What follows belongs to an exercise in optimizing a design on an open flow for small area; a production flow would make more cautious choices.
Where RTL was checked, it was by simulation tests only, not by an equivalence proof against the original.
The series may have gaps, and a smaller design here may also do less where the tests do not look.
Only the layout flow was run in runs 2 and 4; the RTL was not checked for function there.
The clock port is modelled as an ideal driver; clocking choices that lean on that would not hold on a real chip.
Power is estimated from default activity; no workload was simulated.

[flow/flow/run.sh]
#!/bin/bash
# The standard layout (standard.sh), with these changes:
#  - synthesis maps to the x1 (or x0) size of every cell: the platform's
#    don't-use list plus the larger sizes (flow/synth_dont_use.txt); ABC
#    otherwise upsizes the one-gate modules for a load they do not have.
#    Placement and timing repair may still use every size;
#  - the port buffers are the smallest buffer cell (buf_1);
#  - clock tree: clkbuf_4 buffers and no dummy loads, then each clock buffer
#    is sized to the smallest clkbuf that keeps the slew at the flip-flop
#    clock pins under 120 ps (flow/clk_size.tcl).
# Each step's output goes to a log file of its own here; ORFS's own logs are
# under orfs/logs.
set -euo pipefail
R=orfs/results/sky130hd/ALU_top/base
bash standard.sh synth "DONT_USE_CELLS=$(cat flow/synth_dont_use.txt)" > synth.log 2>&1
export BUFFER_PORTS_ARGS="-buffer_cell sky130_fd_sc_hd__buf_1"
export CTS_ARGS="-sink_clustering_enable -repair_clock_nets -dont_use_dummy_load -buf_list sky130_fd_sc_hd__clkbuf_4"
bash standard.sh cts > place_cts.log 2>&1
ODB_IN=$R/4_cts.odb ODB_OUT=$R/4_cts.odb SDC_IN=$R/4_cts.sdc \
  LIB=$FLOW_HOME/platforms/sky130hd/lib/sky130_fd_sc_hd__tt_025C_1v80.lib \
  PLATFORM_DIR=$FLOW_HOME/platforms/sky130hd CLK_SLEW_TARGET=0.120 CLK_ROOT_SLEW_TARGET=0.25 \
  openroad -no_splash -exit flow/clk_size.tcl > clk_size.log 2>&1
bash standard.sh > route_finish.log 2>&1
[flow/flow/clk_size.tcl]
# Sizes each clock buffer to the smallest clkbuf that keeps the slew at the
# pins it drives under a target, leaves first, then re-legalizes placement.
read_db $::env(ODB_IN)
read_liberty $::env(LIB)
read_sdc $::env(SDC_IN)
source $::env(PLATFORM_DIR)/setRC.tcl
set_propagated_clock [all_clocks]
estimate_parasitics -placement
set target $::env(CLK_SLEW_TARGET)
set sizes {sky130_fd_sc_hd__clkbuf_1 sky130_fd_sc_hd__clkbuf_2 sky130_fd_sc_hd__clkbuf_4 sky130_fd_sc_hd__clkbuf_8 sky130_fd_sc_hd__clkbuf_16}
proc load_slew {inst} {
  set mx 0
  set out [get_pins -of_objects [get_cells $inst] -filter "direction == output"]
  set net [get_nets -of_objects $out]
  foreach p [get_pins -of_objects $net -filter "direction == input"] {
    set s [get_property $p slew_max]
    if {$s > $mx} { set mx $s }
  }
  return $mx
}
proc drives_flops {inst} {
  set out [get_pins -of_objects [get_cells $inst] -filter "direction == output"]
  set net [get_nets -of_objects $out]
  foreach p [get_pins -of_objects $net -filter "direction == input"] {
    if {[string match *CLK [get_full_name $p]]} { return 1 }
  }
  return 0
}
set bufs {}
foreach i [get_cells -hierarchical *] {
  if {[string match *clkbuf* [get_property $i ref_name]]} { lappend bufs [get_full_name $i] }
}
set leaves {}; set others {}
foreach b $bufs { if {[drives_flops $b]} { lappend leaves $b } else { lappend others $b } }
foreach pass {1 2} {
  foreach b [concat $leaves $others] {
    set t [expr {[lsearch $leaves $b] >= 0 ? $target : $::env(CLK_ROOT_SLEW_TARGET)}]
    foreach s $sizes {
      replace_cell [get_cells $b] [get_lib_cells */$s]
      estimate_parasitics -placement
      if {[load_slew $b] <= $t} { break }
    }
    puts "clock buffer $b: [get_property [get_cells $b] ref_name] slew [load_slew $b]"
  }
}
detailed_placement
check_placement
estimate_parasitics -placement
set mx 0
foreach p [get_pins -hierarchical */CLK] { set s [get_property $p slew_max]; if {$s > $mx} {set mx $s} }
puts "max flop clock slew $mx"
write_db $::env(ODB_OUT)
[flow/flow/synth_dont_use.txt]
sky130_fd_sc_hd__probe_p_8 sky130_fd_sc_hd__probec_p_8 sky130_fd_sc_hd__lpflow_bleeder_1 sky130_fd_sc_hd__lpflow_clkbufkapwr_1 sky130_fd_sc_hd__lpflow_clkbufkapwr_16 sky130_fd_sc_hd__lpflow_clkbufkapwr_2 sky130_fd_sc_hd__lpflow_clkbufkapwr_4 sky130_fd_sc_hd__lpflow_clkbufkapwr_8 sky130_fd_sc_hd__lpflow_clkinvkapwr_1 sky130_fd_sc_hd__lpflow_clkinvkapwr_16 sky130_fd_sc_hd__lpflow_clkinvkapwr_2 sky130_fd_sc_hd__lpflow_clkinvkapwr_4 sky130_fd_sc_hd__lpflow_clkinvkapwr_8 sky130_fd_sc_hd__lpflow_decapkapwr_12 sky130_fd_sc_hd__lpflow_decapkapwr_3 sky130_fd_sc_hd__lpflow_decapkapwr_4 sky130_fd_sc_hd__lpflow_decapkapwr_6 sky130_fd_sc_hd__lpflow_decapkapwr_8 sky130_fd_sc_hd__lpflow_inputiso0n_1 sky130_fd_sc_hd__lpflow_inputiso0p_1 sky130_fd_sc_hd__lpflow_inputiso1n_1 sky130_fd_sc_hd__lpflow_inputiso1p_1 sky130_fd_sc_hd__lpflow_inputisolatch_1 sky130_fd_sc_hd__lpflow_isobufsrc_1 sky130_fd_sc_hd__lpflow_isobufsrc_16 sky130_fd_sc_hd__lpflow_isobufsrc_2 sky130_fd_sc_hd__lpflow_isobufsrc_4 sky130_fd_sc_hd__lpflow_isobufsrc_8 sky130_fd_sc_hd__lpflow_isobufsrckapwr_16 sky130_fd_sc_hd__lpflow_lsbuf_lh_hl_isowell_tap_1 sky130_fd_sc_hd__lpflow_lsbuf_lh_hl_isowell_tap_2 sky130_fd_sc_hd__lpflow_lsbuf_lh_hl_isowell_tap_4 sky130_fd_sc_hd__lpflow_lsbuf_lh_isowell_4 sky130_fd_sc_hd__lpflow_lsbuf_lh_isowell_tap_1 sky130_fd_sc_hd__lpflow_lsbuf_lh_isowell_tap_2 sky130_fd_sc_hd__lpflow_lsbuf_lh_isowell_tap_4 sky130_fd_sc_hd__a2111o_2 sky130_fd_sc_hd__a2111o_4 sky130_fd_sc_hd__a2111oi_2 sky130_fd_sc_hd__a2111oi_4 sky130_fd_sc_hd__a211o_2 sky130_fd_sc_hd__a211o_4 sky130_fd_sc_hd__a211oi_2 sky130_fd_sc_hd__a211oi_4 sky130_fd_sc_hd__a21bo_2 sky130_fd_sc_hd__a21bo_4 sky130_fd_sc_hd__a21boi_2 sky130_fd_sc_hd__a21boi_4 sky130_fd_sc_hd__a21o_2 sky130_fd_sc_hd__a21o_4 sky130_fd_sc_hd__a21oi_2 sky130_fd_sc_hd__a21oi_4 sky130_fd_sc_hd__a221o_2 sky130_fd_sc_hd__a221o_4 sky130_fd_sc_hd__a221oi_2 sky130_fd_sc_hd__a221oi_4 sky130_fd_sc_hd__a22o_2 sky130_fd_sc_hd__a22o_4 sky130_fd_sc_hd__a22oi_2 sky130_fd_sc_hd__a22oi_4 sky130_fd_sc_hd__a2bb2o_2 sky130_fd_sc_hd__a2bb2o_4 sky130_fd_sc_hd__a2bb2oi_2 sky130_fd_sc_hd__a2bb2oi_4 sky130_fd_sc_hd__a311o_2 sky130_fd_sc_hd__a311o_4 sky130_fd_sc_hd__a311oi_2 sky130_fd_sc_hd__a311oi_4 sky130_fd_sc_hd__a31o_2 sky130_fd_sc_hd__a31o_4 sky130_fd_sc_hd__a31oi_2 sky130_fd_sc_hd__a31oi_4 sky130_fd_sc_hd__a32o_2 sky130_fd_sc_hd__a32o_4 sky130_fd_sc_hd__a32oi_2 sky130_fd_sc_hd__a32oi_4 sky130_fd_sc_hd__a41o_2 sky130_fd_sc_hd__a41o_4 sky130_fd_sc_hd__a41oi_2 sky130_fd_sc_hd__a41oi_4 sky130_fd_sc_hd__and2_2 sky130_fd_sc_hd__and2_4 sky130_fd_sc_hd__and2b_2 sky130_fd_sc_hd__and2b_4 sky130_fd_sc_hd__and3_2 sky130_fd_sc_hd__and3_4 sky130_fd_sc_hd__and3b_2 sky130_fd_sc_hd__and3b_4 sky130_fd_sc_hd__and4_2 sky130_fd_sc_hd__and4_4 sky130_fd_sc_hd__and4b_2 sky130_fd_sc_hd__and4b_4 sky130_fd_sc_hd__and4bb_2 sky130_fd_sc_hd__and4bb_4 sky130_fd_sc_hd__buf_12 sky130_fd_sc_hd__buf_16 sky130_fd_sc_hd__buf_2 sky130_fd_sc_hd__buf_6 sky130_fd_sc_hd__buf_8 sky130_fd_sc_hd__bufbuf_16 sky130_fd_sc_hd__bufbuf_8 sky130_fd_sc_hd__bufinv_16 sky130_fd_sc_hd__bufinv_8 sky130_fd_sc_hd__clkbuf_16 sky130_fd_sc_hd__clkbuf_2 sky130_fd_sc_hd__clkbuf_4 sky130_fd_sc_hd__clkbuf_8 sky130_fd_sc_hd__clkdlybuf4s15_2 sky130_fd_sc_hd__clkdlybuf4s18_2 sky130_fd_sc_hd__clkdlybuf4s25_2 sky130_fd_sc_hd__clkdlybuf4s50_2 sky130_fd_sc_hd__clkinv_16 sky130_fd_sc_hd__clkinv_2 sky130_fd_sc_hd__clkinv_4 sky130_fd_sc_hd__clkinv_8 sky130_fd_sc_hd__clkinvlp_2 sky130_fd_sc_hd__clkinvlp_4 sky130_fd_sc_hd__decap_12 sky130_fd_sc_hd__decap_3 sky130_fd_sc_hd__decap_4 sky130_fd_sc_hd__decap_6 sky130_fd_sc_hd__decap_8 sky130_fd_sc_hd__dfbbn_2 sky130_fd_sc_hd__dfrbp_2 sky130_fd_sc_hd__dfrtp_2 sky130_fd_sc_hd__dfrtp_4 sky130_fd_sc_hd__dfsbp_2 sky130_fd_sc_hd__dfstp_2 sky130_fd_sc_hd__dfstp_4 sky130_fd_sc_hd__dfxbp_2 sky130_fd_sc_hd__dfxtp_2 sky130_fd_sc_hd__dfxtp_4 sky130_fd_sc_hd__diode_2 sky130_fd_sc_hd__dlclkp_2 sky130_fd_sc_hd__dlclkp_4 sky130_fd_sc_hd__dlrbn_2 sky130_fd_sc_hd__dlrbp_2 sky130_fd_sc_hd__dlrtn_2 sky130_fd_sc_hd__dlrtn_4 sky130_fd_sc_hd__dlrtp_2 sky130_fd_sc_hd__dlrtp_4 sky130_fd_sc_hd__dlxbn_2 sky130_fd_sc_hd__dlxtn_2 sky130_fd_sc_hd__dlxtn_4 sky130_fd_sc_hd__ebufn_2 sky130_fd_sc_hd__ebufn_4 sky130_fd_sc_hd__ebufn_8 sky130_fd_sc_hd__einvn_2 sky130_fd_sc_hd__einvn_4 sky130_fd_sc_hd__einvn_8 sky130_fd_sc_hd__einvp_2 sky130_fd_sc_hd__einvp_4 sky130_fd_sc_hd__einvp_8 sky130_fd_sc_hd__fa_2 sky130_fd_sc_hd__fa_4 sky130_fd_sc_hd__ha_2 sky130_fd_sc_hd__ha_4 sky130_fd_sc_hd__inv_12 sky130_fd_sc_hd__inv_16 sky130_fd_sc_hd__inv_2 sky130_fd_sc_hd__inv_4 sky130_fd_sc_hd__inv_6 sky130_fd_sc_hd__inv_8 sky130_fd_sc_hd__maj3_2 sky130_fd_sc_hd__maj3_4 sky130_fd_sc_hd__mux2_2 sky130_fd_sc_hd__mux2_4 sky130_fd_sc_hd__mux2_8 sky130_fd_sc_hd__mux2i_2 sky130_fd_sc_hd__mux2i_4 sky130_fd_sc_hd__mux4_2 sky130_fd_sc_hd__mux4_4 sky130_fd_sc_hd__nand2_2 sky130_fd_sc_hd__nand2_4 sky130_fd_sc_hd__nand2_8 sky130_fd_sc_hd__nand2b_2 sky130_fd_sc_hd__nand2b_4 sky130_fd_sc_hd__nand3_2 sky130_fd_sc_hd__nand3_4 sky130_fd_sc_hd__nand3b_2 sky130_fd_sc_hd__nand3b_4 sky130_fd_sc_hd__nand4_2 sky130_fd_sc_hd__nand4_4 sky130_fd_sc_hd__nand4b_2 sky130_fd_sc_hd__nand4b_4 sky130_fd_sc_hd__nand4bb_2 sky130_fd_sc_hd__nand4bb_4 sky130_fd_sc_hd__nor2_2 sky130_fd_sc_hd__nor2_4 sky130_fd_sc_hd__nor2_8 sky130_fd_sc_hd__nor2b_2 sky130_fd_sc_hd__nor2b_4 sky130_fd_sc_hd__nor3_2 sky130_fd_sc_hd__nor3_4 sky130_fd_sc_hd__nor3b_2 sky130_fd_sc_hd__nor3b_4 sky130_fd_sc_hd__nor4_2 sky130_fd_sc_hd__nor4_4 sky130_fd_sc_hd__nor4b_2 sky130_fd_sc_hd__nor4b_4 sky130_fd_sc_hd__nor4bb_2 sky130_fd_sc_hd__nor4bb_4 sky130_fd_sc_hd__o2111a_2 sky130_fd_sc_hd__o2111a_4 sky130_fd_sc_hd__o2111ai_2 sky130_fd_sc_hd__o2111ai_4 sky130_fd_sc_hd__o211a_2 sky130_fd_sc_hd__o211a_4 sky130_fd_sc_hd__o211ai_2 sky130_fd_sc_hd__o211ai_4 sky130_fd_sc_hd__o21a_2 sky130_fd_sc_hd__o21a_4 sky130_fd_sc_hd__o21ai_2 sky130_fd_sc_hd__o21ai_4 sky130_fd_sc_hd__o21ba_2 sky130_fd_sc_hd__o21ba_4 sky130_fd_sc_hd__o21bai_2 sky130_fd_sc_hd__o21bai_4 sky130_fd_sc_hd__o221a_2 sky130_fd_sc_hd__o221a_4 sky130_fd_sc_hd__o221ai_2 sky130_fd_sc_hd__o221ai_4 sky130_fd_sc_hd__o22a_2 sky130_fd_sc_hd__o22a_4 sky130_fd_sc_hd__o22ai_2 sky130_fd_sc_hd__o22ai_4 sky130_fd_sc_hd__o2bb2a_2 sky130_fd_sc_hd__o2bb2a_4 sky130_fd_sc_hd__o2bb2ai_2 sky130_fd_sc_hd__o2bb2ai_4 sky130_fd_sc_hd__o311a_2 sky130_fd_sc_hd__o311a_4 sky130_fd_sc_hd__o311ai_2 sky130_fd_sc_hd__o311ai_4 sky130_fd_sc_hd__o31a_2 sky130_fd_sc_hd__o31a_4 sky130_fd_sc_hd__o31ai_2 sky130_fd_sc_hd__o31ai_4 sky130_fd_sc_hd__o32a_2 sky130_fd_sc_hd__o32a_4 sky130_fd_sc_hd__o32ai_2 sky130_fd_sc_hd__o32ai_4 sky130_fd_sc_hd__o41a_2 sky130_fd_sc_hd__o41a_4 sky130_fd_sc_hd__o41ai_2 sky130_fd_sc_hd__o41ai_4 sky130_fd_sc_hd__or2_2 sky130_fd_sc_hd__or2_4 sky130_fd_sc_hd__or2b_2 sky130_fd_sc_hd__or2b_4 sky130_fd_sc_hd__or3_2 sky130_fd_sc_hd__or3_4 sky130_fd_sc_hd__or3b_2 sky130_fd_sc_hd__or3b_4 sky130_fd_sc_hd__or4_2 sky130_fd_sc_hd__or4_4 sky130_fd_sc_hd__or4b_2 sky130_fd_sc_hd__or4b_4 sky130_fd_sc_hd__or4bb_2 sky130_fd_sc_hd__or4bb_4 sky130_fd_sc_hd__sdfbbn_2 sky130_fd_sc_hd__sdfrbp_2 sky130_fd_sc_hd__sdfrtp_2 sky130_fd_sc_hd__sdfrtp_4 sky130_fd_sc_hd__sdfsbp_2 sky130_fd_sc_hd__sdfstp_2 sky130_fd_sc_hd__sdfstp_4 sky130_fd_sc_hd__sdfxbp_2 sky130_fd_sc_hd__sdfxtp_2 sky130_fd_sc_hd__sdfxtp_4 sky130_fd_sc_hd__sdlclkp_2 sky130_fd_sc_hd__sdlclkp_4 sky130_fd_sc_hd__sedfxbp_2 sky130_fd_sc_hd__sedfxtp_2 sky130_fd_sc_hd__sedfxtp_4 sky130_fd_sc_hd__xnor2_2 sky130_fd_sc_hd__xnor2_4 sky130_fd_sc_hd__xnor3_2 sky130_fd_sc_hd__xnor3_4 sky130_fd_sc_hd__xor2_2 sky130_fd_sc_hd__xor2_4 sky130_fd_sc_hd__xor3_2 sky130_fd_sc_hd__xor3_4
[flow/standard.sh]
#!/bin/bash
# synth_recipe.tcl (not shown) runs the flow's synth.tcl, then flattens the netlist and writes it again
# the make line also repeats each setting of config.mk as NAME=value (left out here)
make -C /OpenROAD-flow-scripts/flow DESIGN_CONFIG=/design/flow/config.mk WORK_HOME=/design/flow/orfs CLKGATE_MAP_FILE= SYNTH_SCRIPT=/design/flow/synth_recipe.tcl "${@:-finish}"
[flow/config.mk]
export PLATFORM = sky130hd
export DESIGN_NAME = ALU_top
export DESIGN_NICKNAME = ALU_top
export VERILOG_FILES = /design/flow/design.v
export SDC_FILE = /design/flow/constraint.sdc
export NUM_CORES = 4
export LEC_CHECK = 0
export CAP_MARGIN = 20
export CORE_MARGIN = 2
export CORE_UTILIZATION = 70
export SLEW_MARGIN = 20
export SYNTH_HIERARCHICAL = 1
export SYNTH_MINIMUM_KEEP_SIZE = 1
[flow/constraint.sdc]
create_clock -name core_clock -period 4.5 [get_ports {clk}]
set_input_delay 0.9000 -clock core_clock [delete_from_list [all_inputs] [get_ports {clk}]]
set_output_delay 0.9000 -clock core_clock [all_outputs]
set_load 0.01 [all_outputs]
[flow/design.v]
`timescale 1ns / 1ps
module ALU_top(
    input clk,
    input [31:0] a,
    input [31:0] b,
    input [3:0] f,
    output reg [31:0] y,
    output reg [3:0] zero
    );
    reg  [31:0] a_r, b_r;
    reg  [3:0]  f_r;
    wire [31:0] y_c;
    wire [3:0]  zero_c;
    ALU u_alu(.a(a_r), .b(b_r), .f(f_r), .y(y_c), .zero(zero_c));
    always @(posedge clk) begin
        a_r  <= a;
        b_r  <= b;
        f_r  <= f;
        y    <= y_c;
        zero <= zero_c;
    end
endmodule

`timescale 1ns / 1ps
module ALU(
   input signed [31:0] a, b,
   input [3:0] f,
   output signed [31:0] y,
   output [3:0] zero
   );
   wire bb0, p0, g0, bb1, pn1, gn1, bb2, p2, g2, bb3, pn3, gn3, bb4, p4, g4, bb5, pn5, gn5, qn0, yb0, cn1, l1, q1, y1, c2, qn2, y2, cn3, l3, q3, y3, c4, qn4, y4, cn5, l5, q5, y5, c6, bb6, p6, g6, bb7, pn7, gn7, bb8, p8, g8, bb9, pn9, gn9, bb10, p10, g10, bb11, pn11, gn11, bb12, p12, g12, bb13, pn13, gn13, qn6, y6, cn7, l7, q7, y7, c8, qn8, y8, cn9, l9, q9, y9, c10, qn10, y10, cn11, l11, q11, y11, c12, qn12, y12, cn13, l13, q13, y13, gx6, G6_7, Gn6_8, G6_9, Gn6_10, G6_11, Gn6_12, G6_13, Px6, Pw6, P6, Cn14, bb14, pn14, gn14, bb15, p15, g15, bb16, pn16, gn16, bb17, p17, g17, bb18, pn18, gn18, bb19, p19, g19, l14, q14, y14, c15, qn15, y15, cn16, l16, q16, y16, c17, qn17, y17, cn18, l18, q18, y18, c19, qn19, y19, gx14, Gn14_15, G14_16, Gn14_17, G14_18, Gn14_19, Px14, Pw14, Pn14, C20, bb20, p20, g20, bb21, pn21, gn21, bb22, p22, g22, bb23, pn23, gn23, bb24, p24, g24, qn20, y20, cn21, l21, q21, y21, c22, qn22, y22, cn23, l23, q23, y23, c24, qn24, y24, gx20, G20_21, Gn20_22, G20_23, Gn20_24, Px20, Pw20, P20, Cn25, bb25, pn25, gn25, bb26, p26, g26, bb27, pn27, gn27, bb28, p28, g28, l25, q25, y25, c26, qn26, y26, cn27, l27, q27, y27, c28, qn28, y28, gx25, Gn25_26, G25_27, Gn25_28, Px25, Pw25, Pn25, C29, bb29, p29, g29, bb30, pn30, gn30, bb31, p31, g31, qn29, y29, cn30, l30, q30, y30, c31, qn31, y31, cn32, slt, y0, zf0, zf1, zf2, zf3, zf4, zf5, zf6, zf7, zf8, zf9, zf10, zn0, zn1, zn2, zr;
   wire K1, K2, K3, K1n, K2n, K3n, S7;
   alu_ctrl u_ctrl (.f(f), .K1(K1), .K2(K2), .K3(K3), .K1n(K1n), .K2n(K2n), .K3n(K3n), .S7(S7));
   g_xor2 u_bb0 (.a(b[0]), .b(f[2]), .y(bb0));
   g_ha u_p0 (.a(a[0]), .b(bb0), .s(p0), .c(g0));
   g_xor2 u_bb1 (.a(b[1]), .b(f[2]), .y(bb1));
   g_xnor2 u_pn1 (.a(a[1]), .b(bb1), .y(pn1));
   g_nand2 u_gn1 (.a(a[1]), .b(bb1), .y(gn1));
   g_xor2 u_bb2 (.a(b[2]), .b(f[2]), .y(bb2));
   g_ha u_p2 (.a(a[2]), .b(bb2), .s(p2), .c(g2));
   g_xor2 u_bb3 (.a(b[3]), .b(f[2]), .y(bb3));
   g_xnor2 u_pn3 (.a(a[3]), .b(bb3), .y(pn3));
   g_nand2 u_gn3 (.a(a[3]), .b(bb3), .y(gn3));
   g_xor2 u_bb4 (.a(b[4]), .b(f[2]), .y(bb4));
   g_ha u_p4 (.a(a[4]), .b(bb4), .s(p4), .c(g4));
   g_xor2 u_bb5 (.a(b[5]), .b(f[2]), .y(bb5));
   g_xnor2 u_pn5 (.a(a[5]), .b(bb5), .y(pn5));
   g_nand2 u_gn5 (.a(a[5]), .b(bb5), .y(gn5));
   g_a222oi u_qn0 (.a1(K1), .a2(f[2]), .b1(K2), .b2(g0), .c1(K3), .c2(p0), .y(qn0));
   g_xnor2 u_yb0 (.a(p0), .b(qn0), .y(yb0));
   g_a21oi u_cn1 (.a1(p0), .a2(f[2]), .b1(g0), .y(cn1));
   g_o22ai u_l1 (.a1(K2n), .a2(gn1), .b1(K3n), .b2(pn1), .y(l1));
   g_o21bai u_q1 (.a1(K1n), .a2(cn1), .b1n(l1), .y(q1));
   g_xnor2 u_y1 (.a(pn1), .b(q1), .y(y1));
   g_o21ai u_c2 (.a1(pn1), .a2(cn1), .b1(gn1), .y(c2));
   g_a222oi u_qn2 (.a1(K1), .a2(c2), .b1(K2), .b2(g2), .c1(K3), .c2(p2), .y(qn2));
   g_xnor2 u_y2 (.a(p2), .b(qn2), .y(y2));
   g_a21oi u_cn3 (.a1(p2), .a2(c2), .b1(g2), .y(cn3));
   g_o22ai u_l3 (.a1(K2n), .a2(gn3), .b1(K3n), .b2(pn3), .y(l3));
   g_o21bai u_q3 (.a1(K1n), .a2(cn3), .b1n(l3), .y(q3));
   g_xnor2 u_y3 (.a(pn3), .b(q3), .y(y3));
   g_o21ai u_c4 (.a1(pn3), .a2(cn3), .b1(gn3), .y(c4));
   g_a222oi u_qn4 (.a1(K1), .a2(c4), .b1(K2), .b2(g4), .c1(K3), .c2(p4), .y(qn4));
   g_xnor2 u_y4 (.a(p4), .b(qn4), .y(y4));
   g_a21oi u_cn5 (.a1(p4), .a2(c4), .b1(g4), .y(cn5));
   g_o22ai u_l5 (.a1(K2n), .a2(gn5), .b1(K3n), .b2(pn5), .y(l5));
   g_o21bai u_q5 (.a1(K1n), .a2(cn5), .b1n(l5), .y(q5));
   g_xnor2 u_y5 (.a(pn5), .b(q5), .y(y5));
   g_o21ai u_c6 (.a1(pn5), .a2(cn5), .b1(gn5), .y(c6));
   g_xor2 u_bb6 (.a(b[6]), .b(f[2]), .y(bb6));
   g_ha u_p6 (.a(a[6]), .b(bb6), .s(p6), .c(g6));
   g_xor2 u_bb7 (.a(b[7]), .b(f[2]), .y(bb7));
   g_xnor2 u_pn7 (.a(a[7]), .b(bb7), .y(pn7));
   g_nand2 u_gn7 (.a(a[7]), .b(bb7), .y(gn7));
   g_xor2 u_bb8 (.a(b[8]), .b(f[2]), .y(bb8));
   g_ha u_p8 (.a(a[8]), .b(bb8), .s(p8), .c(g8));
   g_xor2 u_bb9 (.a(b[9]), .b(f[2]), .y(bb9));
   g_xnor2 u_pn9 (.a(a[9]), .b(bb9), .y(pn9));
   g_nand2 u_gn9 (.a(a[9]), .b(bb9), .y(gn9));
   g_xor2 u_bb10 (.a(b[10]), .b(f[2]), .y(bb10));
   g_ha u_p10 (.a(a[10]), .b(bb10), .s(p10), .c(g10));
   g_xor2 u_bb11 (.a(b[11]), .b(f[2]), .y(bb11));
   g_xnor2 u_pn11 (.a(a[11]), .b(bb11), .y(pn11));
   g_nand2 u_gn11 (.a(a[11]), .b(bb11), .y(gn11));
   g_xor2 u_bb12 (.a(b[12]), .b(f[2]), .y(bb12));
   g_ha u_p12 (.a(a[12]), .b(bb12), .s(p12), .c(g12));
   g_xor2 u_bb13 (.a(b[13]), .b(f[2]), .y(bb13));
   g_xnor2 u_pn13 (.a(a[13]), .b(bb13), .y(pn13));
   g_nand2 u_gn13 (.a(a[13]), .b(bb13), .y(gn13));
   g_a222oi u_qn6 (.a1(K1), .a2(c6), .b1(K2), .b2(g6), .c1(K3), .c2(p6), .y(qn6));
   g_xnor2 u_y6 (.a(p6), .b(qn6), .y(y6));
   g_a21oi u_cn7 (.a1(p6), .a2(c6), .b1(g6), .y(cn7));
   g_o22ai u_l7 (.a1(K2n), .a2(gn7), .b1(K3n), .b2(pn7), .y(l7));
   g_o21bai u_q7 (.a1(K1n), .a2(cn7), .b1n(l7), .y(q7));
   g_xnor2 u_y7 (.a(pn7), .b(q7), .y(y7));
   g_o21ai u_c8 (.a1(pn7), .a2(cn7), .b1(gn7), .y(c8));
   g_a222oi u_qn8 (.a1(K1), .a2(c8), .b1(K2), .b2(g8), .c1(K3), .c2(p8), .y(qn8));
   g_xnor2 u_y8 (.a(p8), .b(qn8), .y(y8));
   g_a21oi u_cn9 (.a1(p8), .a2(c8), .b1(g8), .y(cn9));
   g_o22ai u_l9 (.a1(K2n), .a2(gn9), .b1(K3n), .b2(pn9), .y(l9));
   g_o21bai u_q9 (.a1(K1n), .a2(cn9), .b1n(l9), .y(q9));
   g_xnor2 u_y9 (.a(pn9), .b(q9), .y(y9));
   g_o21ai u_c10 (.a1(pn9), .a2(cn9), .b1(gn9), .y(c10));
   g_a222oi u_qn10 (.a1(K1), .a2(c10), .b1(K2), .b2(g10), .c1(K3), .c2(p10), .y(qn10));
   g_xnor2 u_y10 (.a(p10), .b(qn10), .y(y10));
   g_a21oi u_cn11 (.a1(p10), .a2(c10), .b1(g10), .y(cn11));
   g_o22ai u_l11 (.a1(K2n), .a2(gn11), .b1(K3n), .b2(pn11), .y(l11));
   g_o21bai u_q11 (.a1(K1n), .a2(cn11), .b1n(l11), .y(q11));
   g_xnor2 u_y11 (.a(pn11), .b(q11), .y(y11));
   g_o21ai u_c12 (.a1(pn11), .a2(cn11), .b1(gn11), .y(c12));
   g_a222oi u_qn12 (.a1(K1), .a2(c12), .b1(K2), .b2(g12), .c1(K3), .c2(p12), .y(qn12));
   g_xnor2 u_y12 (.a(p12), .b(qn12), .y(y12));
   g_a21oi u_cn13 (.a1(p12), .a2(c12), .b1(g12), .y(cn13));
   g_o22ai u_l13 (.a1(K2n), .a2(gn13), .b1(K3n), .b2(pn13), .y(l13));
   g_o21bai u_q13 (.a1(K1n), .a2(cn13), .b1n(l13), .y(q13));
   g_xnor2 u_y13 (.a(pn13), .b(q13), .y(y13));
   g_nand2 u_gx6 (.a(a[6]), .b(bb6), .y(gx6));
   g_o21ai u_G6_7 (.a1(pn7), .a2(gx6), .b1(gn7), .y(G6_7));
   g_a21oi u_Gn6_8 (.a1(p8), .a2(G6_7), .b1(g8), .y(Gn6_8));
   g_o21ai u_G6_9 (.a1(pn9), .a2(Gn6_8), .b1(gn9), .y(G6_9));
   g_a21oi u_Gn6_10 (.a1(p10), .a2(G6_9), .b1(g10), .y(Gn6_10));
   g_o21ai u_G6_11 (.a1(pn11), .a2(Gn6_10), .b1(gn11), .y(G6_11));
   g_a21oi u_Gn6_12 (.a1(p12), .a2(G6_11), .b1(g12), .y(Gn6_12));
   g_o21ai u_G6_13 (.a1(pn13), .a2(Gn6_12), .b1(gn13), .y(G6_13));
   g_nand4 u_Px6 (.a(p6), .b(p8), .c(p10), .d(p12), .y(Px6));
   g_nor4 u_Pw6 (.a(pn7), .b(pn9), .c(pn11), .d(pn13), .y(Pw6));
   g_nor2b u_P6 (.a(Px6), .bn(Pw6), .y(P6));
   g_a21oi u_Cn14 (.a1(P6), .a2(c6), .b1(G6_13), .y(Cn14));
   g_xor2 u_bb14 (.a(b[14]), .b(f[2]), .y(bb14));
   g_xnor2 u_pn14 (.a(a[14]), .b(bb14), .y(pn14));
   g_nand2 u_gn14 (.a(a[14]), .b(bb14), .y(gn14));
   g_xor2 u_bb15 (.a(b[15]), .b(f[2]), .y(bb15));
   g_ha u_p15 (.a(a[15]), .b(bb15), .s(p15), .c(g15));
   g_xor2 u_bb16 (.a(b[16]), .b(f[2]), .y(bb16));
   g_xnor2 u_pn16 (.a(a[16]), .b(bb16), .y(pn16));
   g_nand2 u_gn16 (.a(a[16]), .b(bb16), .y(gn16));
   g_xor2 u_bb17 (.a(b[17]), .b(f[2]), .y(bb17));
   g_ha u_p17 (.a(a[17]), .b(bb17), .s(p17), .c(g17));
   g_xor2 u_bb18 (.a(b[18]), .b(f[2]), .y(bb18));
   g_xnor2 u_pn18 (.a(a[18]), .b(bb18), .y(pn18));
   g_nand2 u_gn18 (.a(a[18]), .b(bb18), .y(gn18));
   g_xor2 u_bb19 (.a(b[19]), .b(f[2]), .y(bb19));
   g_ha u_p19 (.a(a[19]), .b(bb19), .s(p19), .c(g19));
   g_o22ai u_l14 (.a1(K2n), .a2(gn14), .b1(K3n), .b2(pn14), .y(l14));
   g_o21bai u_q14 (.a1(K1n), .a2(Cn14), .b1n(l14), .y(q14));
   g_xnor2 u_y14 (.a(pn14), .b(q14), .y(y14));
   g_o21ai u_c15 (.a1(pn14), .a2(Cn14), .b1(gn14), .y(c15));
   g_a222oi u_qn15 (.a1(K1), .a2(c15), .b1(K2), .b2(g15), .c1(K3), .c2(p15), .y(qn15));
   g_xnor2 u_y15 (.a(p15), .b(qn15), .y(y15));
   g_a21oi u_cn16 (.a1(p15), .a2(c15), .b1(g15), .y(cn16));
   g_o22ai u_l16 (.a1(K2n), .a2(gn16), .b1(K3n), .b2(pn16), .y(l16));
   g_o21bai u_q16 (.a1(K1n), .a2(cn16), .b1n(l16), .y(q16));
   g_xnor2 u_y16 (.a(pn16), .b(q16), .y(y16));
   g_o21ai u_c17 (.a1(pn16), .a2(cn16), .b1(gn16), .y(c17));
   g_a222oi u_qn17 (.a1(K1), .a2(c17), .b1(K2), .b2(g17), .c1(K3), .c2(p17), .y(qn17));
   g_xnor2 u_y17 (.a(p17), .b(qn17), .y(y17));
   g_a21oi u_cn18 (.a1(p17), .a2(c17), .b1(g17), .y(cn18));
   g_o22ai u_l18 (.a1(K2n), .a2(gn18), .b1(K3n), .b2(pn18), .y(l18));
   g_o21bai u_q18 (.a1(K1n), .a2(cn18), .b1n(l18), .y(q18));
   g_xnor2 u_y18 (.a(pn18), .b(q18), .y(y18));
   g_o21ai u_c19 (.a1(pn18), .a2(cn18), .b1(gn18), .y(c19));
   g_a222oi u_qn19 (.a1(K1), .a2(c19), .b1(K2), .b2(g19), .c1(K3), .c2(p19), .y(qn19));
   g_xnor2 u_y19 (.a(p19), .b(qn19), .y(y19));
   g_and2 u_gx14 (.a(a[14]), .b(bb14), .y(gx14));
   g_a21oi u_Gn14_15 (.a1(p15), .a2(gx14), .b1(g15), .y(Gn14_15));
   g_o21ai u_G14_16 (.a1(pn16), .a2(Gn14_15), .b1(gn16), .y(G14_16));
   g_a21oi u_Gn14_17 (.a1(p17), .a2(G14_16), .b1(g17), .y(Gn14_17));
   g_o21ai u_G14_18 (.a1(pn18), .a2(Gn14_17), .b1(gn18), .y(G14_18));
   g_a21oi u_Gn14_19 (.a1(p19), .a2(G14_18), .b1(g19), .y(Gn14_19));
   g_nand3 u_Px14 (.a(p15), .b(p17), .c(p19), .y(Px14));
   g_nor3 u_Pw14 (.a(pn14), .b(pn16), .c(pn18), .y(Pw14));
   g_nand2b u_Pn14 (.an(Px14), .b(Pw14), .y(Pn14));
   g_o21ai u_C20 (.a1(Pn14), .a2(Cn14), .b1(Gn14_19), .y(C20));
   g_xor2 u_bb20 (.a(b[20]), .b(f[2]), .y(bb20));
   g_ha u_p20 (.a(a[20]), .b(bb20), .s(p20), .c(g20));
   g_xor2 u_bb21 (.a(b[21]), .b(f[2]), .y(bb21));
   g_xnor2 u_pn21 (.a(a[21]), .b(bb21), .y(pn21));
   g_nand2 u_gn21 (.a(a[21]), .b(bb21), .y(gn21));
   g_xor2 u_bb22 (.a(b[22]), .b(f[2]), .y(bb22));
   g_ha u_p22 (.a(a[22]), .b(bb22), .s(p22), .c(g22));
   g_xor2 u_bb23 (.a(b[23]), .b(f[2]), .y(bb23));
   g_xnor2 u_pn23 (.a(a[23]), .b(bb23), .y(pn23));
   g_nand2 u_gn23 (.a(a[23]), .b(bb23), .y(gn23));
   g_xor2 u_bb24 (.a(b[24]), .b(f[2]), .y(bb24));
   g_ha u_p24 (.a(a[24]), .b(bb24), .s(p24), .c(g24));
   g_a222oi u_qn20 (.a1(K1), .a2(C20), .b1(K2), .b2(g20), .c1(K3), .c2(p20), .y(qn20));
   g_xnor2 u_y20 (.a(p20), .b(qn20), .y(y20));
   g_a21oi u_cn21 (.a1(p20), .a2(C20), .b1(g20), .y(cn21));
   g_o22ai u_l21 (.a1(K2n), .a2(gn21), .b1(K3n), .b2(pn21), .y(l21));
   g_o21bai u_q21 (.a1(K1n), .a2(cn21), .b1n(l21), .y(q21));
   g_xnor2 u_y21 (.a(pn21), .b(q21), .y(y21));
   g_o21ai u_c22 (.a1(pn21), .a2(cn21), .b1(gn21), .y(c22));
   g_a222oi u_qn22 (.a1(K1), .a2(c22), .b1(K2), .b2(g22), .c1(K3), .c2(p22), .y(qn22));
   g_xnor2 u_y22 (.a(p22), .b(qn22), .y(y22));
   g_a21oi u_cn23 (.a1(p22), .a2(c22), .b1(g22), .y(cn23));
   g_o22ai u_l23 (.a1(K2n), .a2(gn23), .b1(K3n), .b2(pn23), .y(l23));
   g_o21bai u_q23 (.a1(K1n), .a2(cn23), .b1n(l23), .y(q23));
   g_xnor2 u_y23 (.a(pn23), .b(q23), .y(y23));
   g_o21ai u_c24 (.a1(pn23), .a2(cn23), .b1(gn23), .y(c24));
   g_a222oi u_qn24 (.a1(K1), .a2(c24), .b1(K2), .b2(g24), .c1(K3), .c2(p24), .y(qn24));
   g_xnor2 u_y24 (.a(p24), .b(qn24), .y(y24));
   g_nand2 u_gx20 (.a(a[20]), .b(bb20), .y(gx20));
   g_o21ai u_G20_21 (.a1(pn21), .a2(gx20), .b1(gn21), .y(G20_21));
   g_a21oi u_Gn20_22 (.a1(p22), .a2(G20_21), .b1(g22), .y(Gn20_22));
   g_o21ai u_G20_23 (.a1(pn23), .a2(Gn20_22), .b1(gn23), .y(G20_23));
   g_a21oi u_Gn20_24 (.a1(p24), .a2(G20_23), .b1(g24), .y(Gn20_24));
   g_nand3 u_Px20 (.a(p20), .b(p22), .c(p24), .y(Px20));
   g_nor2 u_Pw20 (.a(pn21), .b(pn23), .y(Pw20));
   g_nor2b u_P20 (.a(Px20), .bn(Pw20), .y(P20));
   g_a21boi u_Cn25 (.a1(P20), .a2(C20), .b1n(Gn20_24), .y(Cn25));
   g_xor2 u_bb25 (.a(b[25]), .b(f[2]), .y(bb25));
   g_xnor2 u_pn25 (.a(a[25]), .b(bb25), .y(pn25));
   g_nand2 u_gn25 (.a(a[25]), .b(bb25), .y(gn25));
   g_xor2 u_bb26 (.a(b[26]), .b(f[2]), .y(bb26));
   g_ha u_p26 (.a(a[26]), .b(bb26), .s(p26), .c(g26));
   g_xor2 u_bb27 (.a(b[27]), .b(f[2]), .y(bb27));
   g_xnor2 u_pn27 (.a(a[27]), .b(bb27), .y(pn27));
   g_nand2 u_gn27 (.a(a[27]), .b(bb27), .y(gn27));
   g_xor2 u_bb28 (.a(b[28]), .b(f[2]), .y(bb28));
   g_ha u_p28 (.a(a[28]), .b(bb28), .s(p28), .c(g28));
   g_o22ai u_l25 (.a1(K2n), .a2(gn25), .b1(K3n), .b2(pn25), .y(l25));
   g_o21bai u_q25 (.a1(K1n), .a2(Cn25), .b1n(l25), .y(q25));
   g_xnor2 u_y25 (.a(pn25), .b(q25), .y(y25));
   g_o21ai u_c26 (.a1(pn25), .a2(Cn25), .b1(gn25), .y(c26));
   g_a222oi u_qn26 (.a1(K1), .a2(c26), .b1(K2), .b2(g26), .c1(K3), .c2(p26), .y(qn26));
   g_xnor2 u_y26 (.a(p26), .b(qn26), .y(y26));
   g_a21oi u_cn27 (.a1(p26), .a2(c26), .b1(g26), .y(cn27));
   g_o22ai u_l27 (.a1(K2n), .a2(gn27), .b1(K3n), .b2(pn27), .y(l27));
   g_o21bai u_q27 (.a1(K1n), .a2(cn27), .b1n(l27), .y(q27));
   g_xnor2 u_y27 (.a(pn27), .b(q27), .y(y27));
   g_o21ai u_c28 (.a1(pn27), .a2(cn27), .b1(gn27), .y(c28));
   g_a222oi u_qn28 (.a1(K1), .a2(c28), .b1(K2), .b2(g28), .c1(K3), .c2(p28), .y(qn28));
   g_xnor2 u_y28 (.a(p28), .b(qn28), .y(y28));
   g_and2 u_gx25 (.a(a[25]), .b(bb25), .y(gx25));
   g_a21oi u_Gn25_26 (.a1(p26), .a2(gx25), .b1(g26), .y(Gn25_26));
   g_o21ai u_G25_27 (.a1(pn27), .a2(Gn25_26), .b1(gn27), .y(G25_27));
   g_a21oi u_Gn25_28 (.a1(p28), .a2(G25_27), .b1(g28), .y(Gn25_28));
   g_nand2 u_Px25 (.a(p26), .b(p28), .y(Px25));
   g_nor2 u_Pw25 (.a(pn25), .b(pn27), .y(Pw25));
   g_nand2b u_Pn25 (.an(Px25), .b(Pw25), .y(Pn25));
   g_o21ai u_C29 (.a1(Pn25), .a2(Cn25), .b1(Gn25_28), .y(C29));
   g_xor2 u_bb29 (.a(b[29]), .b(f[2]), .y(bb29));
   g_ha u_p29 (.a(a[29]), .b(bb29), .s(p29), .c(g29));
   g_xor2 u_bb30 (.a(b[30]), .b(f[2]), .y(bb30));
   g_xnor2 u_pn30 (.a(a[30]), .b(bb30), .y(pn30));
   g_nand2 u_gn30 (.a(a[30]), .b(bb30), .y(gn30));
   g_xor2 u_bb31 (.a(b[31]), .b(f[2]), .y(bb31));
   g_ha u_p31 (.a(a[31]), .b(bb31), .s(p31), .c(g31));
   g_a222oi u_qn29 (.a1(K1), .a2(C29), .b1(K2), .b2(g29), .c1(K3), .c2(p29), .y(qn29));
   g_xnor2 u_y29 (.a(p29), .b(qn29), .y(y29));
   g_a21oi u_cn30 (.a1(p29), .a2(C29), .b1(g29), .y(cn30));
   g_o22ai u_l30 (.a1(K2n), .a2(gn30), .b1(K3n), .b2(pn30), .y(l30));
   g_o21bai u_q30 (.a1(K1n), .a2(cn30), .b1n(l30), .y(q30));
   g_xnor2 u_y30 (.a(pn30), .b(q30), .y(y30));
   g_o21ai u_c31 (.a1(pn30), .a2(cn30), .b1(gn30), .y(c31));
   g_a222oi u_qn31 (.a1(K1), .a2(c31), .b1(K2), .b2(g31), .c1(K3), .c2(p31), .y(qn31));
   g_xnor2 u_y31 (.a(p31), .b(qn31), .y(y31));
   g_a21oi u_cn32 (.a1(p31), .a2(c31), .b1(g31), .y(cn32));
   g_xnor2 u_slt (.a(p31), .b(cn32), .y(slt));
   g_a21o u_y0 (.a1(S7), .a2(slt), .b1(yb0), .y(y0));
   g_nor2 u_zf0 (.a(y19), .b(y24), .y(zf0));
   g_nor2 u_zf1 (.a(y28), .b(y31), .y(zf1));
   g_nor2 u_zf2 (.a(y13), .b(y18), .y(zf2));
   g_nor2 u_zf3 (.a(y23), .b(y27), .y(zf3));
   g_nor2 u_zf4 (.a(y30), .b(y12), .y(zf4));
   g_nor3 u_zf5 (.a(y17), .b(y22), .c(y26), .y(zf5));
   g_nor3 u_zf6 (.a(y29), .b(y11), .c(y16), .y(zf6));
   g_nor3 u_zf7 (.a(y21), .b(y25), .c(y10), .y(zf7));
   g_nor4 u_zf8 (.a(y15), .b(y20), .c(y9), .d(y14), .y(zf8));
   g_nor4 u_zf9 (.a(y8), .b(y7), .c(y6), .d(y5), .y(zf9));
   g_nor4 u_zf10 (.a(y4), .b(y3), .c(y2), .d(y1), .y(zf10));
   g_nand4 u_zn0 (.a(zf0), .b(zf1), .c(zf2), .d(zf3), .y(zn0));
   g_nand4 u_zn1 (.a(zf4), .b(zf5), .c(zf6), .d(zf7), .y(zn1));
   g_nand3 u_zn2 (.a(zf8), .b(zf9), .c(zf10), .y(zn2));
   g_nor4 u_zr (.a(y0), .b(zn0), .c(zn1), .d(zn2), .y(zr));
   assign y = {y31, y30, y29, y28, y27, y26, y25, y24, y23, y22, y21, y20, y19, y18, y17, y16, y15, y14, y13, y12, y11, y10, y9, y8, y7, y6, y5, y4, y3, y2, y1, y0};
   assign zero = {3'b000, zr};
endmodule
module alu_ctrl(input [3:0] f, output K1, K2, K3, K1n, K2n, K3n, S7);
   assign K1 = ~f[3] & f[1] & ~f[0];
   assign K2 = ~f[3] & ~f[1];
   assign K3 = f[3] | (~f[1] & ~f[0]) | (f[2] & f[1] & f[0]);
   assign K1n = ~(~f[3] & f[1] & ~f[0]);
   assign K2n = ~(~f[3] & ~f[1]);
   assign K3n = ~(f[3] | (~f[1] & ~f[0]) | (f[2] & f[1] & f[0]));
   assign S7 = ~f[3] & f[2] & f[1] & f[0];
endmodule
module g_a21boi(input a1, a2, b1n, output y);
   assign y = ~((a1 & a2) | ~b1n);
endmodule
module g_a21o(input a1, a2, b1, output y);
   assign y = (a1 & a2) | b1;
endmodule
module g_a21oi(input a1, a2, b1, output y);
   assign y = ~((a1 & a2) | b1);
endmodule
module g_a222oi(input a1, a2, b1, b2, c1, c2, output y);
   assign y = ~((a1 & a2) | (b1 & b2) | (c1 & c2));
endmodule
module g_and2(input a, b, output y);
   assign y = ~(~a | ~b);
endmodule
module g_ha(input a, b, output s, c);
   assign s = a ^ b;
   assign c = a & b;
endmodule
module g_nand2(input a, b, output y);
   assign y = ~(a & b);
endmodule
module g_nand2b(input an, b, output y);
   assign y = ~(~an & b);
endmodule
module g_nand3(input a, b, c, output y);
   assign y = ~(a & b & c);
endmodule
module g_nand4(input a, b, c, d, output y);
   assign y = ~(a & b & c & d);
endmodule
module g_nor2(input a, b, output y);
   assign y = ~(a | b);
endmodule
module g_nor2b(input a, bn, output y);
   assign y = ~(a | ~bn);
endmodule
module g_nor3(input a, b, c, output y);
   assign y = ~(a | b | c);
endmodule
module g_nor4(input a, b, c, d, output y);
   assign y = ~(a | b | c | d);
endmodule
module g_o21ai(input a1, a2, b1, output y);
   assign y = ~((a1 | a2) & b1);
endmodule
module g_o21bai(input a1, a2, b1n, output y);
   assign y = ~((a1 | a2) & ~b1n);
endmodule
module g_o22ai(input a1, a2, b1, b2, output y);
   assign y = ~((a1 | a2) & (b1 | b2));
endmodule
module g_xnor2(input a, b, output y);
   assign y = (a & b) | (~a & ~b);
endmodule
module g_xor2(input a, b, output y);
   assign y = (a & ~b) | (~a & b);
endmodule
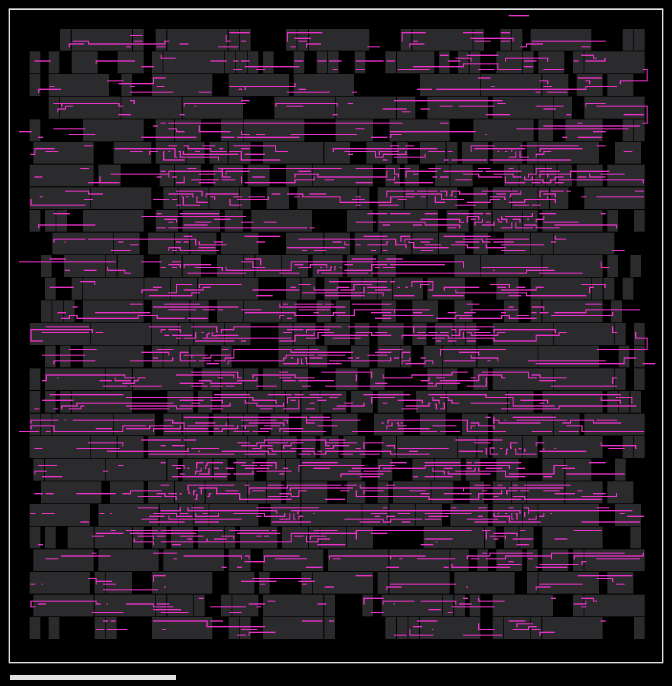
run_1/layer_met1.png
Scale bar: 20 um. Cells faint in the background.
The layer carries 3,450 um of wire. The layer holds 40% of the routed length. The wires run mostly horizontal. The longest straight run is 28.1 um.
M1 GR Usage: 33.4%
Post-Route WL: 8670 um
via count: 3,244

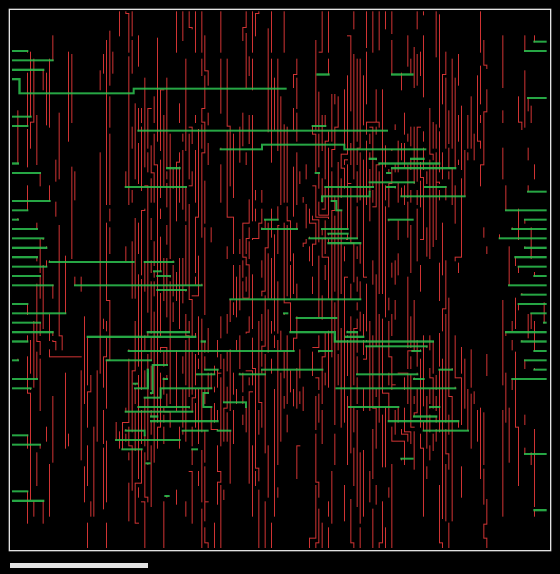
run_1/wires.png
Scale bar: 20 um. Only two layers are drawn.
Key: red = metal 2 [wire length 4,300 um]; green = metal 3 [wire length 708 um]
gr usage total: 28.3%
WL per Instance: 16.0 um

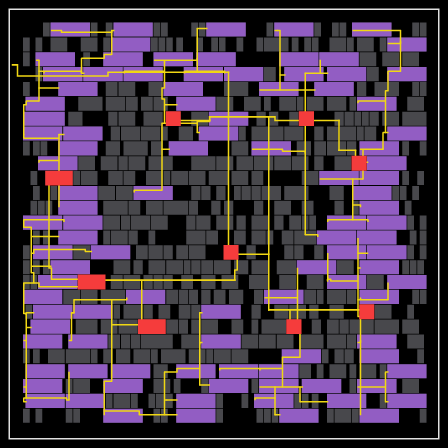
run_1/clk_routes.png
Key: red = clock drivers [count 9]; yellow = clock wires [length 892 um]; purple = flip-flops [count 101]
There are 10 routed clock nets.
Skew-Pair Late Insertion Delay: 0.44 ns
clk_skew: 0.0332 ns
Power Clock: 0.365 mW
Clk pwr share: 18.2%

==> flow_metrics.py, run 1 <==
metrics = {
    "die": {
        "core_um2": 5440,
        "ios": 105,
        "die_area_um2": 6140,
        "row_count": 27,
        "die_w_um": 78.4,
    },
    "cts": {
        "postCtsSetupRepairBufs": 0,
        "cts_resized": 0,
        "cts.sink_count": 101,
        "cts_buffer_depth": 2,
        "numCtsBuffers": 9,
        "root_buffer": "clkbuf_4",
    },
    "route": {
        "dr.first_iter.drc_count": 308,
    },
    "synthesis": {
        "syn_avg_cell_area_um2": 10.9,
        "ys_seq_area_share_pct": 52.2,
        "synth.cell_area_um2": 3870,
    },
    "critical_path": {
        "worstPathRequired_ns": 4.84,
        "reg2reg_slack_ns": 0.29,
        "timing.rr.start": "f_r[2]",
        "reg2regPathDepth": 18,
        "worstSetupEndpointType": "flop",
    },
    "sta": {
        "hold_slack_ns": 0.539,
        "min_period_ns": 4.21,
        "finalCritPeriodShare_pct": 93.6,
        "drv_slew": 0,
        "tightest_slew_ns": 0.698,
        "hold_viol": 0,
        "max-slew-margin-rel_pct": 53.5,
        "fin_ws_ns": 0.289,
    },
    "placement": {
        "port_buffers": 101,
        "place.gp.congestion": 0.860,
        "placed_cells": 532,
        "placed_area_um2": 4370,
        "dp_slack_ns": 0.301,
        "hpwl_um": 6210,
    },
    "cells_and_area": {
        "final_cell_mix": "buf_1 (101), dfxtp_1 (100), xnor2_1 (47)",
        "postLayoutCellArea_um2": 4470,
        "area_growth_pct": 15.4,
        "fin_cells": 541,
        "antenna_cells": 0,
    },
    "global_route": {
        "top_usage_layer": "met2",
        "grt_pass1_vias": 2967,
        "grt-ovfl-total": 0,
    },
    "power_and_ir_drop": {
        "leakagePower_nw": 1.69,
        "power.internal_mw": 1.38,
        "combPwrFrac_pct": 28.7,
        "powerDensity_nw_per_um2": 449,
        "sequentialPowerShare_pct": 53.1,
    },
    "worst_hold_path": {
        "worstHoldStart": "b[27]",
    },
    "run_status": {
        "status": "timing/DRC/antenna clean",
    },
}
-- run 1: cells by family after synthesis --
kind of cell,share of synthesized area (%)
buf+inv,0.775
fa+ha+maj,5.49
xor+xnor,18.1
simple gates,6.75
flops,52.2
compound gates,16.6
other cells,0.0968
-- run 1: modules after synthesis (local to each module, per instance), a selection --
module | times used | cells inside | flops+latches | area, um^2
g_a21boi | 1 | 1 | 0 | 7.51
alu_ctrl | 1 | 9 | 0 | 52.6
g_xnor2 | 48 | 1 | 0 | 8.76
g_nand2 | 18 | 1 | 0 | 3.75
g_nand4 | 3 | 1 | 0 | 6.26
g_nor2b | 2 | 1 | 0 | 6.26
ALU_top | 1 | 105 | 101 | 2050
g_a21o | 1 | 1 | 0 | 7.51
g_nor3 | 4 | 1 | 0 | 5.00
g_nand3 | 3 | 1 | 0 | 5.00
g_nor4 | 5 | 1 | 0 | 6.26
g_o21bai | 15 | 1 | 0 | 7.51
-- run 1: routing by layer --
metal | part of all wire, % | vias to the layer above
li1 | - | 1516
met1 | 40 | 1497
met2 | 50 | 203
met3 | 8.2 | 28
met4 | 2.4 | 0
met5 | 0 | -
-- run 1: Yosys cell counts --
master / count
a21boi_1: 1
a21o_1: 1
a21oi_1: 25
a222oi_1: 17
and2_1: 2
and3_1: 1
and4b_1: 1
buf_4: 3
conb_1: 1
dfxtp_1: 101
ha_1: 17
inv_1: 2
nand2_1: 18
nand2b_1: 2
nand3_1: 3
nand4_1: 3
nor2_1: 8
nor2b_1: 2
nor3_1: 5
nor3b_1: 1
nor4_1: 5
o21ai_1: 25
o21bai_1: 15
o22ai_1: 15
or2_1: 1
or3_1: 1
xnor2_1: 48
xor2_1: 32
-- run 1: worst max-delay path by stage --
| stage | start | endpoint | slack (ns) |
|---|---|---|---|
| final | f_r[2] | zero[0] | 0.29 |
| after CTS | f_r[2] | zero[0] | 0.22 |
| after detailed placement | f_r[2] | zero[0] | 0.30 |
| after global placement | f_r[2] | zero[0] | 0.56 |
| after global routing | f_r[2] | zero[0] | 0.03 |
| after floorplan | f_r[2] | zero[0] | 0.07 |
-- run 1: state kept, by name, summed over array words and instances (netlist names) --
name  cells
a_r      32
b_r      32
f_r       4
y        32
zero      1
-- run 1: cell type report --
| cell class | count | area, um^2 |
|---|---|---|
| fillers | 352 | 970 |
| clock buffers | 9 | 86.3 |
| inverters | 2 | 7.51 |
| repair buffers | 105 | 413 |
| flip-flops and latches | 101 | 2020 |
| multi-input cells | 252 | 1850 |
| well taps | 72 | 90.1 |
-- run 1: critical path, cell delays in order, from the launching register on --
cell and delay (ns):
dfxtp_2 0.43, buf_6 0.29, xor2_1 0.18, ha_1 0.29, a21oi_1 0.22, o21ai_1 0.12
a21oi_1 0.20, o21ai_1 0.15, a21oi_1 0.27, o21ai_1 0.17, a21boi_2 0.22, o21ai_1 0.11
a21oi_1 0.18, o21ai_1 0.12, a222oi_1 0.44, xnor2_1 0.15, nor2_1 0.18, nand4_1 0.11
nor4_1 0.29
-- run 1: power by group through the flow --
stage	clock [mW]	combinational (mW)	sequential (mW)
5_1_grt	0.411	0.623	1.08
6_report	0.365	0.576	1.07
4_1_cts	0.341	0.561	1.07
2_1_floorplan	0	0.335	1.14
3_5_place_dp	0	0.556	1.09
3_3_place_gp	0	0.546	1.08
--- run 2 (changed files replaced; the others as in run 1) ---
==> flow/design.v <==
`timescale 1ns / 1ps
module ALU_top(
    input clk,
    input [31:0] a,
    input [31:0] b,
    input [3:0] f,
    output reg [31:0] y,
    output reg [3:0] zero
    );
    reg  [31:0] a_r, b_r;
    reg  [3:0]  f_r;
    wire [31:0] y_c;
    wire [3:0]  zero_c;
    ALU u_alu(.a(a_r), .b(b_r), .f(f_r), .y(y_c), .zero(zero_c));
    always @(posedge clk) begin
        a_r  <= a;
        b_r  <= b;
        f_r  <= f;
        y    <= y_c;
        zero <= zero_c;
    end
endmodule

`timescale 1ns / 1ps
module ALU(
   input signed [31:0] a, b,
   input [3:0] f,
   output signed [31:0] y,
   output [3:0] zero
   );
   wire bb0, p0, g0, bb1, pn1, gn1, bb2, p2, g2, bb3, pn3, gn3, bb4, p4, g4, bb5, pn5, gn5, qn0, yb0, cn1, l1, q1, y1, c2, qn2, y2, cn3, l3, q3, y3, c4, qn4, y4, cn5, l5, q5, y5, c6, bb6, p6, g6, bb7, pn7, gn7, bb8, p8, g8, bb9, pn9, gn9, bb10, p10, g10, bb11, pn11, gn11, bb12, p12, g12, qn6, y6, cn7, l7, q7, y7, c8, qn8, y8, cn9, l9, q9, y9, c10, qn10, y10, cn11, l11, q11, y11, c12, qn12, y12, gx6, G6_7, Gn6_8, G6_9, Gn6_10, G6_11, Gn6_12, Px6, Pw6, P6, Cn13, bb13, pn13, gn13, bb14, p14, g14, bb15, pn15, gn15, bb16, p16, g16, bb17, pn17, gn17, bb18, p18, g18, l13, q13, y13, c14, qn14, y14, cn15, l15, q15, y15, c16, qn16, y16, cn17, l17, q17, y17, c18, qn18, y18, gx13, Gn13_14, G13_15, Gn13_16, G13_17, Gn13_18, Px13, Pw13, Pn13, C19, bb19, p19, g19, bb20, pn20, gn20, bb21, p21, g21, bb22, pn22, gn22, bb23, p23, g23, bb24, pn24, gn24, qn19, y19, cn20, l20, q20, y20, c21, qn21, y21, cn22, l22, q22, y22, c23, qn23, y23, cn24, l24, q24, y24, gx19, G19_20, Gn19_21, G19_22, Gn19_23, G19_24, Px19, Pw19, P19, Cn25, bb25, pn25, gn25, bb26, p26, g26, bb27, pn27, gn27, bb28, p28, g28, l25, q25, y25, c26, qn26, y26, cn27, l27, q27, y27, c28, qn28, y28, gx25, Gn25_26, G25_27, Gn25_28, Px25, Pw25, Pn25, C29, bb29, p29, g29, bb30, pn30, gn30, bb31, p31, g31, qn29, y29, cn30, l30, q30, y30, c31, qn31, y31, cn32, slt, y0, zf0, zf1, zf2, zf3, zf4, zf5, zf6, zf7, zf8, zf9, zf10, zn0, zn1, zn2, zr;
   wire K1, K2, K3, K1n, K2n, K3n, S7;
   alu_ctrl u_ctrl (.f(f), .K1(K1), .K2(K2), .K3(K3), .K1n(K1n), .K2n(K2n), .K3n(K3n), .S7(S7));
   g_xor2 u_bb0 (.a(b[0]), .b(f[2]), .y(bb0));
   g_ha u_p0 (.a(a[0]), .b(bb0), .s(p0), .c(g0));
   g_xor2 u_bb1 (.a(b[1]), .b(f[2]), .y(bb1));
   g_xnor2 u_pn1 (.a(a[1]), .b(bb1), .y(pn1));
   g_nand2 u_gn1 (.a(a[1]), .b(bb1), .y(gn1));
   g_xor2 u_bb2 (.a(b[2]), .b(f[2]), .y(bb2));
   g_ha u_p2 (.a(a[2]), .b(bb2), .s(p2), .c(g2));
   g_xor2 u_bb3 (.a(b[3]), .b(f[2]), .y(bb3));
   g_xnor2 u_pn3 (.a(a[3]), .b(bb3), .y(pn3));
   g_nand2 u_gn3 (.a(a[3]), .b(bb3), .y(gn3));
   g_xor2 u_bb4 (.a(b[4]), .b(f[2]), .y(bb4));
   g_ha u_p4 (.a(a[4]), .b(bb4), .s(p4), .c(g4));
   g_xor2 u_bb5 (.a(b[5]), .b(f[2]), .y(bb5));
   g_xnor2 u_pn5 (.a(a[5]), .b(bb5), .y(pn5));
   g_nand2 u_gn5 (.a(a[5]), .b(bb5), .y(gn5));
   g_a222oi u_qn0 (.a1(K1), .a2(f[2]), .b1(K2), .b2(g0), .c1(K3), .c2(p0), .y(qn0));
   g_xnor2 u_yb0 (.a(p0), .b(qn0), .y(yb0));
   g_a21oi u_cn1 (.a1(p0), .a2(f[2]), .b1(g0), .y(cn1));
   g_o22ai u_l1 (.a1(K2n), .a2(gn1), .b1(K3n), .b2(pn1), .y(l1));
   g_o21bai u_q1 (.a1(K1n), .a2(cn1), .b1n(l1), .y(q1));
   g_xnor2 u_y1 (.a(pn1), .b(q1), .y(y1));
   g_o21ai u_c2 (.a1(pn1), .a2(cn1), .b1(gn1), .y(c2));
   g_a222oi u_qn2 (.a1(K1), .a2(c2), .b1(K2), .b2(g2), .c1(K3), .c2(p2), .y(qn2));
   g_xnor2 u_y2 (.a(p2), .b(qn2), .y(y2));
   g_a21oi u_cn3 (.a1(p2), .a2(c2), .b1(g2), .y(cn3));
   g_o22ai u_l3 (.a1(K2n), .a2(gn3), .b1(K3n), .b2(pn3), .y(l3));
   g_o21bai u_q3 (.a1(K1n), .a2(cn3), .b1n(l3), .y(q3));
   g_xnor2 u_y3 (.a(pn3), .b(q3), .y(y3));
   g_o21ai u_c4 (.a1(pn3), .a2(cn3), .b1(gn3), .y(c4));
   g_a222oi u_qn4 (.a1(K1), .a2(c4), .b1(K2), .b2(g4), .c1(K3), .c2(p4), .y(qn4));
   g_xnor2 u_y4 (.a(p4), .b(qn4), .y(y4));
   g_a21oi u_cn5 (.a1(p4), .a2(c4), .b1(g4), .y(cn5));
   g_o22ai u_l5 (.a1(K2n), .a2(gn5), .b1(K3n), .b2(pn5), .y(l5));
   g_o21bai u_q5 (.a1(K1n), .a2(cn5), .b1n(l5), .y(q5));
   g_xnor2 u_y5 (.a(pn5), .b(q5), .y(y5));
   g_o21ai u_c6 (.a1(pn5), .a2(cn5), .b1(gn5), .y(c6));
   g_xor2 u_bb6 (.a(b[6]), .b(f[2]), .y(bb6));
   g_ha u_p6 (.a(a[6]), .b(bb6), .s(p6), .c(g6));
   g_xor2 u_bb7 (.a(b[7]), .b(f[2]), .y(bb7));
   g_xnor2 u_pn7 (.a(a[7]), .b(bb7), .y(pn7));
   g_nand2 u_gn7 (.a(a[7]), .b(bb7), .y(gn7));
   g_xor2 u_bb8 (.a(b[8]), .b(f[2]), .y(bb8));
   g_ha u_p8 (.a(a[8]), .b(bb8), .s(p8), .c(g8));
   g_xor2 u_bb9 (.a(b[9]), .b(f[2]), .y(bb9));
   g_xnor2 u_pn9 (.a(a[9]), .b(bb9), .y(pn9));
   g_nand2 u_gn9 (.a(a[9]), .b(bb9), .y(gn9));
   g_xor2 u_bb10 (.a(b[10]), .b(f[2]), .y(bb10));
   g_ha u_p10 (.a(a[10]), .b(bb10), .s(p10), .c(g10));
   g_xor2 u_bb11 (.a(b[11]), .b(f[2]), .y(bb11));
   g_xnor2 u_pn11 (.a(a[11]), .b(bb11), .y(pn11));
   g_nand2 u_gn11 (.a(a[11]), .b(bb11), .y(gn11));
   g_xor2 u_bb12 (.a(b[12]), .b(f[2]), .y(bb12));
   g_ha u_p12 (.a(a[12]), .b(bb12), .s(p12), .c(g12));
   g_a222oi u_qn6 (.a1(K1), .a2(c6), .b1(K2), .b2(g6), .c1(K3), .c2(p6), .y(qn6));
   g_xnor2 u_y6 (.a(p6), .b(qn6), .y(y6));
   g_a21oi u_cn7 (.a1(p6), .a2(c6), .b1(g6), .y(cn7));
   g_o22ai u_l7 (.a1(K2n), .a2(gn7), .b1(K3n), .b2(pn7), .y(l7));
   g_o21bai u_q7 (.a1(K1n), .a2(cn7), .b1n(l7), .y(q7));
   g_xnor2 u_y7 (.a(pn7), .b(q7), .y(y7));
   g_o21ai u_c8 (.a1(pn7), .a2(cn7), .b1(gn7), .y(c8));
   g_a222oi u_qn8 (.a1(K1), .a2(c8), .b1(K2), .b2(g8), .c1(K3), .c2(p8), .y(qn8));
   g_xnor2 u_y8 (.a(p8), .b(qn8), .y(y8));
   g_a21oi u_cn9 (.a1(p8), .a2(c8), .b1(g8), .y(cn9));
   g_o22ai u_l9 (.a1(K2n), .a2(gn9), .b1(K3n), .b2(pn9), .y(l9));
   g_o21bai u_q9 (.a1(K1n), .a2(cn9), .b1n(l9), .y(q9));
   g_xnor2 u_y9 (.a(pn9), .b(q9), .y(y9));
   g_o21ai u_c10 (.a1(pn9), .a2(cn9), .b1(gn9), .y(c10));
   g_a222oi u_qn10 (.a1(K1), .a2(c10), .b1(K2), .b2(g10), .c1(K3), .c2(p10), .y(qn10));
   g_xnor2 u_y10 (.a(p10), .b(qn10), .y(y10));
   g_a21oi u_cn11 (.a1(p10), .a2(c10), .b1(g10), .y(cn11));
   g_o22ai u_l11 (.a1(K2n), .a2(gn11), .b1(K3n), .b2(pn11), .y(l11));
   g_o21bai u_q11 (.a1(K1n), .a2(cn11), .b1n(l11), .y(q11));
   g_xnor2 u_y11 (.a(pn11), .b(q11), .y(y11));
   g_o21ai u_c12 (.a1(pn11), .a2(cn11), .b1(gn11), .y(c12));
   g_a222oi u_qn12 (.a1(K1), .a2(c12), .b1(K2), .b2(g12), .c1(K3), .c2(p12), .y(qn12));
   g_xnor2 u_y12 (.a(p12), .b(qn12), .y(y12));
   g_nand2 u_gx6 (.a(a[6]), .b(bb6), .y(gx6));
   g_o21ai u_G6_7 (.a1(pn7), .a2(gx6), .b1(gn7), .y(G6_7));
   g_a21oi u_Gn6_8 (.a1(p8), .a2(G6_7), .b1(g8), .y(Gn6_8));
   g_o21ai u_G6_9 (.a1(pn9), .a2(Gn6_8), .b1(gn9), .y(G6_9));
   g_a21oi u_Gn6_10 (.a1(p10), .a2(G6_9), .b1(g10), .y(Gn6_10));
   g_o21ai u_G6_11 (.a1(pn11), .a2(Gn6_10), .b1(gn11), .y(G6_11));
   g_a21oi u_Gn6_12 (.a1(p12), .a2(G6_11), .b1(g12), .y(Gn6_12));
   g_nand4 u_Px6 (.a(p6), .b(p8), .c(p10), .d(p12), .y(Px6));
   g_nor3 u_Pw6 (.a(pn7), .b(pn9), .c(pn11), .y(Pw6));
   g_nor2b u_P6 (.a(Px6), .bn(Pw6), .y(P6));
   g_a21boi u_Cn13 (.a1(P6), .a2(c6), .b1n(Gn6_12), .y(Cn13));
   g_xor2 u_bb13 (.a(b[13]), .b(f[2]), .y(bb13));
   g_xnor2 u_pn13 (.a(a[13]), .b(bb13), .y(pn13));
   g_nand2 u_gn13 (.a(a[13]), .b(bb13), .y(gn13));
   g_xor2 u_bb14 (.a(b[14]), .b(f[2]), .y(bb14));
   g_ha u_p14 (.a(a[14]), .b(bb14), .s(p14), .c(g14));
   g_xor2 u_bb15 (.a(b[15]), .b(f[2]), .y(bb15));
   g_xnor2 u_pn15 (.a(a[15]), .b(bb15), .y(pn15));
   g_nand2 u_gn15 (.a(a[15]), .b(bb15), .y(gn15));
   g_xor2 u_bb16 (.a(b[16]), .b(f[2]), .y(bb16));
   g_ha u_p16 (.a(a[16]), .b(bb16), .s(p16), .c(g16));
   g_xor2 u_bb17 (.a(b[17]), .b(f[2]), .y(bb17));
   g_xnor2 u_pn17 (.a(a[17]), .b(bb17), .y(pn17));
   g_nand2 u_gn17 (.a(a[17]), .b(bb17), .y(gn17));
   g_xor2 u_bb18 (.a(b[18]), .b(f[2]), .y(bb18));
   g_ha u_p18 (.a(a[18]), .b(bb18), .s(p18), .c(g18));
   g_o22ai u_l13 (.a1(K2n), .a2(gn13), .b1(K3n), .b2(pn13), .y(l13));
   g_o21bai u_q13 (.a1(K1n), .a2(Cn13), .b1n(l13), .y(q13));
   g_xnor2 u_y13 (.a(pn13), .b(q13), .y(y13));
   g_o21ai u_c14 (.a1(pn13), .a2(Cn13), .b1(gn13), .y(c14));
   g_a222oi u_qn14 (.a1(K1), .a2(c14), .b1(K2), .b2(g14), .c1(K3), .c2(p14), .y(qn14));
   g_xnor2 u_y14 (.a(p14), .b(qn14), .y(y14));
   g_a21oi u_cn15 (.a1(p14), .a2(c14), .b1(g14), .y(cn15));
   g_o22ai u_l15 (.a1(K2n), .a2(gn15), .b1(K3n), .b2(pn15), .y(l15));
   g_o21bai u_q15 (.a1(K1n), .a2(cn15), .b1n(l15), .y(q15));
   g_xnor2 u_y15 (.a(pn15), .b(q15), .y(y15));
   g_o21ai u_c16 (.a1(pn15), .a2(cn15), .b1(gn15), .y(c16));
   g_a222oi u_qn16 (.a1(K1), .a2(c16), .b1(K2), .b2(g16), .c1(K3), .c2(p16), .y(qn16));
   g_xnor2 u_y16 (.a(p16), .b(qn16), .y(y16));
   g_a21oi u_cn17 (.a1(p16), .a2(c16), .b1(g16), .y(cn17));
   g_o22ai u_l17 (.a1(K2n), .a2(gn17), .b1(K3n), .b2(pn17), .y(l17));
   g_o21bai u_q17 (.a1(K1n), .a2(cn17), .b1n(l17), .y(q17));
   g_xnor2 u_y17 (.a(pn17), .b(q17), .y(y17));
   g_o21ai u_c18 (.a1(pn17), .a2(cn17), .b1(gn17), .y(c18));
   g_a222oi u_qn18 (.a1(K1), .a2(c18), .b1(K2), .b2(g18), .c1(K3), .c2(p18), .y(qn18));
   g_xnor2 u_y18 (.a(p18), .b(qn18), .y(y18));
   g_and2 u_gx13 (.a(a[13]), .b(bb13), .y(gx13));
   g_a21oi u_Gn13_14 (.a1(p14), .a2(gx13), .b1(g14), .y(Gn13_14));
   g_o21ai u_G13_15 (.a1(pn15), .a2(Gn13_14), .b1(gn15), .y(G13_15));
   g_a21oi u_Gn13_16 (.a1(p16), .a2(G13_15), .b1(g16), .y(Gn13_16));
   g_o21ai u_G13_17 (.a1(pn17), .a2(Gn13_16), .b1(gn17), .y(G13_17));
   g_a21oi u_Gn13_18 (.a1(p18), .a2(G13_17), .b1(g18), .y(Gn13_18));
   g_nand3 u_Px13 (.a(p14), .b(p16), .c(p18), .y(Px13));
   g_nor3 u_Pw13 (.a(pn13), .b(pn15), .c(pn17), .y(Pw13));
   g_nand2b u_Pn13 (.an(Px13), .b(Pw13), .y(Pn13));
   g_o21ai u_C19 (.a1(Pn13), .a2(Cn13), .b1(Gn13_18), .y(C19));
   g_xor2 u_bb19 (.a(b[19]), .b(f[2]), .y(bb19));
   g_ha u_p19 (.a(a[19]), .b(bb19), .s(p19), .c(g19));
   g_xor2 u_bb20 (.a(b[20]), .b(f[2]), .y(bb20));
   g_xnor2 u_pn20 (.a(a[20]), .b(bb20), .y(pn20));
   g_nand2 u_gn20 (.a(a[20]), .b(bb20), .y(gn20));
   g_xor2 u_bb21 (.a(b[21]), .b(f[2]), .y(bb21));
   g_ha u_p21 (.a(a[21]), .b(bb21), .s(p21), .c(g21));
   g_xor2 u_bb22 (.a(b[22]), .b(f[2]), .y(bb22));
   g_xnor2 u_pn22 (.a(a[22]), .b(bb22), .y(pn22));
   g_nand2 u_gn22 (.a(a[22]), .b(bb22), .y(gn22));
   g_xor2 u_bb23 (.a(b[23]), .b(f[2]), .y(bb23));
   g_ha u_p23 (.a(a[23]), .b(bb23), .s(p23), .c(g23));
   g_xor2 u_bb24 (.a(b[24]), .b(f[2]), .y(bb24));
   g_xnor2 u_pn24 (.a(a[24]), .b(bb24), .y(pn24));
   g_nand2 u_gn24 (.a(a[24]), .b(bb24), .y(gn24));
   g_a222oi u_qn19 (.a1(K1), .a2(C19), .b1(K2), .b2(g19), .c1(K3), .c2(p19), .y(qn19));
   g_xnor2 u_y19 (.a(p19), .b(qn19), .y(y19));
   g_a21oi u_cn20 (.a1(p19), .a2(C19), .b1(g19), .y(cn20));
   g_o22ai u_l20 (.a1(K2n), .a2(gn20), .b1(K3n), .b2(pn20), .y(l20));
   g_o21bai u_q20 (.a1(K1n), .a2(cn20), .b1n(l20), .y(q20));
   g_xnor2 u_y20 (.a(pn20), .b(q20), .y(y20));
   g_o21ai u_c21 (.a1(pn20), .a2(cn20), .b1(gn20), .y(c21));
   g_a222oi u_qn21 (.a1(K1), .a2(c21), .b1(K2), .b2(g21), .c1(K3), .c2(p21), .y(qn21));
   g_xnor2 u_y21 (.a(p21), .b(qn21), .y(y21));
   g_a21oi u_cn22 (.a1(p21), .a2(c21), .b1(g21), .y(cn22));
   g_o22ai u_l22 (.a1(K2n), .a2(gn22), .b1(K3n), .b2(pn22), .y(l22));
   g_o21bai u_q22 (.a1(K1n), .a2(cn22), .b1n(l22), .y(q22));
   g_xnor2 u_y22 (.a(pn22), .b(q22), .y(y22));
   g_o21ai u_c23 (.a1(pn22), .a2(cn22), .b1(gn22), .y(c23));
   g_a222oi u_qn23 (.a1(K1), .a2(c23), .b1(K2), .b2(g23), .c1(K3), .c2(p23), .y(qn23));
   g_xnor2 u_y23 (.a(p23), .b(qn23), .y(y23));
   g_a21oi u_cn24 (.a1(p23), .a2(c23), .b1(g23), .y(cn24));
   g_o22ai u_l24 (.a1(K2n), .a2(gn24), .b1(K3n), .b2(pn24), .y(l24));
   g_o21bai u_q24 (.a1(K1n), .a2(cn24), .b1n(l24), .y(q24));
   g_xnor2 u_y24 (.a(pn24), .b(q24), .y(y24));
   g_nand2 u_gx19 (.a(a[19]), .b(bb19), .y(gx19));
   g_o21ai u_G19_20 (.a1(pn20), .a2(gx19), .b1(gn20), .y(G19_20));
   g_a21oi u_Gn19_21 (.a1(p21), .a2(G19_20), .b1(g21), .y(Gn19_21));
   g_o21ai u_G19_22 (.a1(pn22), .a2(Gn19_21), .b1(gn22), .y(G19_22));
   g_a21oi u_Gn19_23 (.a1(p23), .a2(G19_22), .b1(g23), .y(Gn19_23));
   g_o21ai u_G19_24 (.a1(pn24), .a2(Gn19_23), .b1(gn24), .y(G19_24));
   g_nand3 u_Px19 (.a(p19), .b(p21), .c(p23), .y(Px19));
   g_nor3 u_Pw19 (.a(pn20), .b(pn22), .c(pn24), .y(Pw19));
   g_nor2b u_P19 (.a(Px19), .bn(Pw19), .y(P19));
   g_a21oi u_Cn25 (.a1(P19), .a2(C19), .b1(G19_24), .y(Cn25));
   g_xor2 u_bb25 (.a(b[25]), .b(f[2]), .y(bb25));
   g_xnor2 u_pn25 (.a(a[25]), .b(bb25), .y(pn25));
   g_nand2 u_gn25 (.a(a[25]), .b(bb25), .y(gn25));
   g_xor2 u_bb26 (.a(b[26]), .b(f[2]), .y(bb26));
   g_ha u_p26 (.a(a[26]), .b(bb26), .s(p26), .c(g26));
   g_xor2 u_bb27 (.a(b[27]), .b(f[2]), .y(bb27));
   g_xnor2 u_pn27 (.a(a[27]), .b(bb27), .y(pn27));
   g_nand2 u_gn27 (.a(a[27]), .b(bb27), .y(gn27));
   g_xor2 u_bb28 (.a(b[28]), .b(f[2]), .y(bb28));
   g_ha u_p28 (.a(a[28]), .b(bb28), .s(p28), .c(g28));
   g_o22ai u_l25 (.a1(K2n), .a2(gn25), .b1(K3n), .b2(pn25), .y(l25));
   g_o21bai u_q25 (.a1(K1n), .a2(Cn25), .b1n(l25), .y(q25));
   g_xnor2 u_y25 (.a(pn25), .b(q25), .y(y25));
   g_o21ai u_c26 (.a1(pn25), .a2(Cn25), .b1(gn25), .y(c26));
   g_a222oi u_qn26 (.a1(K1), .a2(c26), .b1(K2), .b2(g26), .c1(K3), .c2(p26), .y(qn26));
   g_xnor2 u_y26 (.a(p26), .b(qn26), .y(y26));
   g_a21oi u_cn27 (.a1(p26), .a2(c26), .b1(g26), .y(cn27));
   g_o22ai u_l27 (.a1(K2n), .a2(gn27), .b1(K3n), .b2(pn27), .y(l27));
   g_o21bai u_q27 (.a1(K1n), .a2(cn27), .b1n(l27), .y(q27));
   g_xnor2 u_y27 (.a(pn27), .b(q27), .y(y27));
   g_o21ai u_c28 (.a1(pn27), .a2(cn27), .b1(gn27), .y(c28));
   g_a222oi u_qn28 (.a1(K1), .a2(c28), .b1(K2), .b2(g28), .c1(K3), .c2(p28), .y(qn28));
   g_xnor2 u_y28 (.a(p28), .b(qn28), .y(y28));
   g_and2 u_gx25 (.a(a[25]), .b(bb25), .y(gx25));
   g_a21oi u_Gn25_26 (.a1(p26), .a2(gx25), .b1(g26), .y(Gn25_26));
   g_o21ai u_G25_27 (.a1(pn27), .a2(Gn25_26), .b1(gn27), .y(G25_27));
   g_a21oi u_Gn25_28 (.a1(p28), .a2(G25_27), .b1(g28), .y(Gn25_28));
   g_nand2 u_Px25 (.a(p26), .b(p28), .y(Px25));
   g_nor2 u_Pw25 (.a(pn25), .b(pn27), .y(Pw25));
   g_nand2b u_Pn25 (.an(Px25), .b(Pw25), .y(Pn25));
   g_o21ai u_C29 (.a1(Pn25), .a2(Cn25), .b1(Gn25_28), .y(C29));
   g_xor2 u_bb29 (.a(b[29]), .b(f[2]), .y(bb29));
   g_ha u_p29 (.a(a[29]), .b(bb29), .s(p29), .c(g29));
   g_xor2 u_bb30 (.a(b[30]), .b(f[2]), .y(bb30));
   g_xnor2 u_pn30 (.a(a[30]), .b(bb30), .y(pn30));
   g_nand2 u_gn30 (.a(a[30]), .b(bb30), .y(gn30));
   g_xor2 u_bb31 (.a(b[31]), .b(f[2]), .y(bb31));
   g_ha u_p31 (.a(a[31]), .b(bb31), .s(p31), .c(g31));
   g_a222oi u_qn29 (.a1(K1), .a2(C29), .b1(K2), .b2(g29), .c1(K3), .c2(p29), .y(qn29));
   g_xnor2 u_y29 (.a(p29), .b(qn29), .y(y29));
   g_a21oi u_cn30 (.a1(p29), .a2(C29), .b1(g29), .y(cn30));
   g_o22ai u_l30 (.a1(K2n), .a2(gn30), .b1(K3n), .b2(pn30), .y(l30));
   g_o21bai u_q30 (.a1(K1n), .a2(cn30), .b1n(l30), .y(q30));
   g_xnor2 u_y30 (.a(pn30), .b(q30), .y(y30));
   g_o21ai u_c31 (.a1(pn30), .a2(cn30), .b1(gn30), .y(c31));
   g_a222oi u_qn31 (.a1(K1), .a2(c31), .b1(K2), .b2(g31), .c1(K3), .c2(p31), .y(qn31));
   g_xnor2 u_y31 (.a(p31), .b(qn31), .y(y31));
   g_a21oi u_cn32 (.a1(p31), .a2(c31), .b1(g31), .y(cn32));
   g_xnor2 u_slt (.a(p31), .b(cn32), .y(slt));
   g_a21o u_y0 (.a1(S7), .a2(slt), .b1(yb0), .y(y0));
   g_nor2 u_zf0 (.a(y24), .b(y18), .y(zf0));
   g_nor2 u_zf1 (.a(y23), .b(y28), .y(zf1));
   g_nor2 u_zf2 (.a(y31), .b(y12), .y(zf2));
   g_nor2 u_zf3 (.a(y17), .b(y22), .y(zf3));
   g_nor2 u_zf4 (.a(y27), .b(y30), .y(zf4));
   g_nor3 u_zf5 (.a(y11), .b(y16), .c(y21), .y(zf5));
   g_nor3 u_zf6 (.a(y26), .b(y29), .c(y10), .y(zf6));
   g_nor3 u_zf7 (.a(y15), .b(y20), .c(y25), .y(zf7));
   g_nor4 u_zf8 (.a(y9), .b(y14), .c(y19), .d(y8), .y(zf8));
   g_nor4 u_zf9 (.a(y13), .b(y7), .c(y6), .d(y5), .y(zf9));
   g_nor4 u_zf10 (.a(y4), .b(y3), .c(y2), .d(y1), .y(zf10));
   g_nand4 u_zn0 (.a(zf0), .b(zf1), .c(zf2), .d(zf3), .y(zn0));
   g_nand4 u_zn1 (.a(zf4), .b(zf5), .c(zf6), .d(zf7), .y(zn1));
   g_nand3 u_zn2 (.a(zf8), .b(zf9), .c(zf10), .y(zn2));
   g_nor4 u_zr (.a(y0), .b(zn0), .c(zn1), .d(zn2), .y(zr));
   assign y = {y31, y30, y29, y28, y27, y26, y25, y24, y23, y22, y21, y20, y19, y18, y17, y16, y15, y14, y13, y12, y11, y10, y9, y8, y7, y6, y5, y4, y3, y2, y1, y0};
   assign zero = {3'b000, zr};
endmodule
module alu_ctrl(input [3:0] f, output K1, K2, K3, K1n, K2n, K3n, S7);
   assign K1 = ~f[3] & f[1] & ~f[0];
   assign K2 = ~f[3] & ~f[1];
   assign K3 = f[3] | (~f[1] & ~f[0]) | (f[2] & f[1] & f[0]);
   assign K1n = ~(~f[3] & f[1] & ~f[0]);
   assign K2n = ~(~f[3] & ~f[1]);
   assign K3n = ~(f[3] | (~f[1] & ~f[0]) | (f[2] & f[1] & f[0]));
   assign S7 = ~f[3] & f[2] & f[1] & f[0];
endmodule
module g_a21boi(input a1, a2, b1n, output y);
   assign y = ~((a1 & a2) | ~b1n);
endmodule
module g_a21o(input a1, a2, b1, output y);
   assign y = (a1 & a2) | b1;
endmodule
module g_a21oi(input a1, a2, b1, output y);
   assign y = ~((a1 & a2) | b1);
endmodule
module g_a222oi(input a1, a2, b1, b2, c1, c2, output y);
   assign y = ~((a1 & a2) | (b1 & b2) | (c1 & c2));
endmodule
module g_and2(input a, b, output y);
   assign y = ~(~a | ~b);
endmodule
module g_ha(input a, b, output s, c);
   assign s = a ^ b;
   assign c = a & b;
endmodule
module g_nand2(input a, b, output y);
   assign y = ~(a & b);
endmodule
module g_nand2b(input an, b, output y);
   assign y = ~(~an & b);
endmodule
module g_nand3(input a, b, c, output y);
   assign y = ~(a & b & c);
endmodule
module g_nand4(input a, b, c, d, output y);
   assign y = ~(a & b & c & d);
endmodule
module g_nor2(input a, b, output y);
   assign y = ~(a | b);
endmodule
module g_nor2b(input a, bn, output y);
   assign y = ~(a | ~bn);
endmodule
module g_nor3(input a, b, c, output y);
   assign y = ~(a | b | c);
endmodule
module g_nor4(input a, b, c, d, output y);
   assign y = ~(a | b | c | d);
endmodule
module g_o21ai(input a1, a2, b1, output y);
   assign y = ~((a1 | a2) & b1);
endmodule
module g_o21bai(input a1, a2, b1n, output y);
   assign y = ~((a1 | a2) & ~b1n);
endmodule
module g_o22ai(input a1, a2, b1, b2, output y);
   assign y = ~((a1 | a2) & (b1 | b2));
endmodule
module g_xnor2(input a, b, output y);
   assign y = (a & b) | (~a & ~b);
endmodule
module g_xor2(input a, b, output y);
   assign y = (a & ~b) | (~a & b);
endmodule
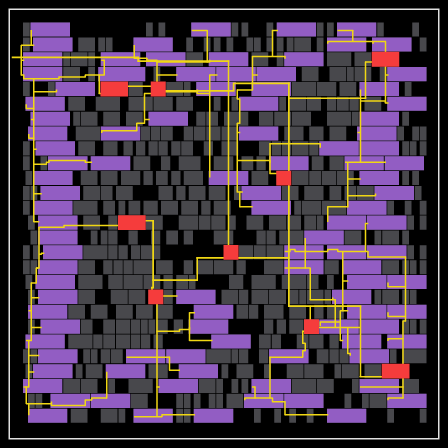
run_2/clk_routes.png
Key: yellow = clock wires [length 919 um]; red = clock drivers [count 9]; purple = flip-flops [count 101]
There are 10 routed clock nets.
clk_skew: 0.0246 ns
Clk pwr share: 18.7%

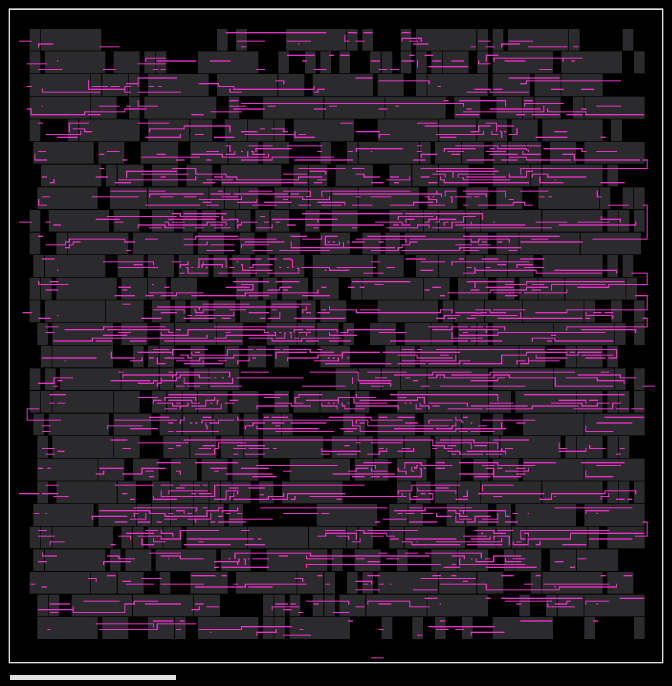
run_2/layer_met1.png
Scale bar: 20 um. Cells faint in the background.
Post-Route WL: 8710 um
via count: 3,206
M1 GR Usage: 35.6%

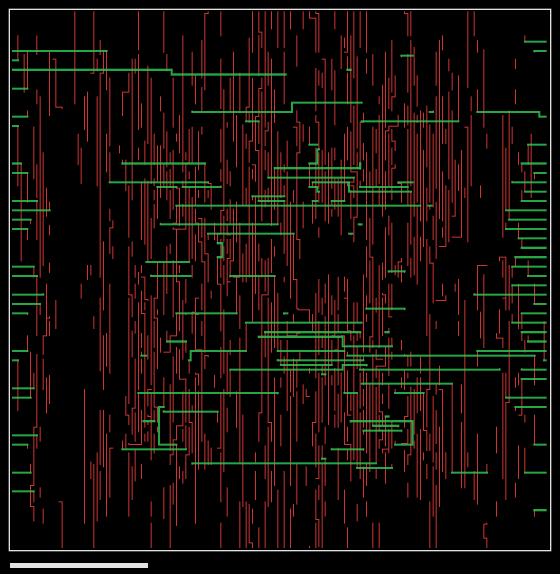
run_2/wires.png
Scale bar: 20 um. Only two layers are drawn.
Key: green = metal 3 [wire length 791 um]; red = metal 2 [wire length 4,150 um]
gr usage total: 29.2%
WL per Instance: 16.1 um

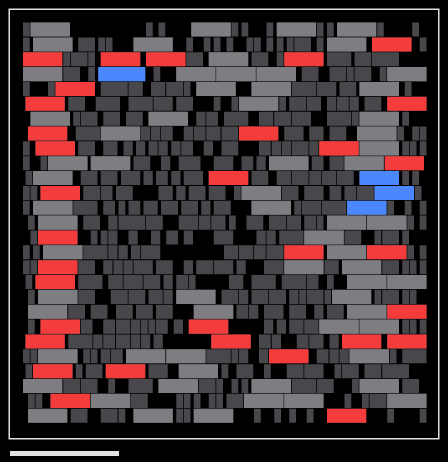
run_2/flops_by_reg.png
Scale bar: 20 um. Other sequential cells in the stronger gray, the rest of the logic in the fainter gray.
Key: red = a_r [flops 32, where spread over the die]; blue = f_r [flops 4]
Another 65 sequential cells are not colored.
Storage cell area: 2030 um^2
sequential power: 1.07 mW
final core occ: 82.4%
Seq area share: 45.2%

==> run 2 against run 1 <==
  * Power increased by 0.89%
  * Clock power rose by 4%
  * Critical path type unchanged
  * Synthesized cell count unchanged
  * Maximum frequency increased by 0.74%
  * Via count fell by 1.2%
  * Clock skew down 0.0086 ns
  * Critical path depth rose by 1
  * Routed wire length rose by 0.42%
  * Sequential share of layout area fell by 0.058 points
  * Clock-buffer cell count is the same
  * Largest cell class unchanged
  * Combinational power about the same
==> flow_metrics.py, run 2 <==
metrics = {
    "placement": {
        "placed_area_um2": 4370,
        "placed_cells": 532,
        "port_buffers": 101,
        "hpwl_um": 6440,
        "place.gp.congestion": 0.885,
    },
    "die": {
        "row_count": 27,
        "start_util_pct": 71.2,
        "die_area_um2": 6140,
        "ios": 105,
        "core_um2": 5440,
        "die_w_um": 78.4,
        "die_h_um": 78.4,
    },
    "critical_path": {
        "cp_cell_sequence": "xor2_1 > ha_1 > a21oi_2 > o21ai_1 > a21oi_1 > o21ai_1 > a21oi_1 > o21ai_1 > a21boi_2 > o21ai_1 > a21oi_1 > o21ai_1 > a21oi_1 > o21ai_1 > a222oi_1 > xnor2_1 > nor2_1 > nand4_1 > nor4_2",
        "reg2reg_slack_ns": 0.32,
        "critPathTopFamily": "compound AO/OA/AOI/OAI gates",
        "cpMaxStageDelayCell": "a222oi_1",
        "cp_common_cell": "o21ai_1",
        "crit_fanout": 10,
        "crit_arrival_ns": 4.51,
        "path_buf_inv": 0,
        "reg2regPathDepth": 19,
        "r2r-end": "zero[0]",
        "worst-path-stages": 19,
        "critPathLaunch": "f_r[2]",
        "cp-endpoint": "zero[0]",
        "worstPathRequired_ns": 4.83,
        "worstSetupPathType": "reg -> reg",
        "worstSetupEndpointType": "flop",
        "startpoint_type": "flop",
        "cpPeakStageDelay_ns": 0.48,
        "timing.rr.start": "f_r[2]",
    },
    "route": {
        "dr.pass1.iters": 5,
        "vias_per_cell": 5.93,
        "drc": 0,
        "dr.first_iter.drc_count": 329,
        "ant_nets": 0,
    },
    "cells_and_area": {
        "fin_cells": 541,
        "layout_commonest_cell": "buf_1",
        "antenna_cells": 0,
        "final_cell_mix": "buf_1 (101), dfxtp_1 (100), xnor2_1 (48)",
        "largestRegisters": "a_r: 32 flops, b_r: 32 flops, y: 32 flops",
        "nets": 557,
        "fillCellCount": 375,
        "layout-drive-gt1-share_pct": 4.26,
        "area_growth_pct": 15.7,
        "postLayoutCellArea_um2": 4480,
    },
    "worst_hold_path": {
        "min-delay-path-class": "in -> reg",
    },
    "sta": {
        "max-slew-margin-rel_pct": 53.5,
        "finalCritPeriodShare_pct": 92.9,
        "tightest_slew_ns": 0.698,
        "min_period_ns": 4.18,
        "hold_viol": 0,
        "tns_ns": 0,
        "hold_slack_ns": 0.541,
        "max_freq_mhz": 239,
        "drv_slew": 0,
        "setup-violations-final": 0,
    },
    "cts": {
        "root_buffer": "clkbuf_4",
        "cts_buffer_depth": 2,
        "numCtsBuffers": 9,
        "cts.sink_count": 101,
        "htreeDepth": 3,
        "clock_latency_ns": 0.44,
        "postCtsSetupRepairBufs": 0,
        "cts.clk_slew.worst_paths_ns": 0.10,
        "tritoncts": "yes",
    },
    "synthesis": {
        "synth_async_sr_flop_share_pct": 0,
        "syn_avg_cell_area_um2": 10.9,
        "ys_dominant_reg_cell": "dfxtp_1",
        "ys_warn_count": 7,
        "netlist_top_cells_area": "dfxtp_1 (52%), xnor2_1 (11%), xor2_1 (7.2%), ha_1 (5.5%), a222oi_1 (4.4%)",
        "synth_seq_cells": 101,
        "synth.most_common_cell": "dfxtp_1",
        "synth-edff-count": 0,
        "yosysTopAreaCell": "dfxtp_1",
        "synth_cell_types": 28,
        "synth_common_cells": "dfxtp_1 (101), xnor2_1 (48), xor2_1 (32)",
        "ys_seq_area_share_pct": 52.2,
        "netlist.area_leader.share_pct": 52.2,
        "synth.cell_area_um2": 3870,
        "synth_cells": 356,
    },
    "job": {
        "maxCapViolations": 0,
    },
    "global_route": {
        "grt_use_met3_pct": 7.82,
        "top_usage_layer": "met2",
        "use_met2_pct": 48.2,
        "grt_pass1_wl_um": 13600,
        "grt_max_degree": 20,
        "antenna_found_initial": 0,
        "grt-ovfl-total": 0,
        "grt_pass1_vias": 2990,
    },
    "run_status": {
        "status": "timing/DRC/antenna clean",
    },
    "power_and_ir_drop": {
        "peakVddDrop_v": 0.000358,
        "p_total_mw": 2.03,
        "leakagePower_nw": 1.69,
        "powerDensity_nw_per_um2": 452,
    },
}
## run 2: area by class of cell
| class | instances | area (um^2) | share of cell area, % |
|---|---|---|---|
| sequential | 101 | 2030 | 45.2 |
| multi-input combinational | 252 | 1860 | 41.4 |
| timing repair buffer | 105 | 409 | 9.13 |
| clock buffer | 9 | 92.6 | 2.07 |
| tap | 72 | 90.1 | 2.01 |
| inverter | 2 | 7.51 | 0.168 |
## run 2: Yosys stat by module (local to each module, per instance), excerpt
module | cells inside | flip-flops and latches
g_a222oi | 1 | 0
g_nand2b | 1 | 0
g_o21ai | 1 | 0
g_a21o | 1 | 0
g_o21bai | 1 | 0
g_nor2b | 1 | 0
g_nor2 | 1 | 0
g_nand2 | 1 | 0
g_nand3 | 1 | 0
g_a21oi | 1 | 0
g_o22ai | 1 | 0
ALU_top | 105 | 101
alu_ctrl | 9 | 0
g_nand4 | 1 | 0
g_xnor2 | 1 | 0
g_ha | 1 | 0
## run 2: cells by family (layout without fill, tap and decap cells)
family | after synthesis | in the layout | synth area share [%]
DFF | 101 | 101 | 52.2
AOI/OAI and AO/OA | 99 | 99 | 16.6
xor gates and xnor gates | 80 | 80 | 18.1
and+or+nand+nor | 53 | 53 | 6.75
adders and majority gates | 17 | 17 | 5.49
buffers and inverters | 5 | 116 | 0.775
other | 1 | 3 | 0.0968
## run 2: worst register-to-register path, delay by kind of cell, from the launching register on
kind / cells / cell delay (ns)
DFF: 1 / 0.45
xor gates and xnor gates: 2 / 0.35
AOI/OAI and AO/OA: 13 / 2.50
adders and majority gates: 1 / 0.31
and+or+nand+nor: 3 / 0.49
## run 2: routing by layer
metal	vias to the layer above	part of all wire, %
met2	178	48
met5	-	0
li1	1510	-
met3	25	9.1
met1	1493	41
met4	0	2.5
## run 2: how the worst min path moves through the flow
stage          startpoint       to  depth (start not counted)
3_3_place_gp       a_r[2]     y[2]                          2
6_report            b[24]  b_r[24]                          1
3_5_place_dp       a_r[2]     y[2]                          2
2_1_floorplan      a_r[2]     y[2]                          2
5_1_grt             a[24]  a_r[24]                          1
4_1_cts             b[14]  b_r[14]                          1
## run 2: stage by stage
step / utilization [%] / setup WS [ns]
floorplan: - / 0.0645
global placement: 80.3 / 0.596
detailed placement: 80.3 / 0.252
CTS: 81.6 / 0.183
global route: 82.4 / -0.00345
finish: 82.4 / 0.320
## run 2: timing repair
action | CTS | global route
endpoints found under the setup margin | 0 | 1
gates resized for setup | 0 | 5
endpoints found under the hold margin | 0 | 0
hold buffers | 0 | 0
## run 2: report_power, final
group | leakage, nW | switching, mW | total [mW] | internal (mW)
clock | 0.0518 | 0.249 | 0.380 | 0.131
sequential | 0.852 | 0.0460 | 1.07 | 1.02
combinational | 0.783 | 0.346 | 0.579 | 0.233
total | 1.69 | 0.641 | 2.03 | 1.39
--- run 3: outline of the changes from run 2 ---
flow/design.v: 345 -> 345 lines; modules unchanged: 20
  ALU: edited, 254 -> 257 lines
  removed: g_a21boi
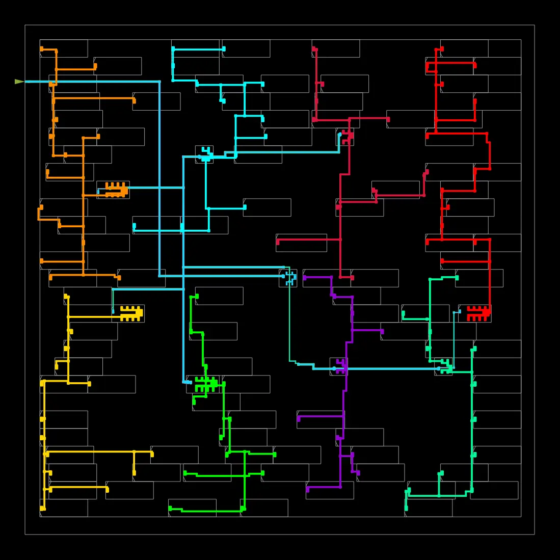
run_3/clock_tree.png
FFs & Latches: 101
TritonCTS Sinks: 101
Clock Tree Root: clkbuf_4
CTS buffer count: 9

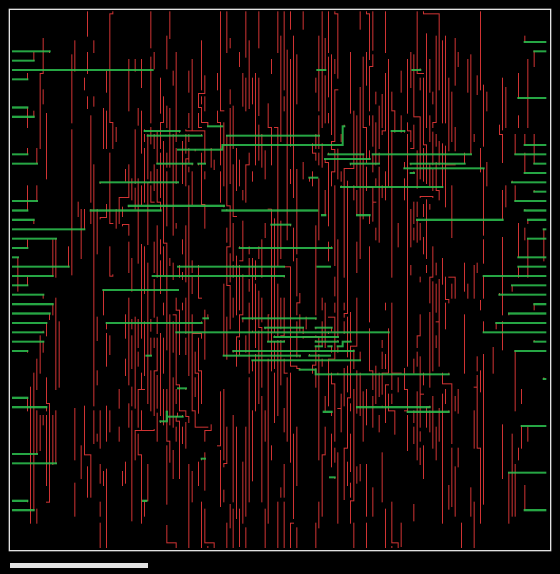
run_3/wires.png
Scale bar: 20 um. Only two layers are drawn.
Key: green = metal 3 [wire length 681 um]; red = metal 2 [wire length 3,890 um]
gr usage total: 27.5%
Post-Route WL: 8300 um

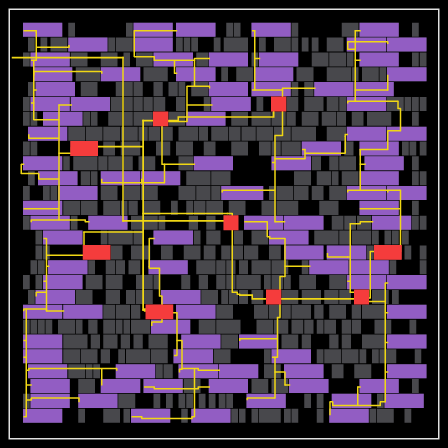
run_3/clk_routes.png
Key: red = clock drivers [count 9]; purple = flip-flops [count 101]; yellow = clock wires [length 905 um]
Position of the flops: spread over the die. There are 10 routed clock nets.
clk_skew: 0.0375 ns
Power Clock: 0.380 mW

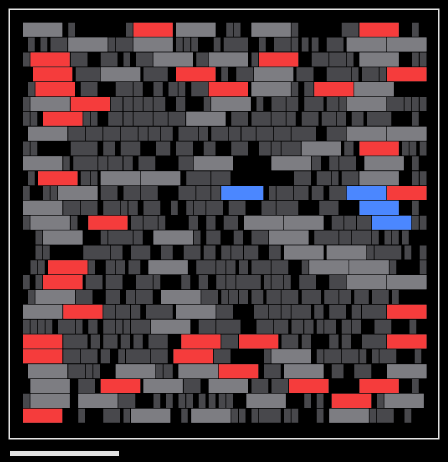
run_3/flops_by_reg.png
Scale bar: 20 um. Other sequential cells in the stronger gray, the rest of the logic in the fainter gray.
Key: red = a_r [flops 32, where spread over the die]; blue = f_r [flops 4, where right middle]
Another 65 sequential cells are not colored.
final core occ: 82.1%
Storage cell area: 2020 um^2
Seq area share: 45.3%

==> run 3 against run 2 <==
  * Synthesized cell count increased by 0.84%
  * Maximum frequency increased by 2.8%
  * Register-to-register slack improved by 0.11 ns
  * Routed wire length decreased by 4.7%
  * Sequential share of layout area increased by 0.071 points
  * Combinational power decreased by 1%
  * Sequential power about the same
==> flow_metrics.py, run 3 <==
metrics = {
    "run_status": {
        "status": "timing/DRC/antenna clean",
    },
    "synthesis": {
        "ys_seq_area_share_pct": 52.2,
        "netlist_top_cells_area": "dfxtp_1 (52%), xnor2_1 (11%), xor2_1 (7.2%), ha_1 (4.8%), a222oi_1 (3.9%)",
        "synth_common_cells": "dfxtp_1 (101), xnor2_1 (50), xor2_1 (32)",
        "netlist.area_leader.share_pct": 52.2,
        "synth_cells": 359,
        "yosysTopAreaCell": "dfxtp_1",
        "ys_warn_count": 7,
        "synth_async_sr_flop_share_pct": 0,
    },
    "critical_path": {
        "startpoint_type": "flop",
        "cp_cell_sequence": "buf_4 > xor2_1 > xnor2_1 > o21ai_1 > a21oi_1 > o21ai_1 > a21oi_1 > o21ai_1 > a21oi_2 > o21bai_1 > a21oi_1 > o21bai_2 > a21oi_1 > o21ai_1 > a21oi_1 > o21bai_1 > xnor2_1 > nor2_1 > nand4_1 > nor4_1",
        "critPathLaunch": "f_r[2]",
        "crit_fanout": 14,
        "timing.rr.start": "f_r[2]",
        "critPathTopFamily": "compound AO/OA/AOI/OAI gates",
        "worstSetupEndpointType": "flop",
        "worstPathRequired_ns": 4.84,
    },
    "cells_and_area": {
        "layout_commonest_cell": "buf_1",
        "postLayoutCellArea_um2": 4470,
        "layout-drive-gt1-share_pct": 3.61,
        "area_growth_pct": 15.3,
        "fillCellCount": 360,
        "final_cell_mix": "buf_1 (101), dfxtp_1 (100), xnor2_1 (50)",
        "antenna_cells": 0,
    },
    "power_and_ir_drop": {
        "p_total_mw": 2.02,
        "powerDensity_nw_per_um2": 452,
        "switching_share_pct": 31.4,
        "p_switching_mw": 0.634,
        "sequentialPowerShare_pct": 52.9,
    },
    "worst_hold_path": {
        "worstHoldStart": "a[7]",
    },
    "route": {
        "route.detailed.wl_per_inst_um": 15.3,
        "ant_nets": 0,
        "dr.first_iter.drc_count": 252,
        "dr.pass1.iters": 8,
        "drc": 0,
        "vias_per_cell": 5.77,
    },
    "global_route": {
        "grt_max_degree": 22,
        "antenna_found_initial": 0,
        "grt-ovfl-total": 0,
        "grt_pass1_vias": 2895,
        "grt_pass1_wl_um": 13000,
    },
    "sta": {
        "drv_slew": 0,
        "finalCritPeriodShare_pct": 90.3,
        "max_freq_mhz": 246,
        "hold_viol": 0,
        "tightest_slew_ns": 1.07,
        "max-slew-margin-rel_pct": 28.2,
        "fin_ws_ns": 0.435,
    },
    "cts": {
        "postCtsHoldBufs": 0,
        "tritoncts": "yes",
        "cts.clk_slew.worst_paths_ns": 0.12,
    },
    "placement": {
        "port_buffers": 101,
        "place.gp.congestion": 0.910,
        "placed_area_um2": 4360,
        "hpwl_um": 5910,
    },
    "die": {
        "ios": 105,
        "row_count": 27,
        "die_area_um2": 6150,
        "die_h_um": 78.4,
        "start_util_pct": 71.3,
        "die_w_um": 78.4,
        "core_um2": 5440,
    },
}
==> run 3: cell types whose count changed in the layout (fill, tap and decap cells not counted), moves of 2 or more <==
cell / change
nand2_1: +3
nor4_1: +2
a222oi_1: -2
xnor2_1: +2
ha_1: -2
o22ai_1: +2
buf_4: -2
o21ai_1: -2
o21bai_1: +3
==> run 3: final timing paths <==
path	to	slack [ns]	depth (start not counted)
max reg2reg	zero[0]	0.44	20
min	a_r[7]	0.54	1
max	zero[0]	0.44	20
min reg2reg	y[4]	0.66	2
==> run 3: final cells by class <==
cell class	count	area, um^2	area share, %
clock buffers	9	92.6	2.07
inverters	2	7.51	0.168
multi-input cells	255	1850	41.4
flip-flops and latches	101	2020	45.3
well taps	72	90.1	2.02
repair buffers	104	405	9.07
==> run 3: repair_timing <==
item | CTS | global route
endpoints found under the setup margin | 0 | 1
setup buffers | 0 | 0
resized for setup | 0 | 3
==> run 3: modules after synthesis, one instance, submodules excluded, a selection <==
module	area, um^2	flip-flops and latches
g_nand2	3.75	0
g_nor2b	6.26	0
g_ha	12.5	0
g_a222oi	10.0	0
g_nand3	5.00	0
g_a21o	7.51	0
ALU_top	2050	101
g_and2	6.26	0
g_nor2	3.75	0
g_o22ai	6.26	0
g_nor3	5.00	0
g_xnor2	8.76	0
g_xor2	8.76	0
==> run 3: logic make-up after synthesis <==
family          synth area share (%)
flops                           52.2
compound gates                  16.7
xor+xnor                        18.5
buf+inv                        0.775
simple gates                    6.91
fa+ha+maj                       4.84
other cells                   0.0967
==> run 3: stage by stage <==
step,std cells,hold WS [ns]
6_report,543,0.539
4_1_cts,543,0.515
2_1_floorplan,361,0.588
3_5_place_dp,534,0.623
5_1_grt,543,0.498
3_3_place_gp,534,0.618
==> run 3: routing by layer <==
layer	track usage (%)	wire (um)
met2	43.4	3890
met4	12.1	214
met3	8.28	681
met1	35.2	3510
met5	0	0
==> run 3: power groups by stage <==
stage | registers (mW) | logic, mW | clock network [mW]
floorplan | 1.14 | 0.336 | 0
global placement | 1.09 | 0.545 | 0
detailed placement | 1.09 | 0.557 | 0
CTS | 1.07 | 0.560 | 0.341
global route | 1.08 | 0.623 | 0.425
finish | 1.07 | 0.572 | 0.380
--- run 4: outline of the changes from run 3 ---
flow/design.v: 345 -> 353 lines; modules unchanged: 19
  ALU: edited, 257 -> 266 lines
  g_a21boi: new, 3 lines
  removed: g_ha
==> module g_a21boi as of run 4 <==
module g_a21boi(input a1, a2, b1n, output y);
   assign y = ~((a1 & a2) | ~b1n);
endmodule
==> run 4 against run 3 <==
  * First-iteration DRC count grew 37%
  * Final area up 2.9%
  * Critical path depth did not move
  * Clock skew shrank 0.0043 ns
  * Largest cell class unchanged
  * Sequential power about the same
  * Synthesized area up 0.48%
  * Die area up 0.46%
  * Clock power grew 3%
  * Global-route usage up 2.5 points
  * Sequential cell count stayed put
  * Still clean
  * Largest power group unchanged
  * Critical endpoint unchanged
  * Non-clock buffer count is the same
==> flow_metrics.py, run 4 <==
metrics = {
    "sta": {
        "drv_slew": 0,
        "fin_skew_ns": 0.0332,
        "max_freq_mhz": 230,
        "setup-violations-final": 0,
        "min_period_ns": 4.35,
        "hold_viol": 0,
        "finalCritPeriodShare_pct": 96.7,
        "tightest_slew_ns": 0.901,
        "hold_slack_ns": 0.536,
        "max-slew-margin-rel_pct": 39.8,
    },
    "critical_path": {
        "reg2reg_slack_ns": 0.15,
        "cp_cell_sequence": "xor2_1 > xnor2_1 > o21ai_1 > a21oi_2 > o21ai_1 > a21oi_2 > o21ai_1 > a21oi_2 > o21ai_1 > a21oi_2 > o21ai_1 > a21oi_1 > o21ai_1 > a21oi_2 > o21ai_1 > a222oi_1 > xnor2_1 > nor2_1 > nand4_1 > nor4_2",
        "r2r-end": "zero[0]",
        "crit_arrival_ns": 4.71,
        "timing.rr.start": "f_r[2]",
        "critPathTopFamily": "compound AO/OA/AOI/OAI gates",
        "cpMaxStageDelayCell": "a222oi_1",
        "path_buf_inv": 0,
        "startpoint_type": "flop",
        "reg2regPathDepth": 20,
        "worstSetupEndpointType": "flop",
        "cp_common_cell": "o21ai_1",
        "worstPathRequired_ns": 4.86,
        "worstSetupPathType": "reg -> reg",
        "crit_fanout": 5,
        "cpPeakStageDelay_ns": 0.42,
    },
    "power_and_ir_drop": {
        "peakVddDrop_v": 0.000347,
        "leakagePower_nw": 1.68,
        "powerDensity_nw_per_um2": 450,
    },
    "run_status": {
        "status": "timing/DRC/antenna clean",
    },
    "cells_and_area": {
        "area_growth_pct": 18.0,
        "final_cell_mix": "buf_1 (101), dfxtp_1 (100), xnor2_1 (48)",
        "largestRegisters": "a_r: 32 flops, b_r: 32 flops, y: 32 flops",
        "layout_commonest_cell": "buf_1",
        "antenna_cells": 0,
        "layout-drive-gt1-share_pct": 6.67,
        "nets": 551,
    },
    "cts": {
        "cts.sink_count": 101,
        "clock_latency_ns": 0.44,
        "root_buffer": "clkbuf_4",
        "cts.clk_slew.worst_paths_ns": 0.11,
        "numCtsBuffers": 9,
        "cts_resized": 0,
        "postCtsSetupRepairBufs": 0,
        "tritoncts": "yes",
        "postCtsHoldBufs": 0,
        "cts_buffer_depth": 2,
    },
    "die": {
        "ios": 105,
        "die_w_um": 78.6,
        "row_count": 27,
        "start_util_pct": 71.6,
        "die_h_um": 78.6,
        "core_um2": 5440,
        "die_area_um2": 6180,
    },
    "worst_hold_path": {
        "min-delay-path-class": "in -> reg",
        "min_to": "b_r[16]",
        "worstHoldStart": "b[16]",
        "holdPathStages": 1,
    },
    "synthesis": {
        "synth_cell_types": 27,
        "synth_seq_cells": 101,
        "yosysTopAreaCell": "dfxtp_1",
        "netlist_top_cells_area": "dfxtp_1 (52%), xor2_1 (11%), xnor2_1 (11%), a222oi_1 (4.4%), o21ai_1 (3.2%)",
        "ys_warn_count": 7,
        "synth_async_sr_flop_share_pct": 0,
        "synth_common_cells": "dfxtp_1 (101), xor2_1 (49), xnor2_1 (48)",
        "netlist.area_leader.share_pct": 51.9,
        "synth.cell_area_um2": 3890,
        "synth-edff-count": 0,
        "synth.most_common_cell": "dfxtp_1",
        "synth_cells": 368,
        "ys_dominant_reg_cell": "dfxtp_1",
    },
    "placement": {
        "hpwl_um": 6720,
        "port_buffers": 101,
        "place.gp.congestion": 0.949,
    },
    "route": {
        "drc": 0,
        "dr.pass1.iters": 7,
        "dr.first_iter.drc_count": 345,
        "ant_nets": 0,
    },
    "global_route": {
        "grt_max_degree": 19,
        "antenna_found_initial": 0,
        "grt_pass1_wl_um": 14200,
        "grt-ovfl-total": 0,
        "grt_pass1_vias": 3195,
    },
    "job": {
        "maxCapViolations": 0,
    },
}
run 4: changes by cell type in the layout (fill, tap and decap cells not counted), sizes merged, moves of 4 or more:
cell / previous run / this run
nand2: 21 / 16
o21bai: 19 / 15
and2: 2 / 19
xor2: 32 / 49
ha: 15 / 0
run 4: layer usage:
metal,up-vias,GRT usage [%],share of wire [%]
met5,-,0,0
met4,0,16.3,2.9
met3,36,8.28,10
met2,228,52.3,51
met1,1546,32.9,36
li1,1521,-,-
run 4: cells by family after synthesis:
family / count (synthesis) / share of synthesized area [%]
and+or+nand+nor: 66 / 9.06
xor gates and xnor gates: 97 / 21.8
DFF: 101 / 51.9
AOI/OAI and AO/OA: 98 / 16.4
buffers and inverters: 5 / 0.771
other: 1 / 0.0963
run 4: stage by stage:
stage | power [mW] | utilization, % | cells | area (um^2) | setup slack (ns)
2_1_floorplan | 1.47 | - | 370 | 3900 | 0.393
3_3_place_gp | 1.63 | 80.6 | 543 | 4380 | 0.493
3_5_place_dp | 1.65 | 80.7 | 543 | 4390 | 0.235
4_1_cts | 1.98 | 81.9 | 552 | 4460 | 0.207
5_1_grt | 2.16 | 84.5 | 552 | 4600 | -0.129
6_report | 2.07 | 84.5 | 552 | 4600 | 0.149
run 4: layout make-up:
class,instances,area (um^2)
fill,312,843
clock buffer,9,98.8
tap,72,90.1
inverter,2,7.51
timing repair buffer,104,409
sequential,101,2020
multi-input combinational,264,1970
run 4: how the worst max path moves through the flow:
stage | startpoint | to | slack (ns) | cells past startpoint
CTS | f_r[2] | zero[0] | 0.21 | 20
detailed placement | f_r[2] | zero[0] | 0.23 | 20
global placement | f_r[2] | zero[0] | 0.49 | 20
floorplan | f_r[2] | zero[0] | 0.39 | 21
finish | f_r[2] | zero[0] | 0.15 | 20
global route | f_r[2] | zero[0] | -0.13 | 20
run 4: Yosys stat by module, one instance, submodules excluded, excerpt:
module | cells | cell area (um^2) | flops+latches | copies in the design
g_xnor2 | 1 | 8.76 | 0 | 48
g_xor2 | 1 | 8.76 | 0 | 49
g_nand2b | 1 | 6.26 | 0 | 2
g_nor3 | 1 | 5.00 | 0 | 5
g_nand2 | 1 | 3.75 | 0 | 16
g_a222oi | 1 | 10.0 | 0 | 17
alu_ctrl | 9 | 52.6 | 0 | 1
g_nor4 | 1 | 6.26 | 0 | 5
g_nand3 | 1 | 5.00 | 0 | 2
g_a21boi | 1 | 7.51 | 0 | 1
g_o21ai | 1 | 5.00 | 0 | 25
ALU_top | 105 | 2050 | 101 | 1
g_and2 | 1 | 6.26 | 0 | 19
g_o21bai | 1 | 7.51 | 0 | 15
g_nor2b | 1 | 6.26 | 0 | 1
g_nand4 | 1 | 6.26 | 0 | 4
run 4: power by group:
group | total [mW] | internal [mW] | switching, mW | leakage [nW]
registers | 1.08 | 1.02 | 0.0537 | 0.852
logic | 0.598 | 0.230 | 0.368 | 0.773
clock network | 0.393 | 0.140 | 0.253 | 0.0544
total | 2.07 | 1.39 | 0.675 | 1.68
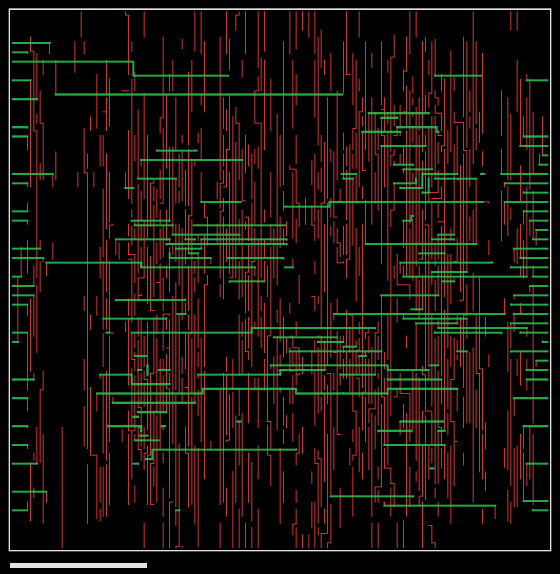
run_4/wires.png
Scale bar: 20 um. Only two layers are drawn.
WL per Instance: 17.4 um
Post-Route WL: 9620 um
via count: 3,331
gr usage total: 30.0%

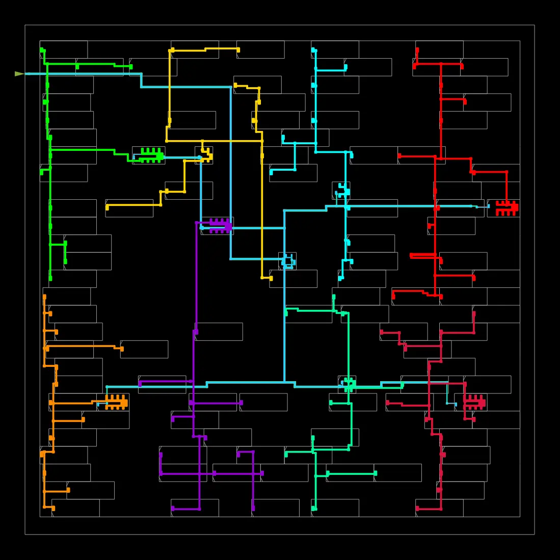
run_4/clock_tree.png
H-Tree Depth: 3

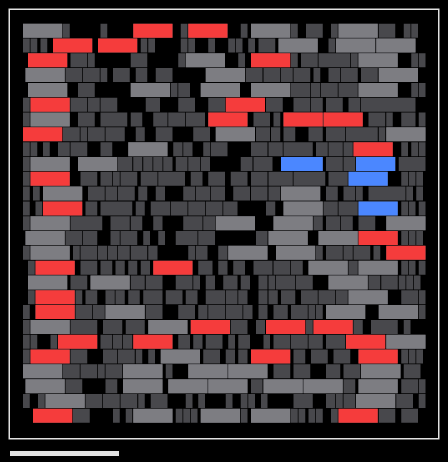
run_4/flops_by_reg.png
Scale bar: 20 um. Other sequential cells in the stronger gray, the rest of the logic in the fainter gray.
final core occ: 84.5%
Seq area share: 44.0%
sequential power: 1.08 mW

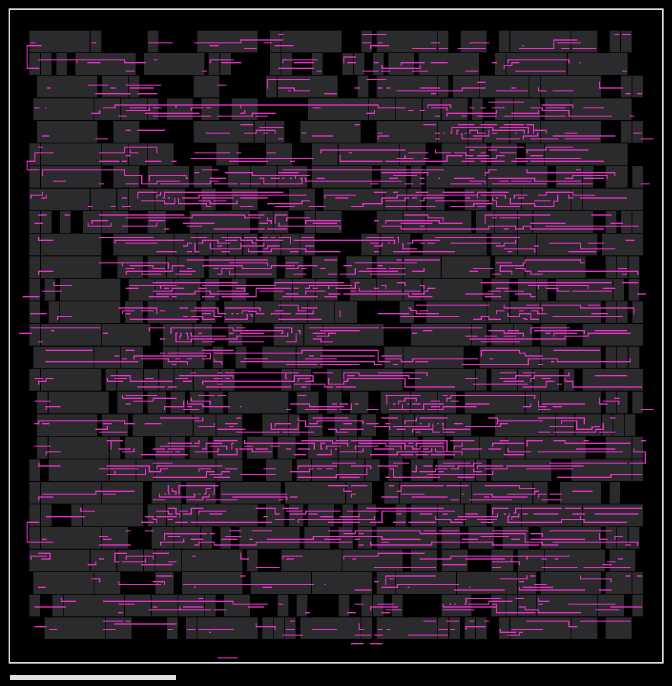
run_4/layer_met1.png
Scale bar: 20 um. Cells faint in the background.
484 nets have wire on it. The longest straight run is 31.7 um.
M1 GR Usage: 32.9%

==> separate check: timing with driven ports <==
Ports are ideal in the flow. The routed layouts listed here were re-timed in OpenROAD. Step 1, drivers: a clkbuf_16 drives clk and a buf_2 each remaining input, both assumed. Step 2 times the ports against the registers' clock, not the clock port: input delays grow and output delays shrink by t, the midpoint of the rising clock arrivals with the driver on. a / b / c = ideal / step 1 / step 2; a / b = the first two.
run	shift t [ns]	setup WS [ns]	worst register clock-pin slew, ns	cell pins on the clock port's net
run 1	0.452	0.289 / 0.289 / 0.289	0.12 / 0.12	1
run 2	0.456	0.320 / 0.320 / 0.320	0.11 / 0.11	1
run 3	0.449	0.435 / 0.435 / 0.435	0.12 / 0.12	1
run 4	0.454	0.149 / 0.149 / 0.149	0.11 / 0.11	1
After both steps setup and hold are still met in every run listed.
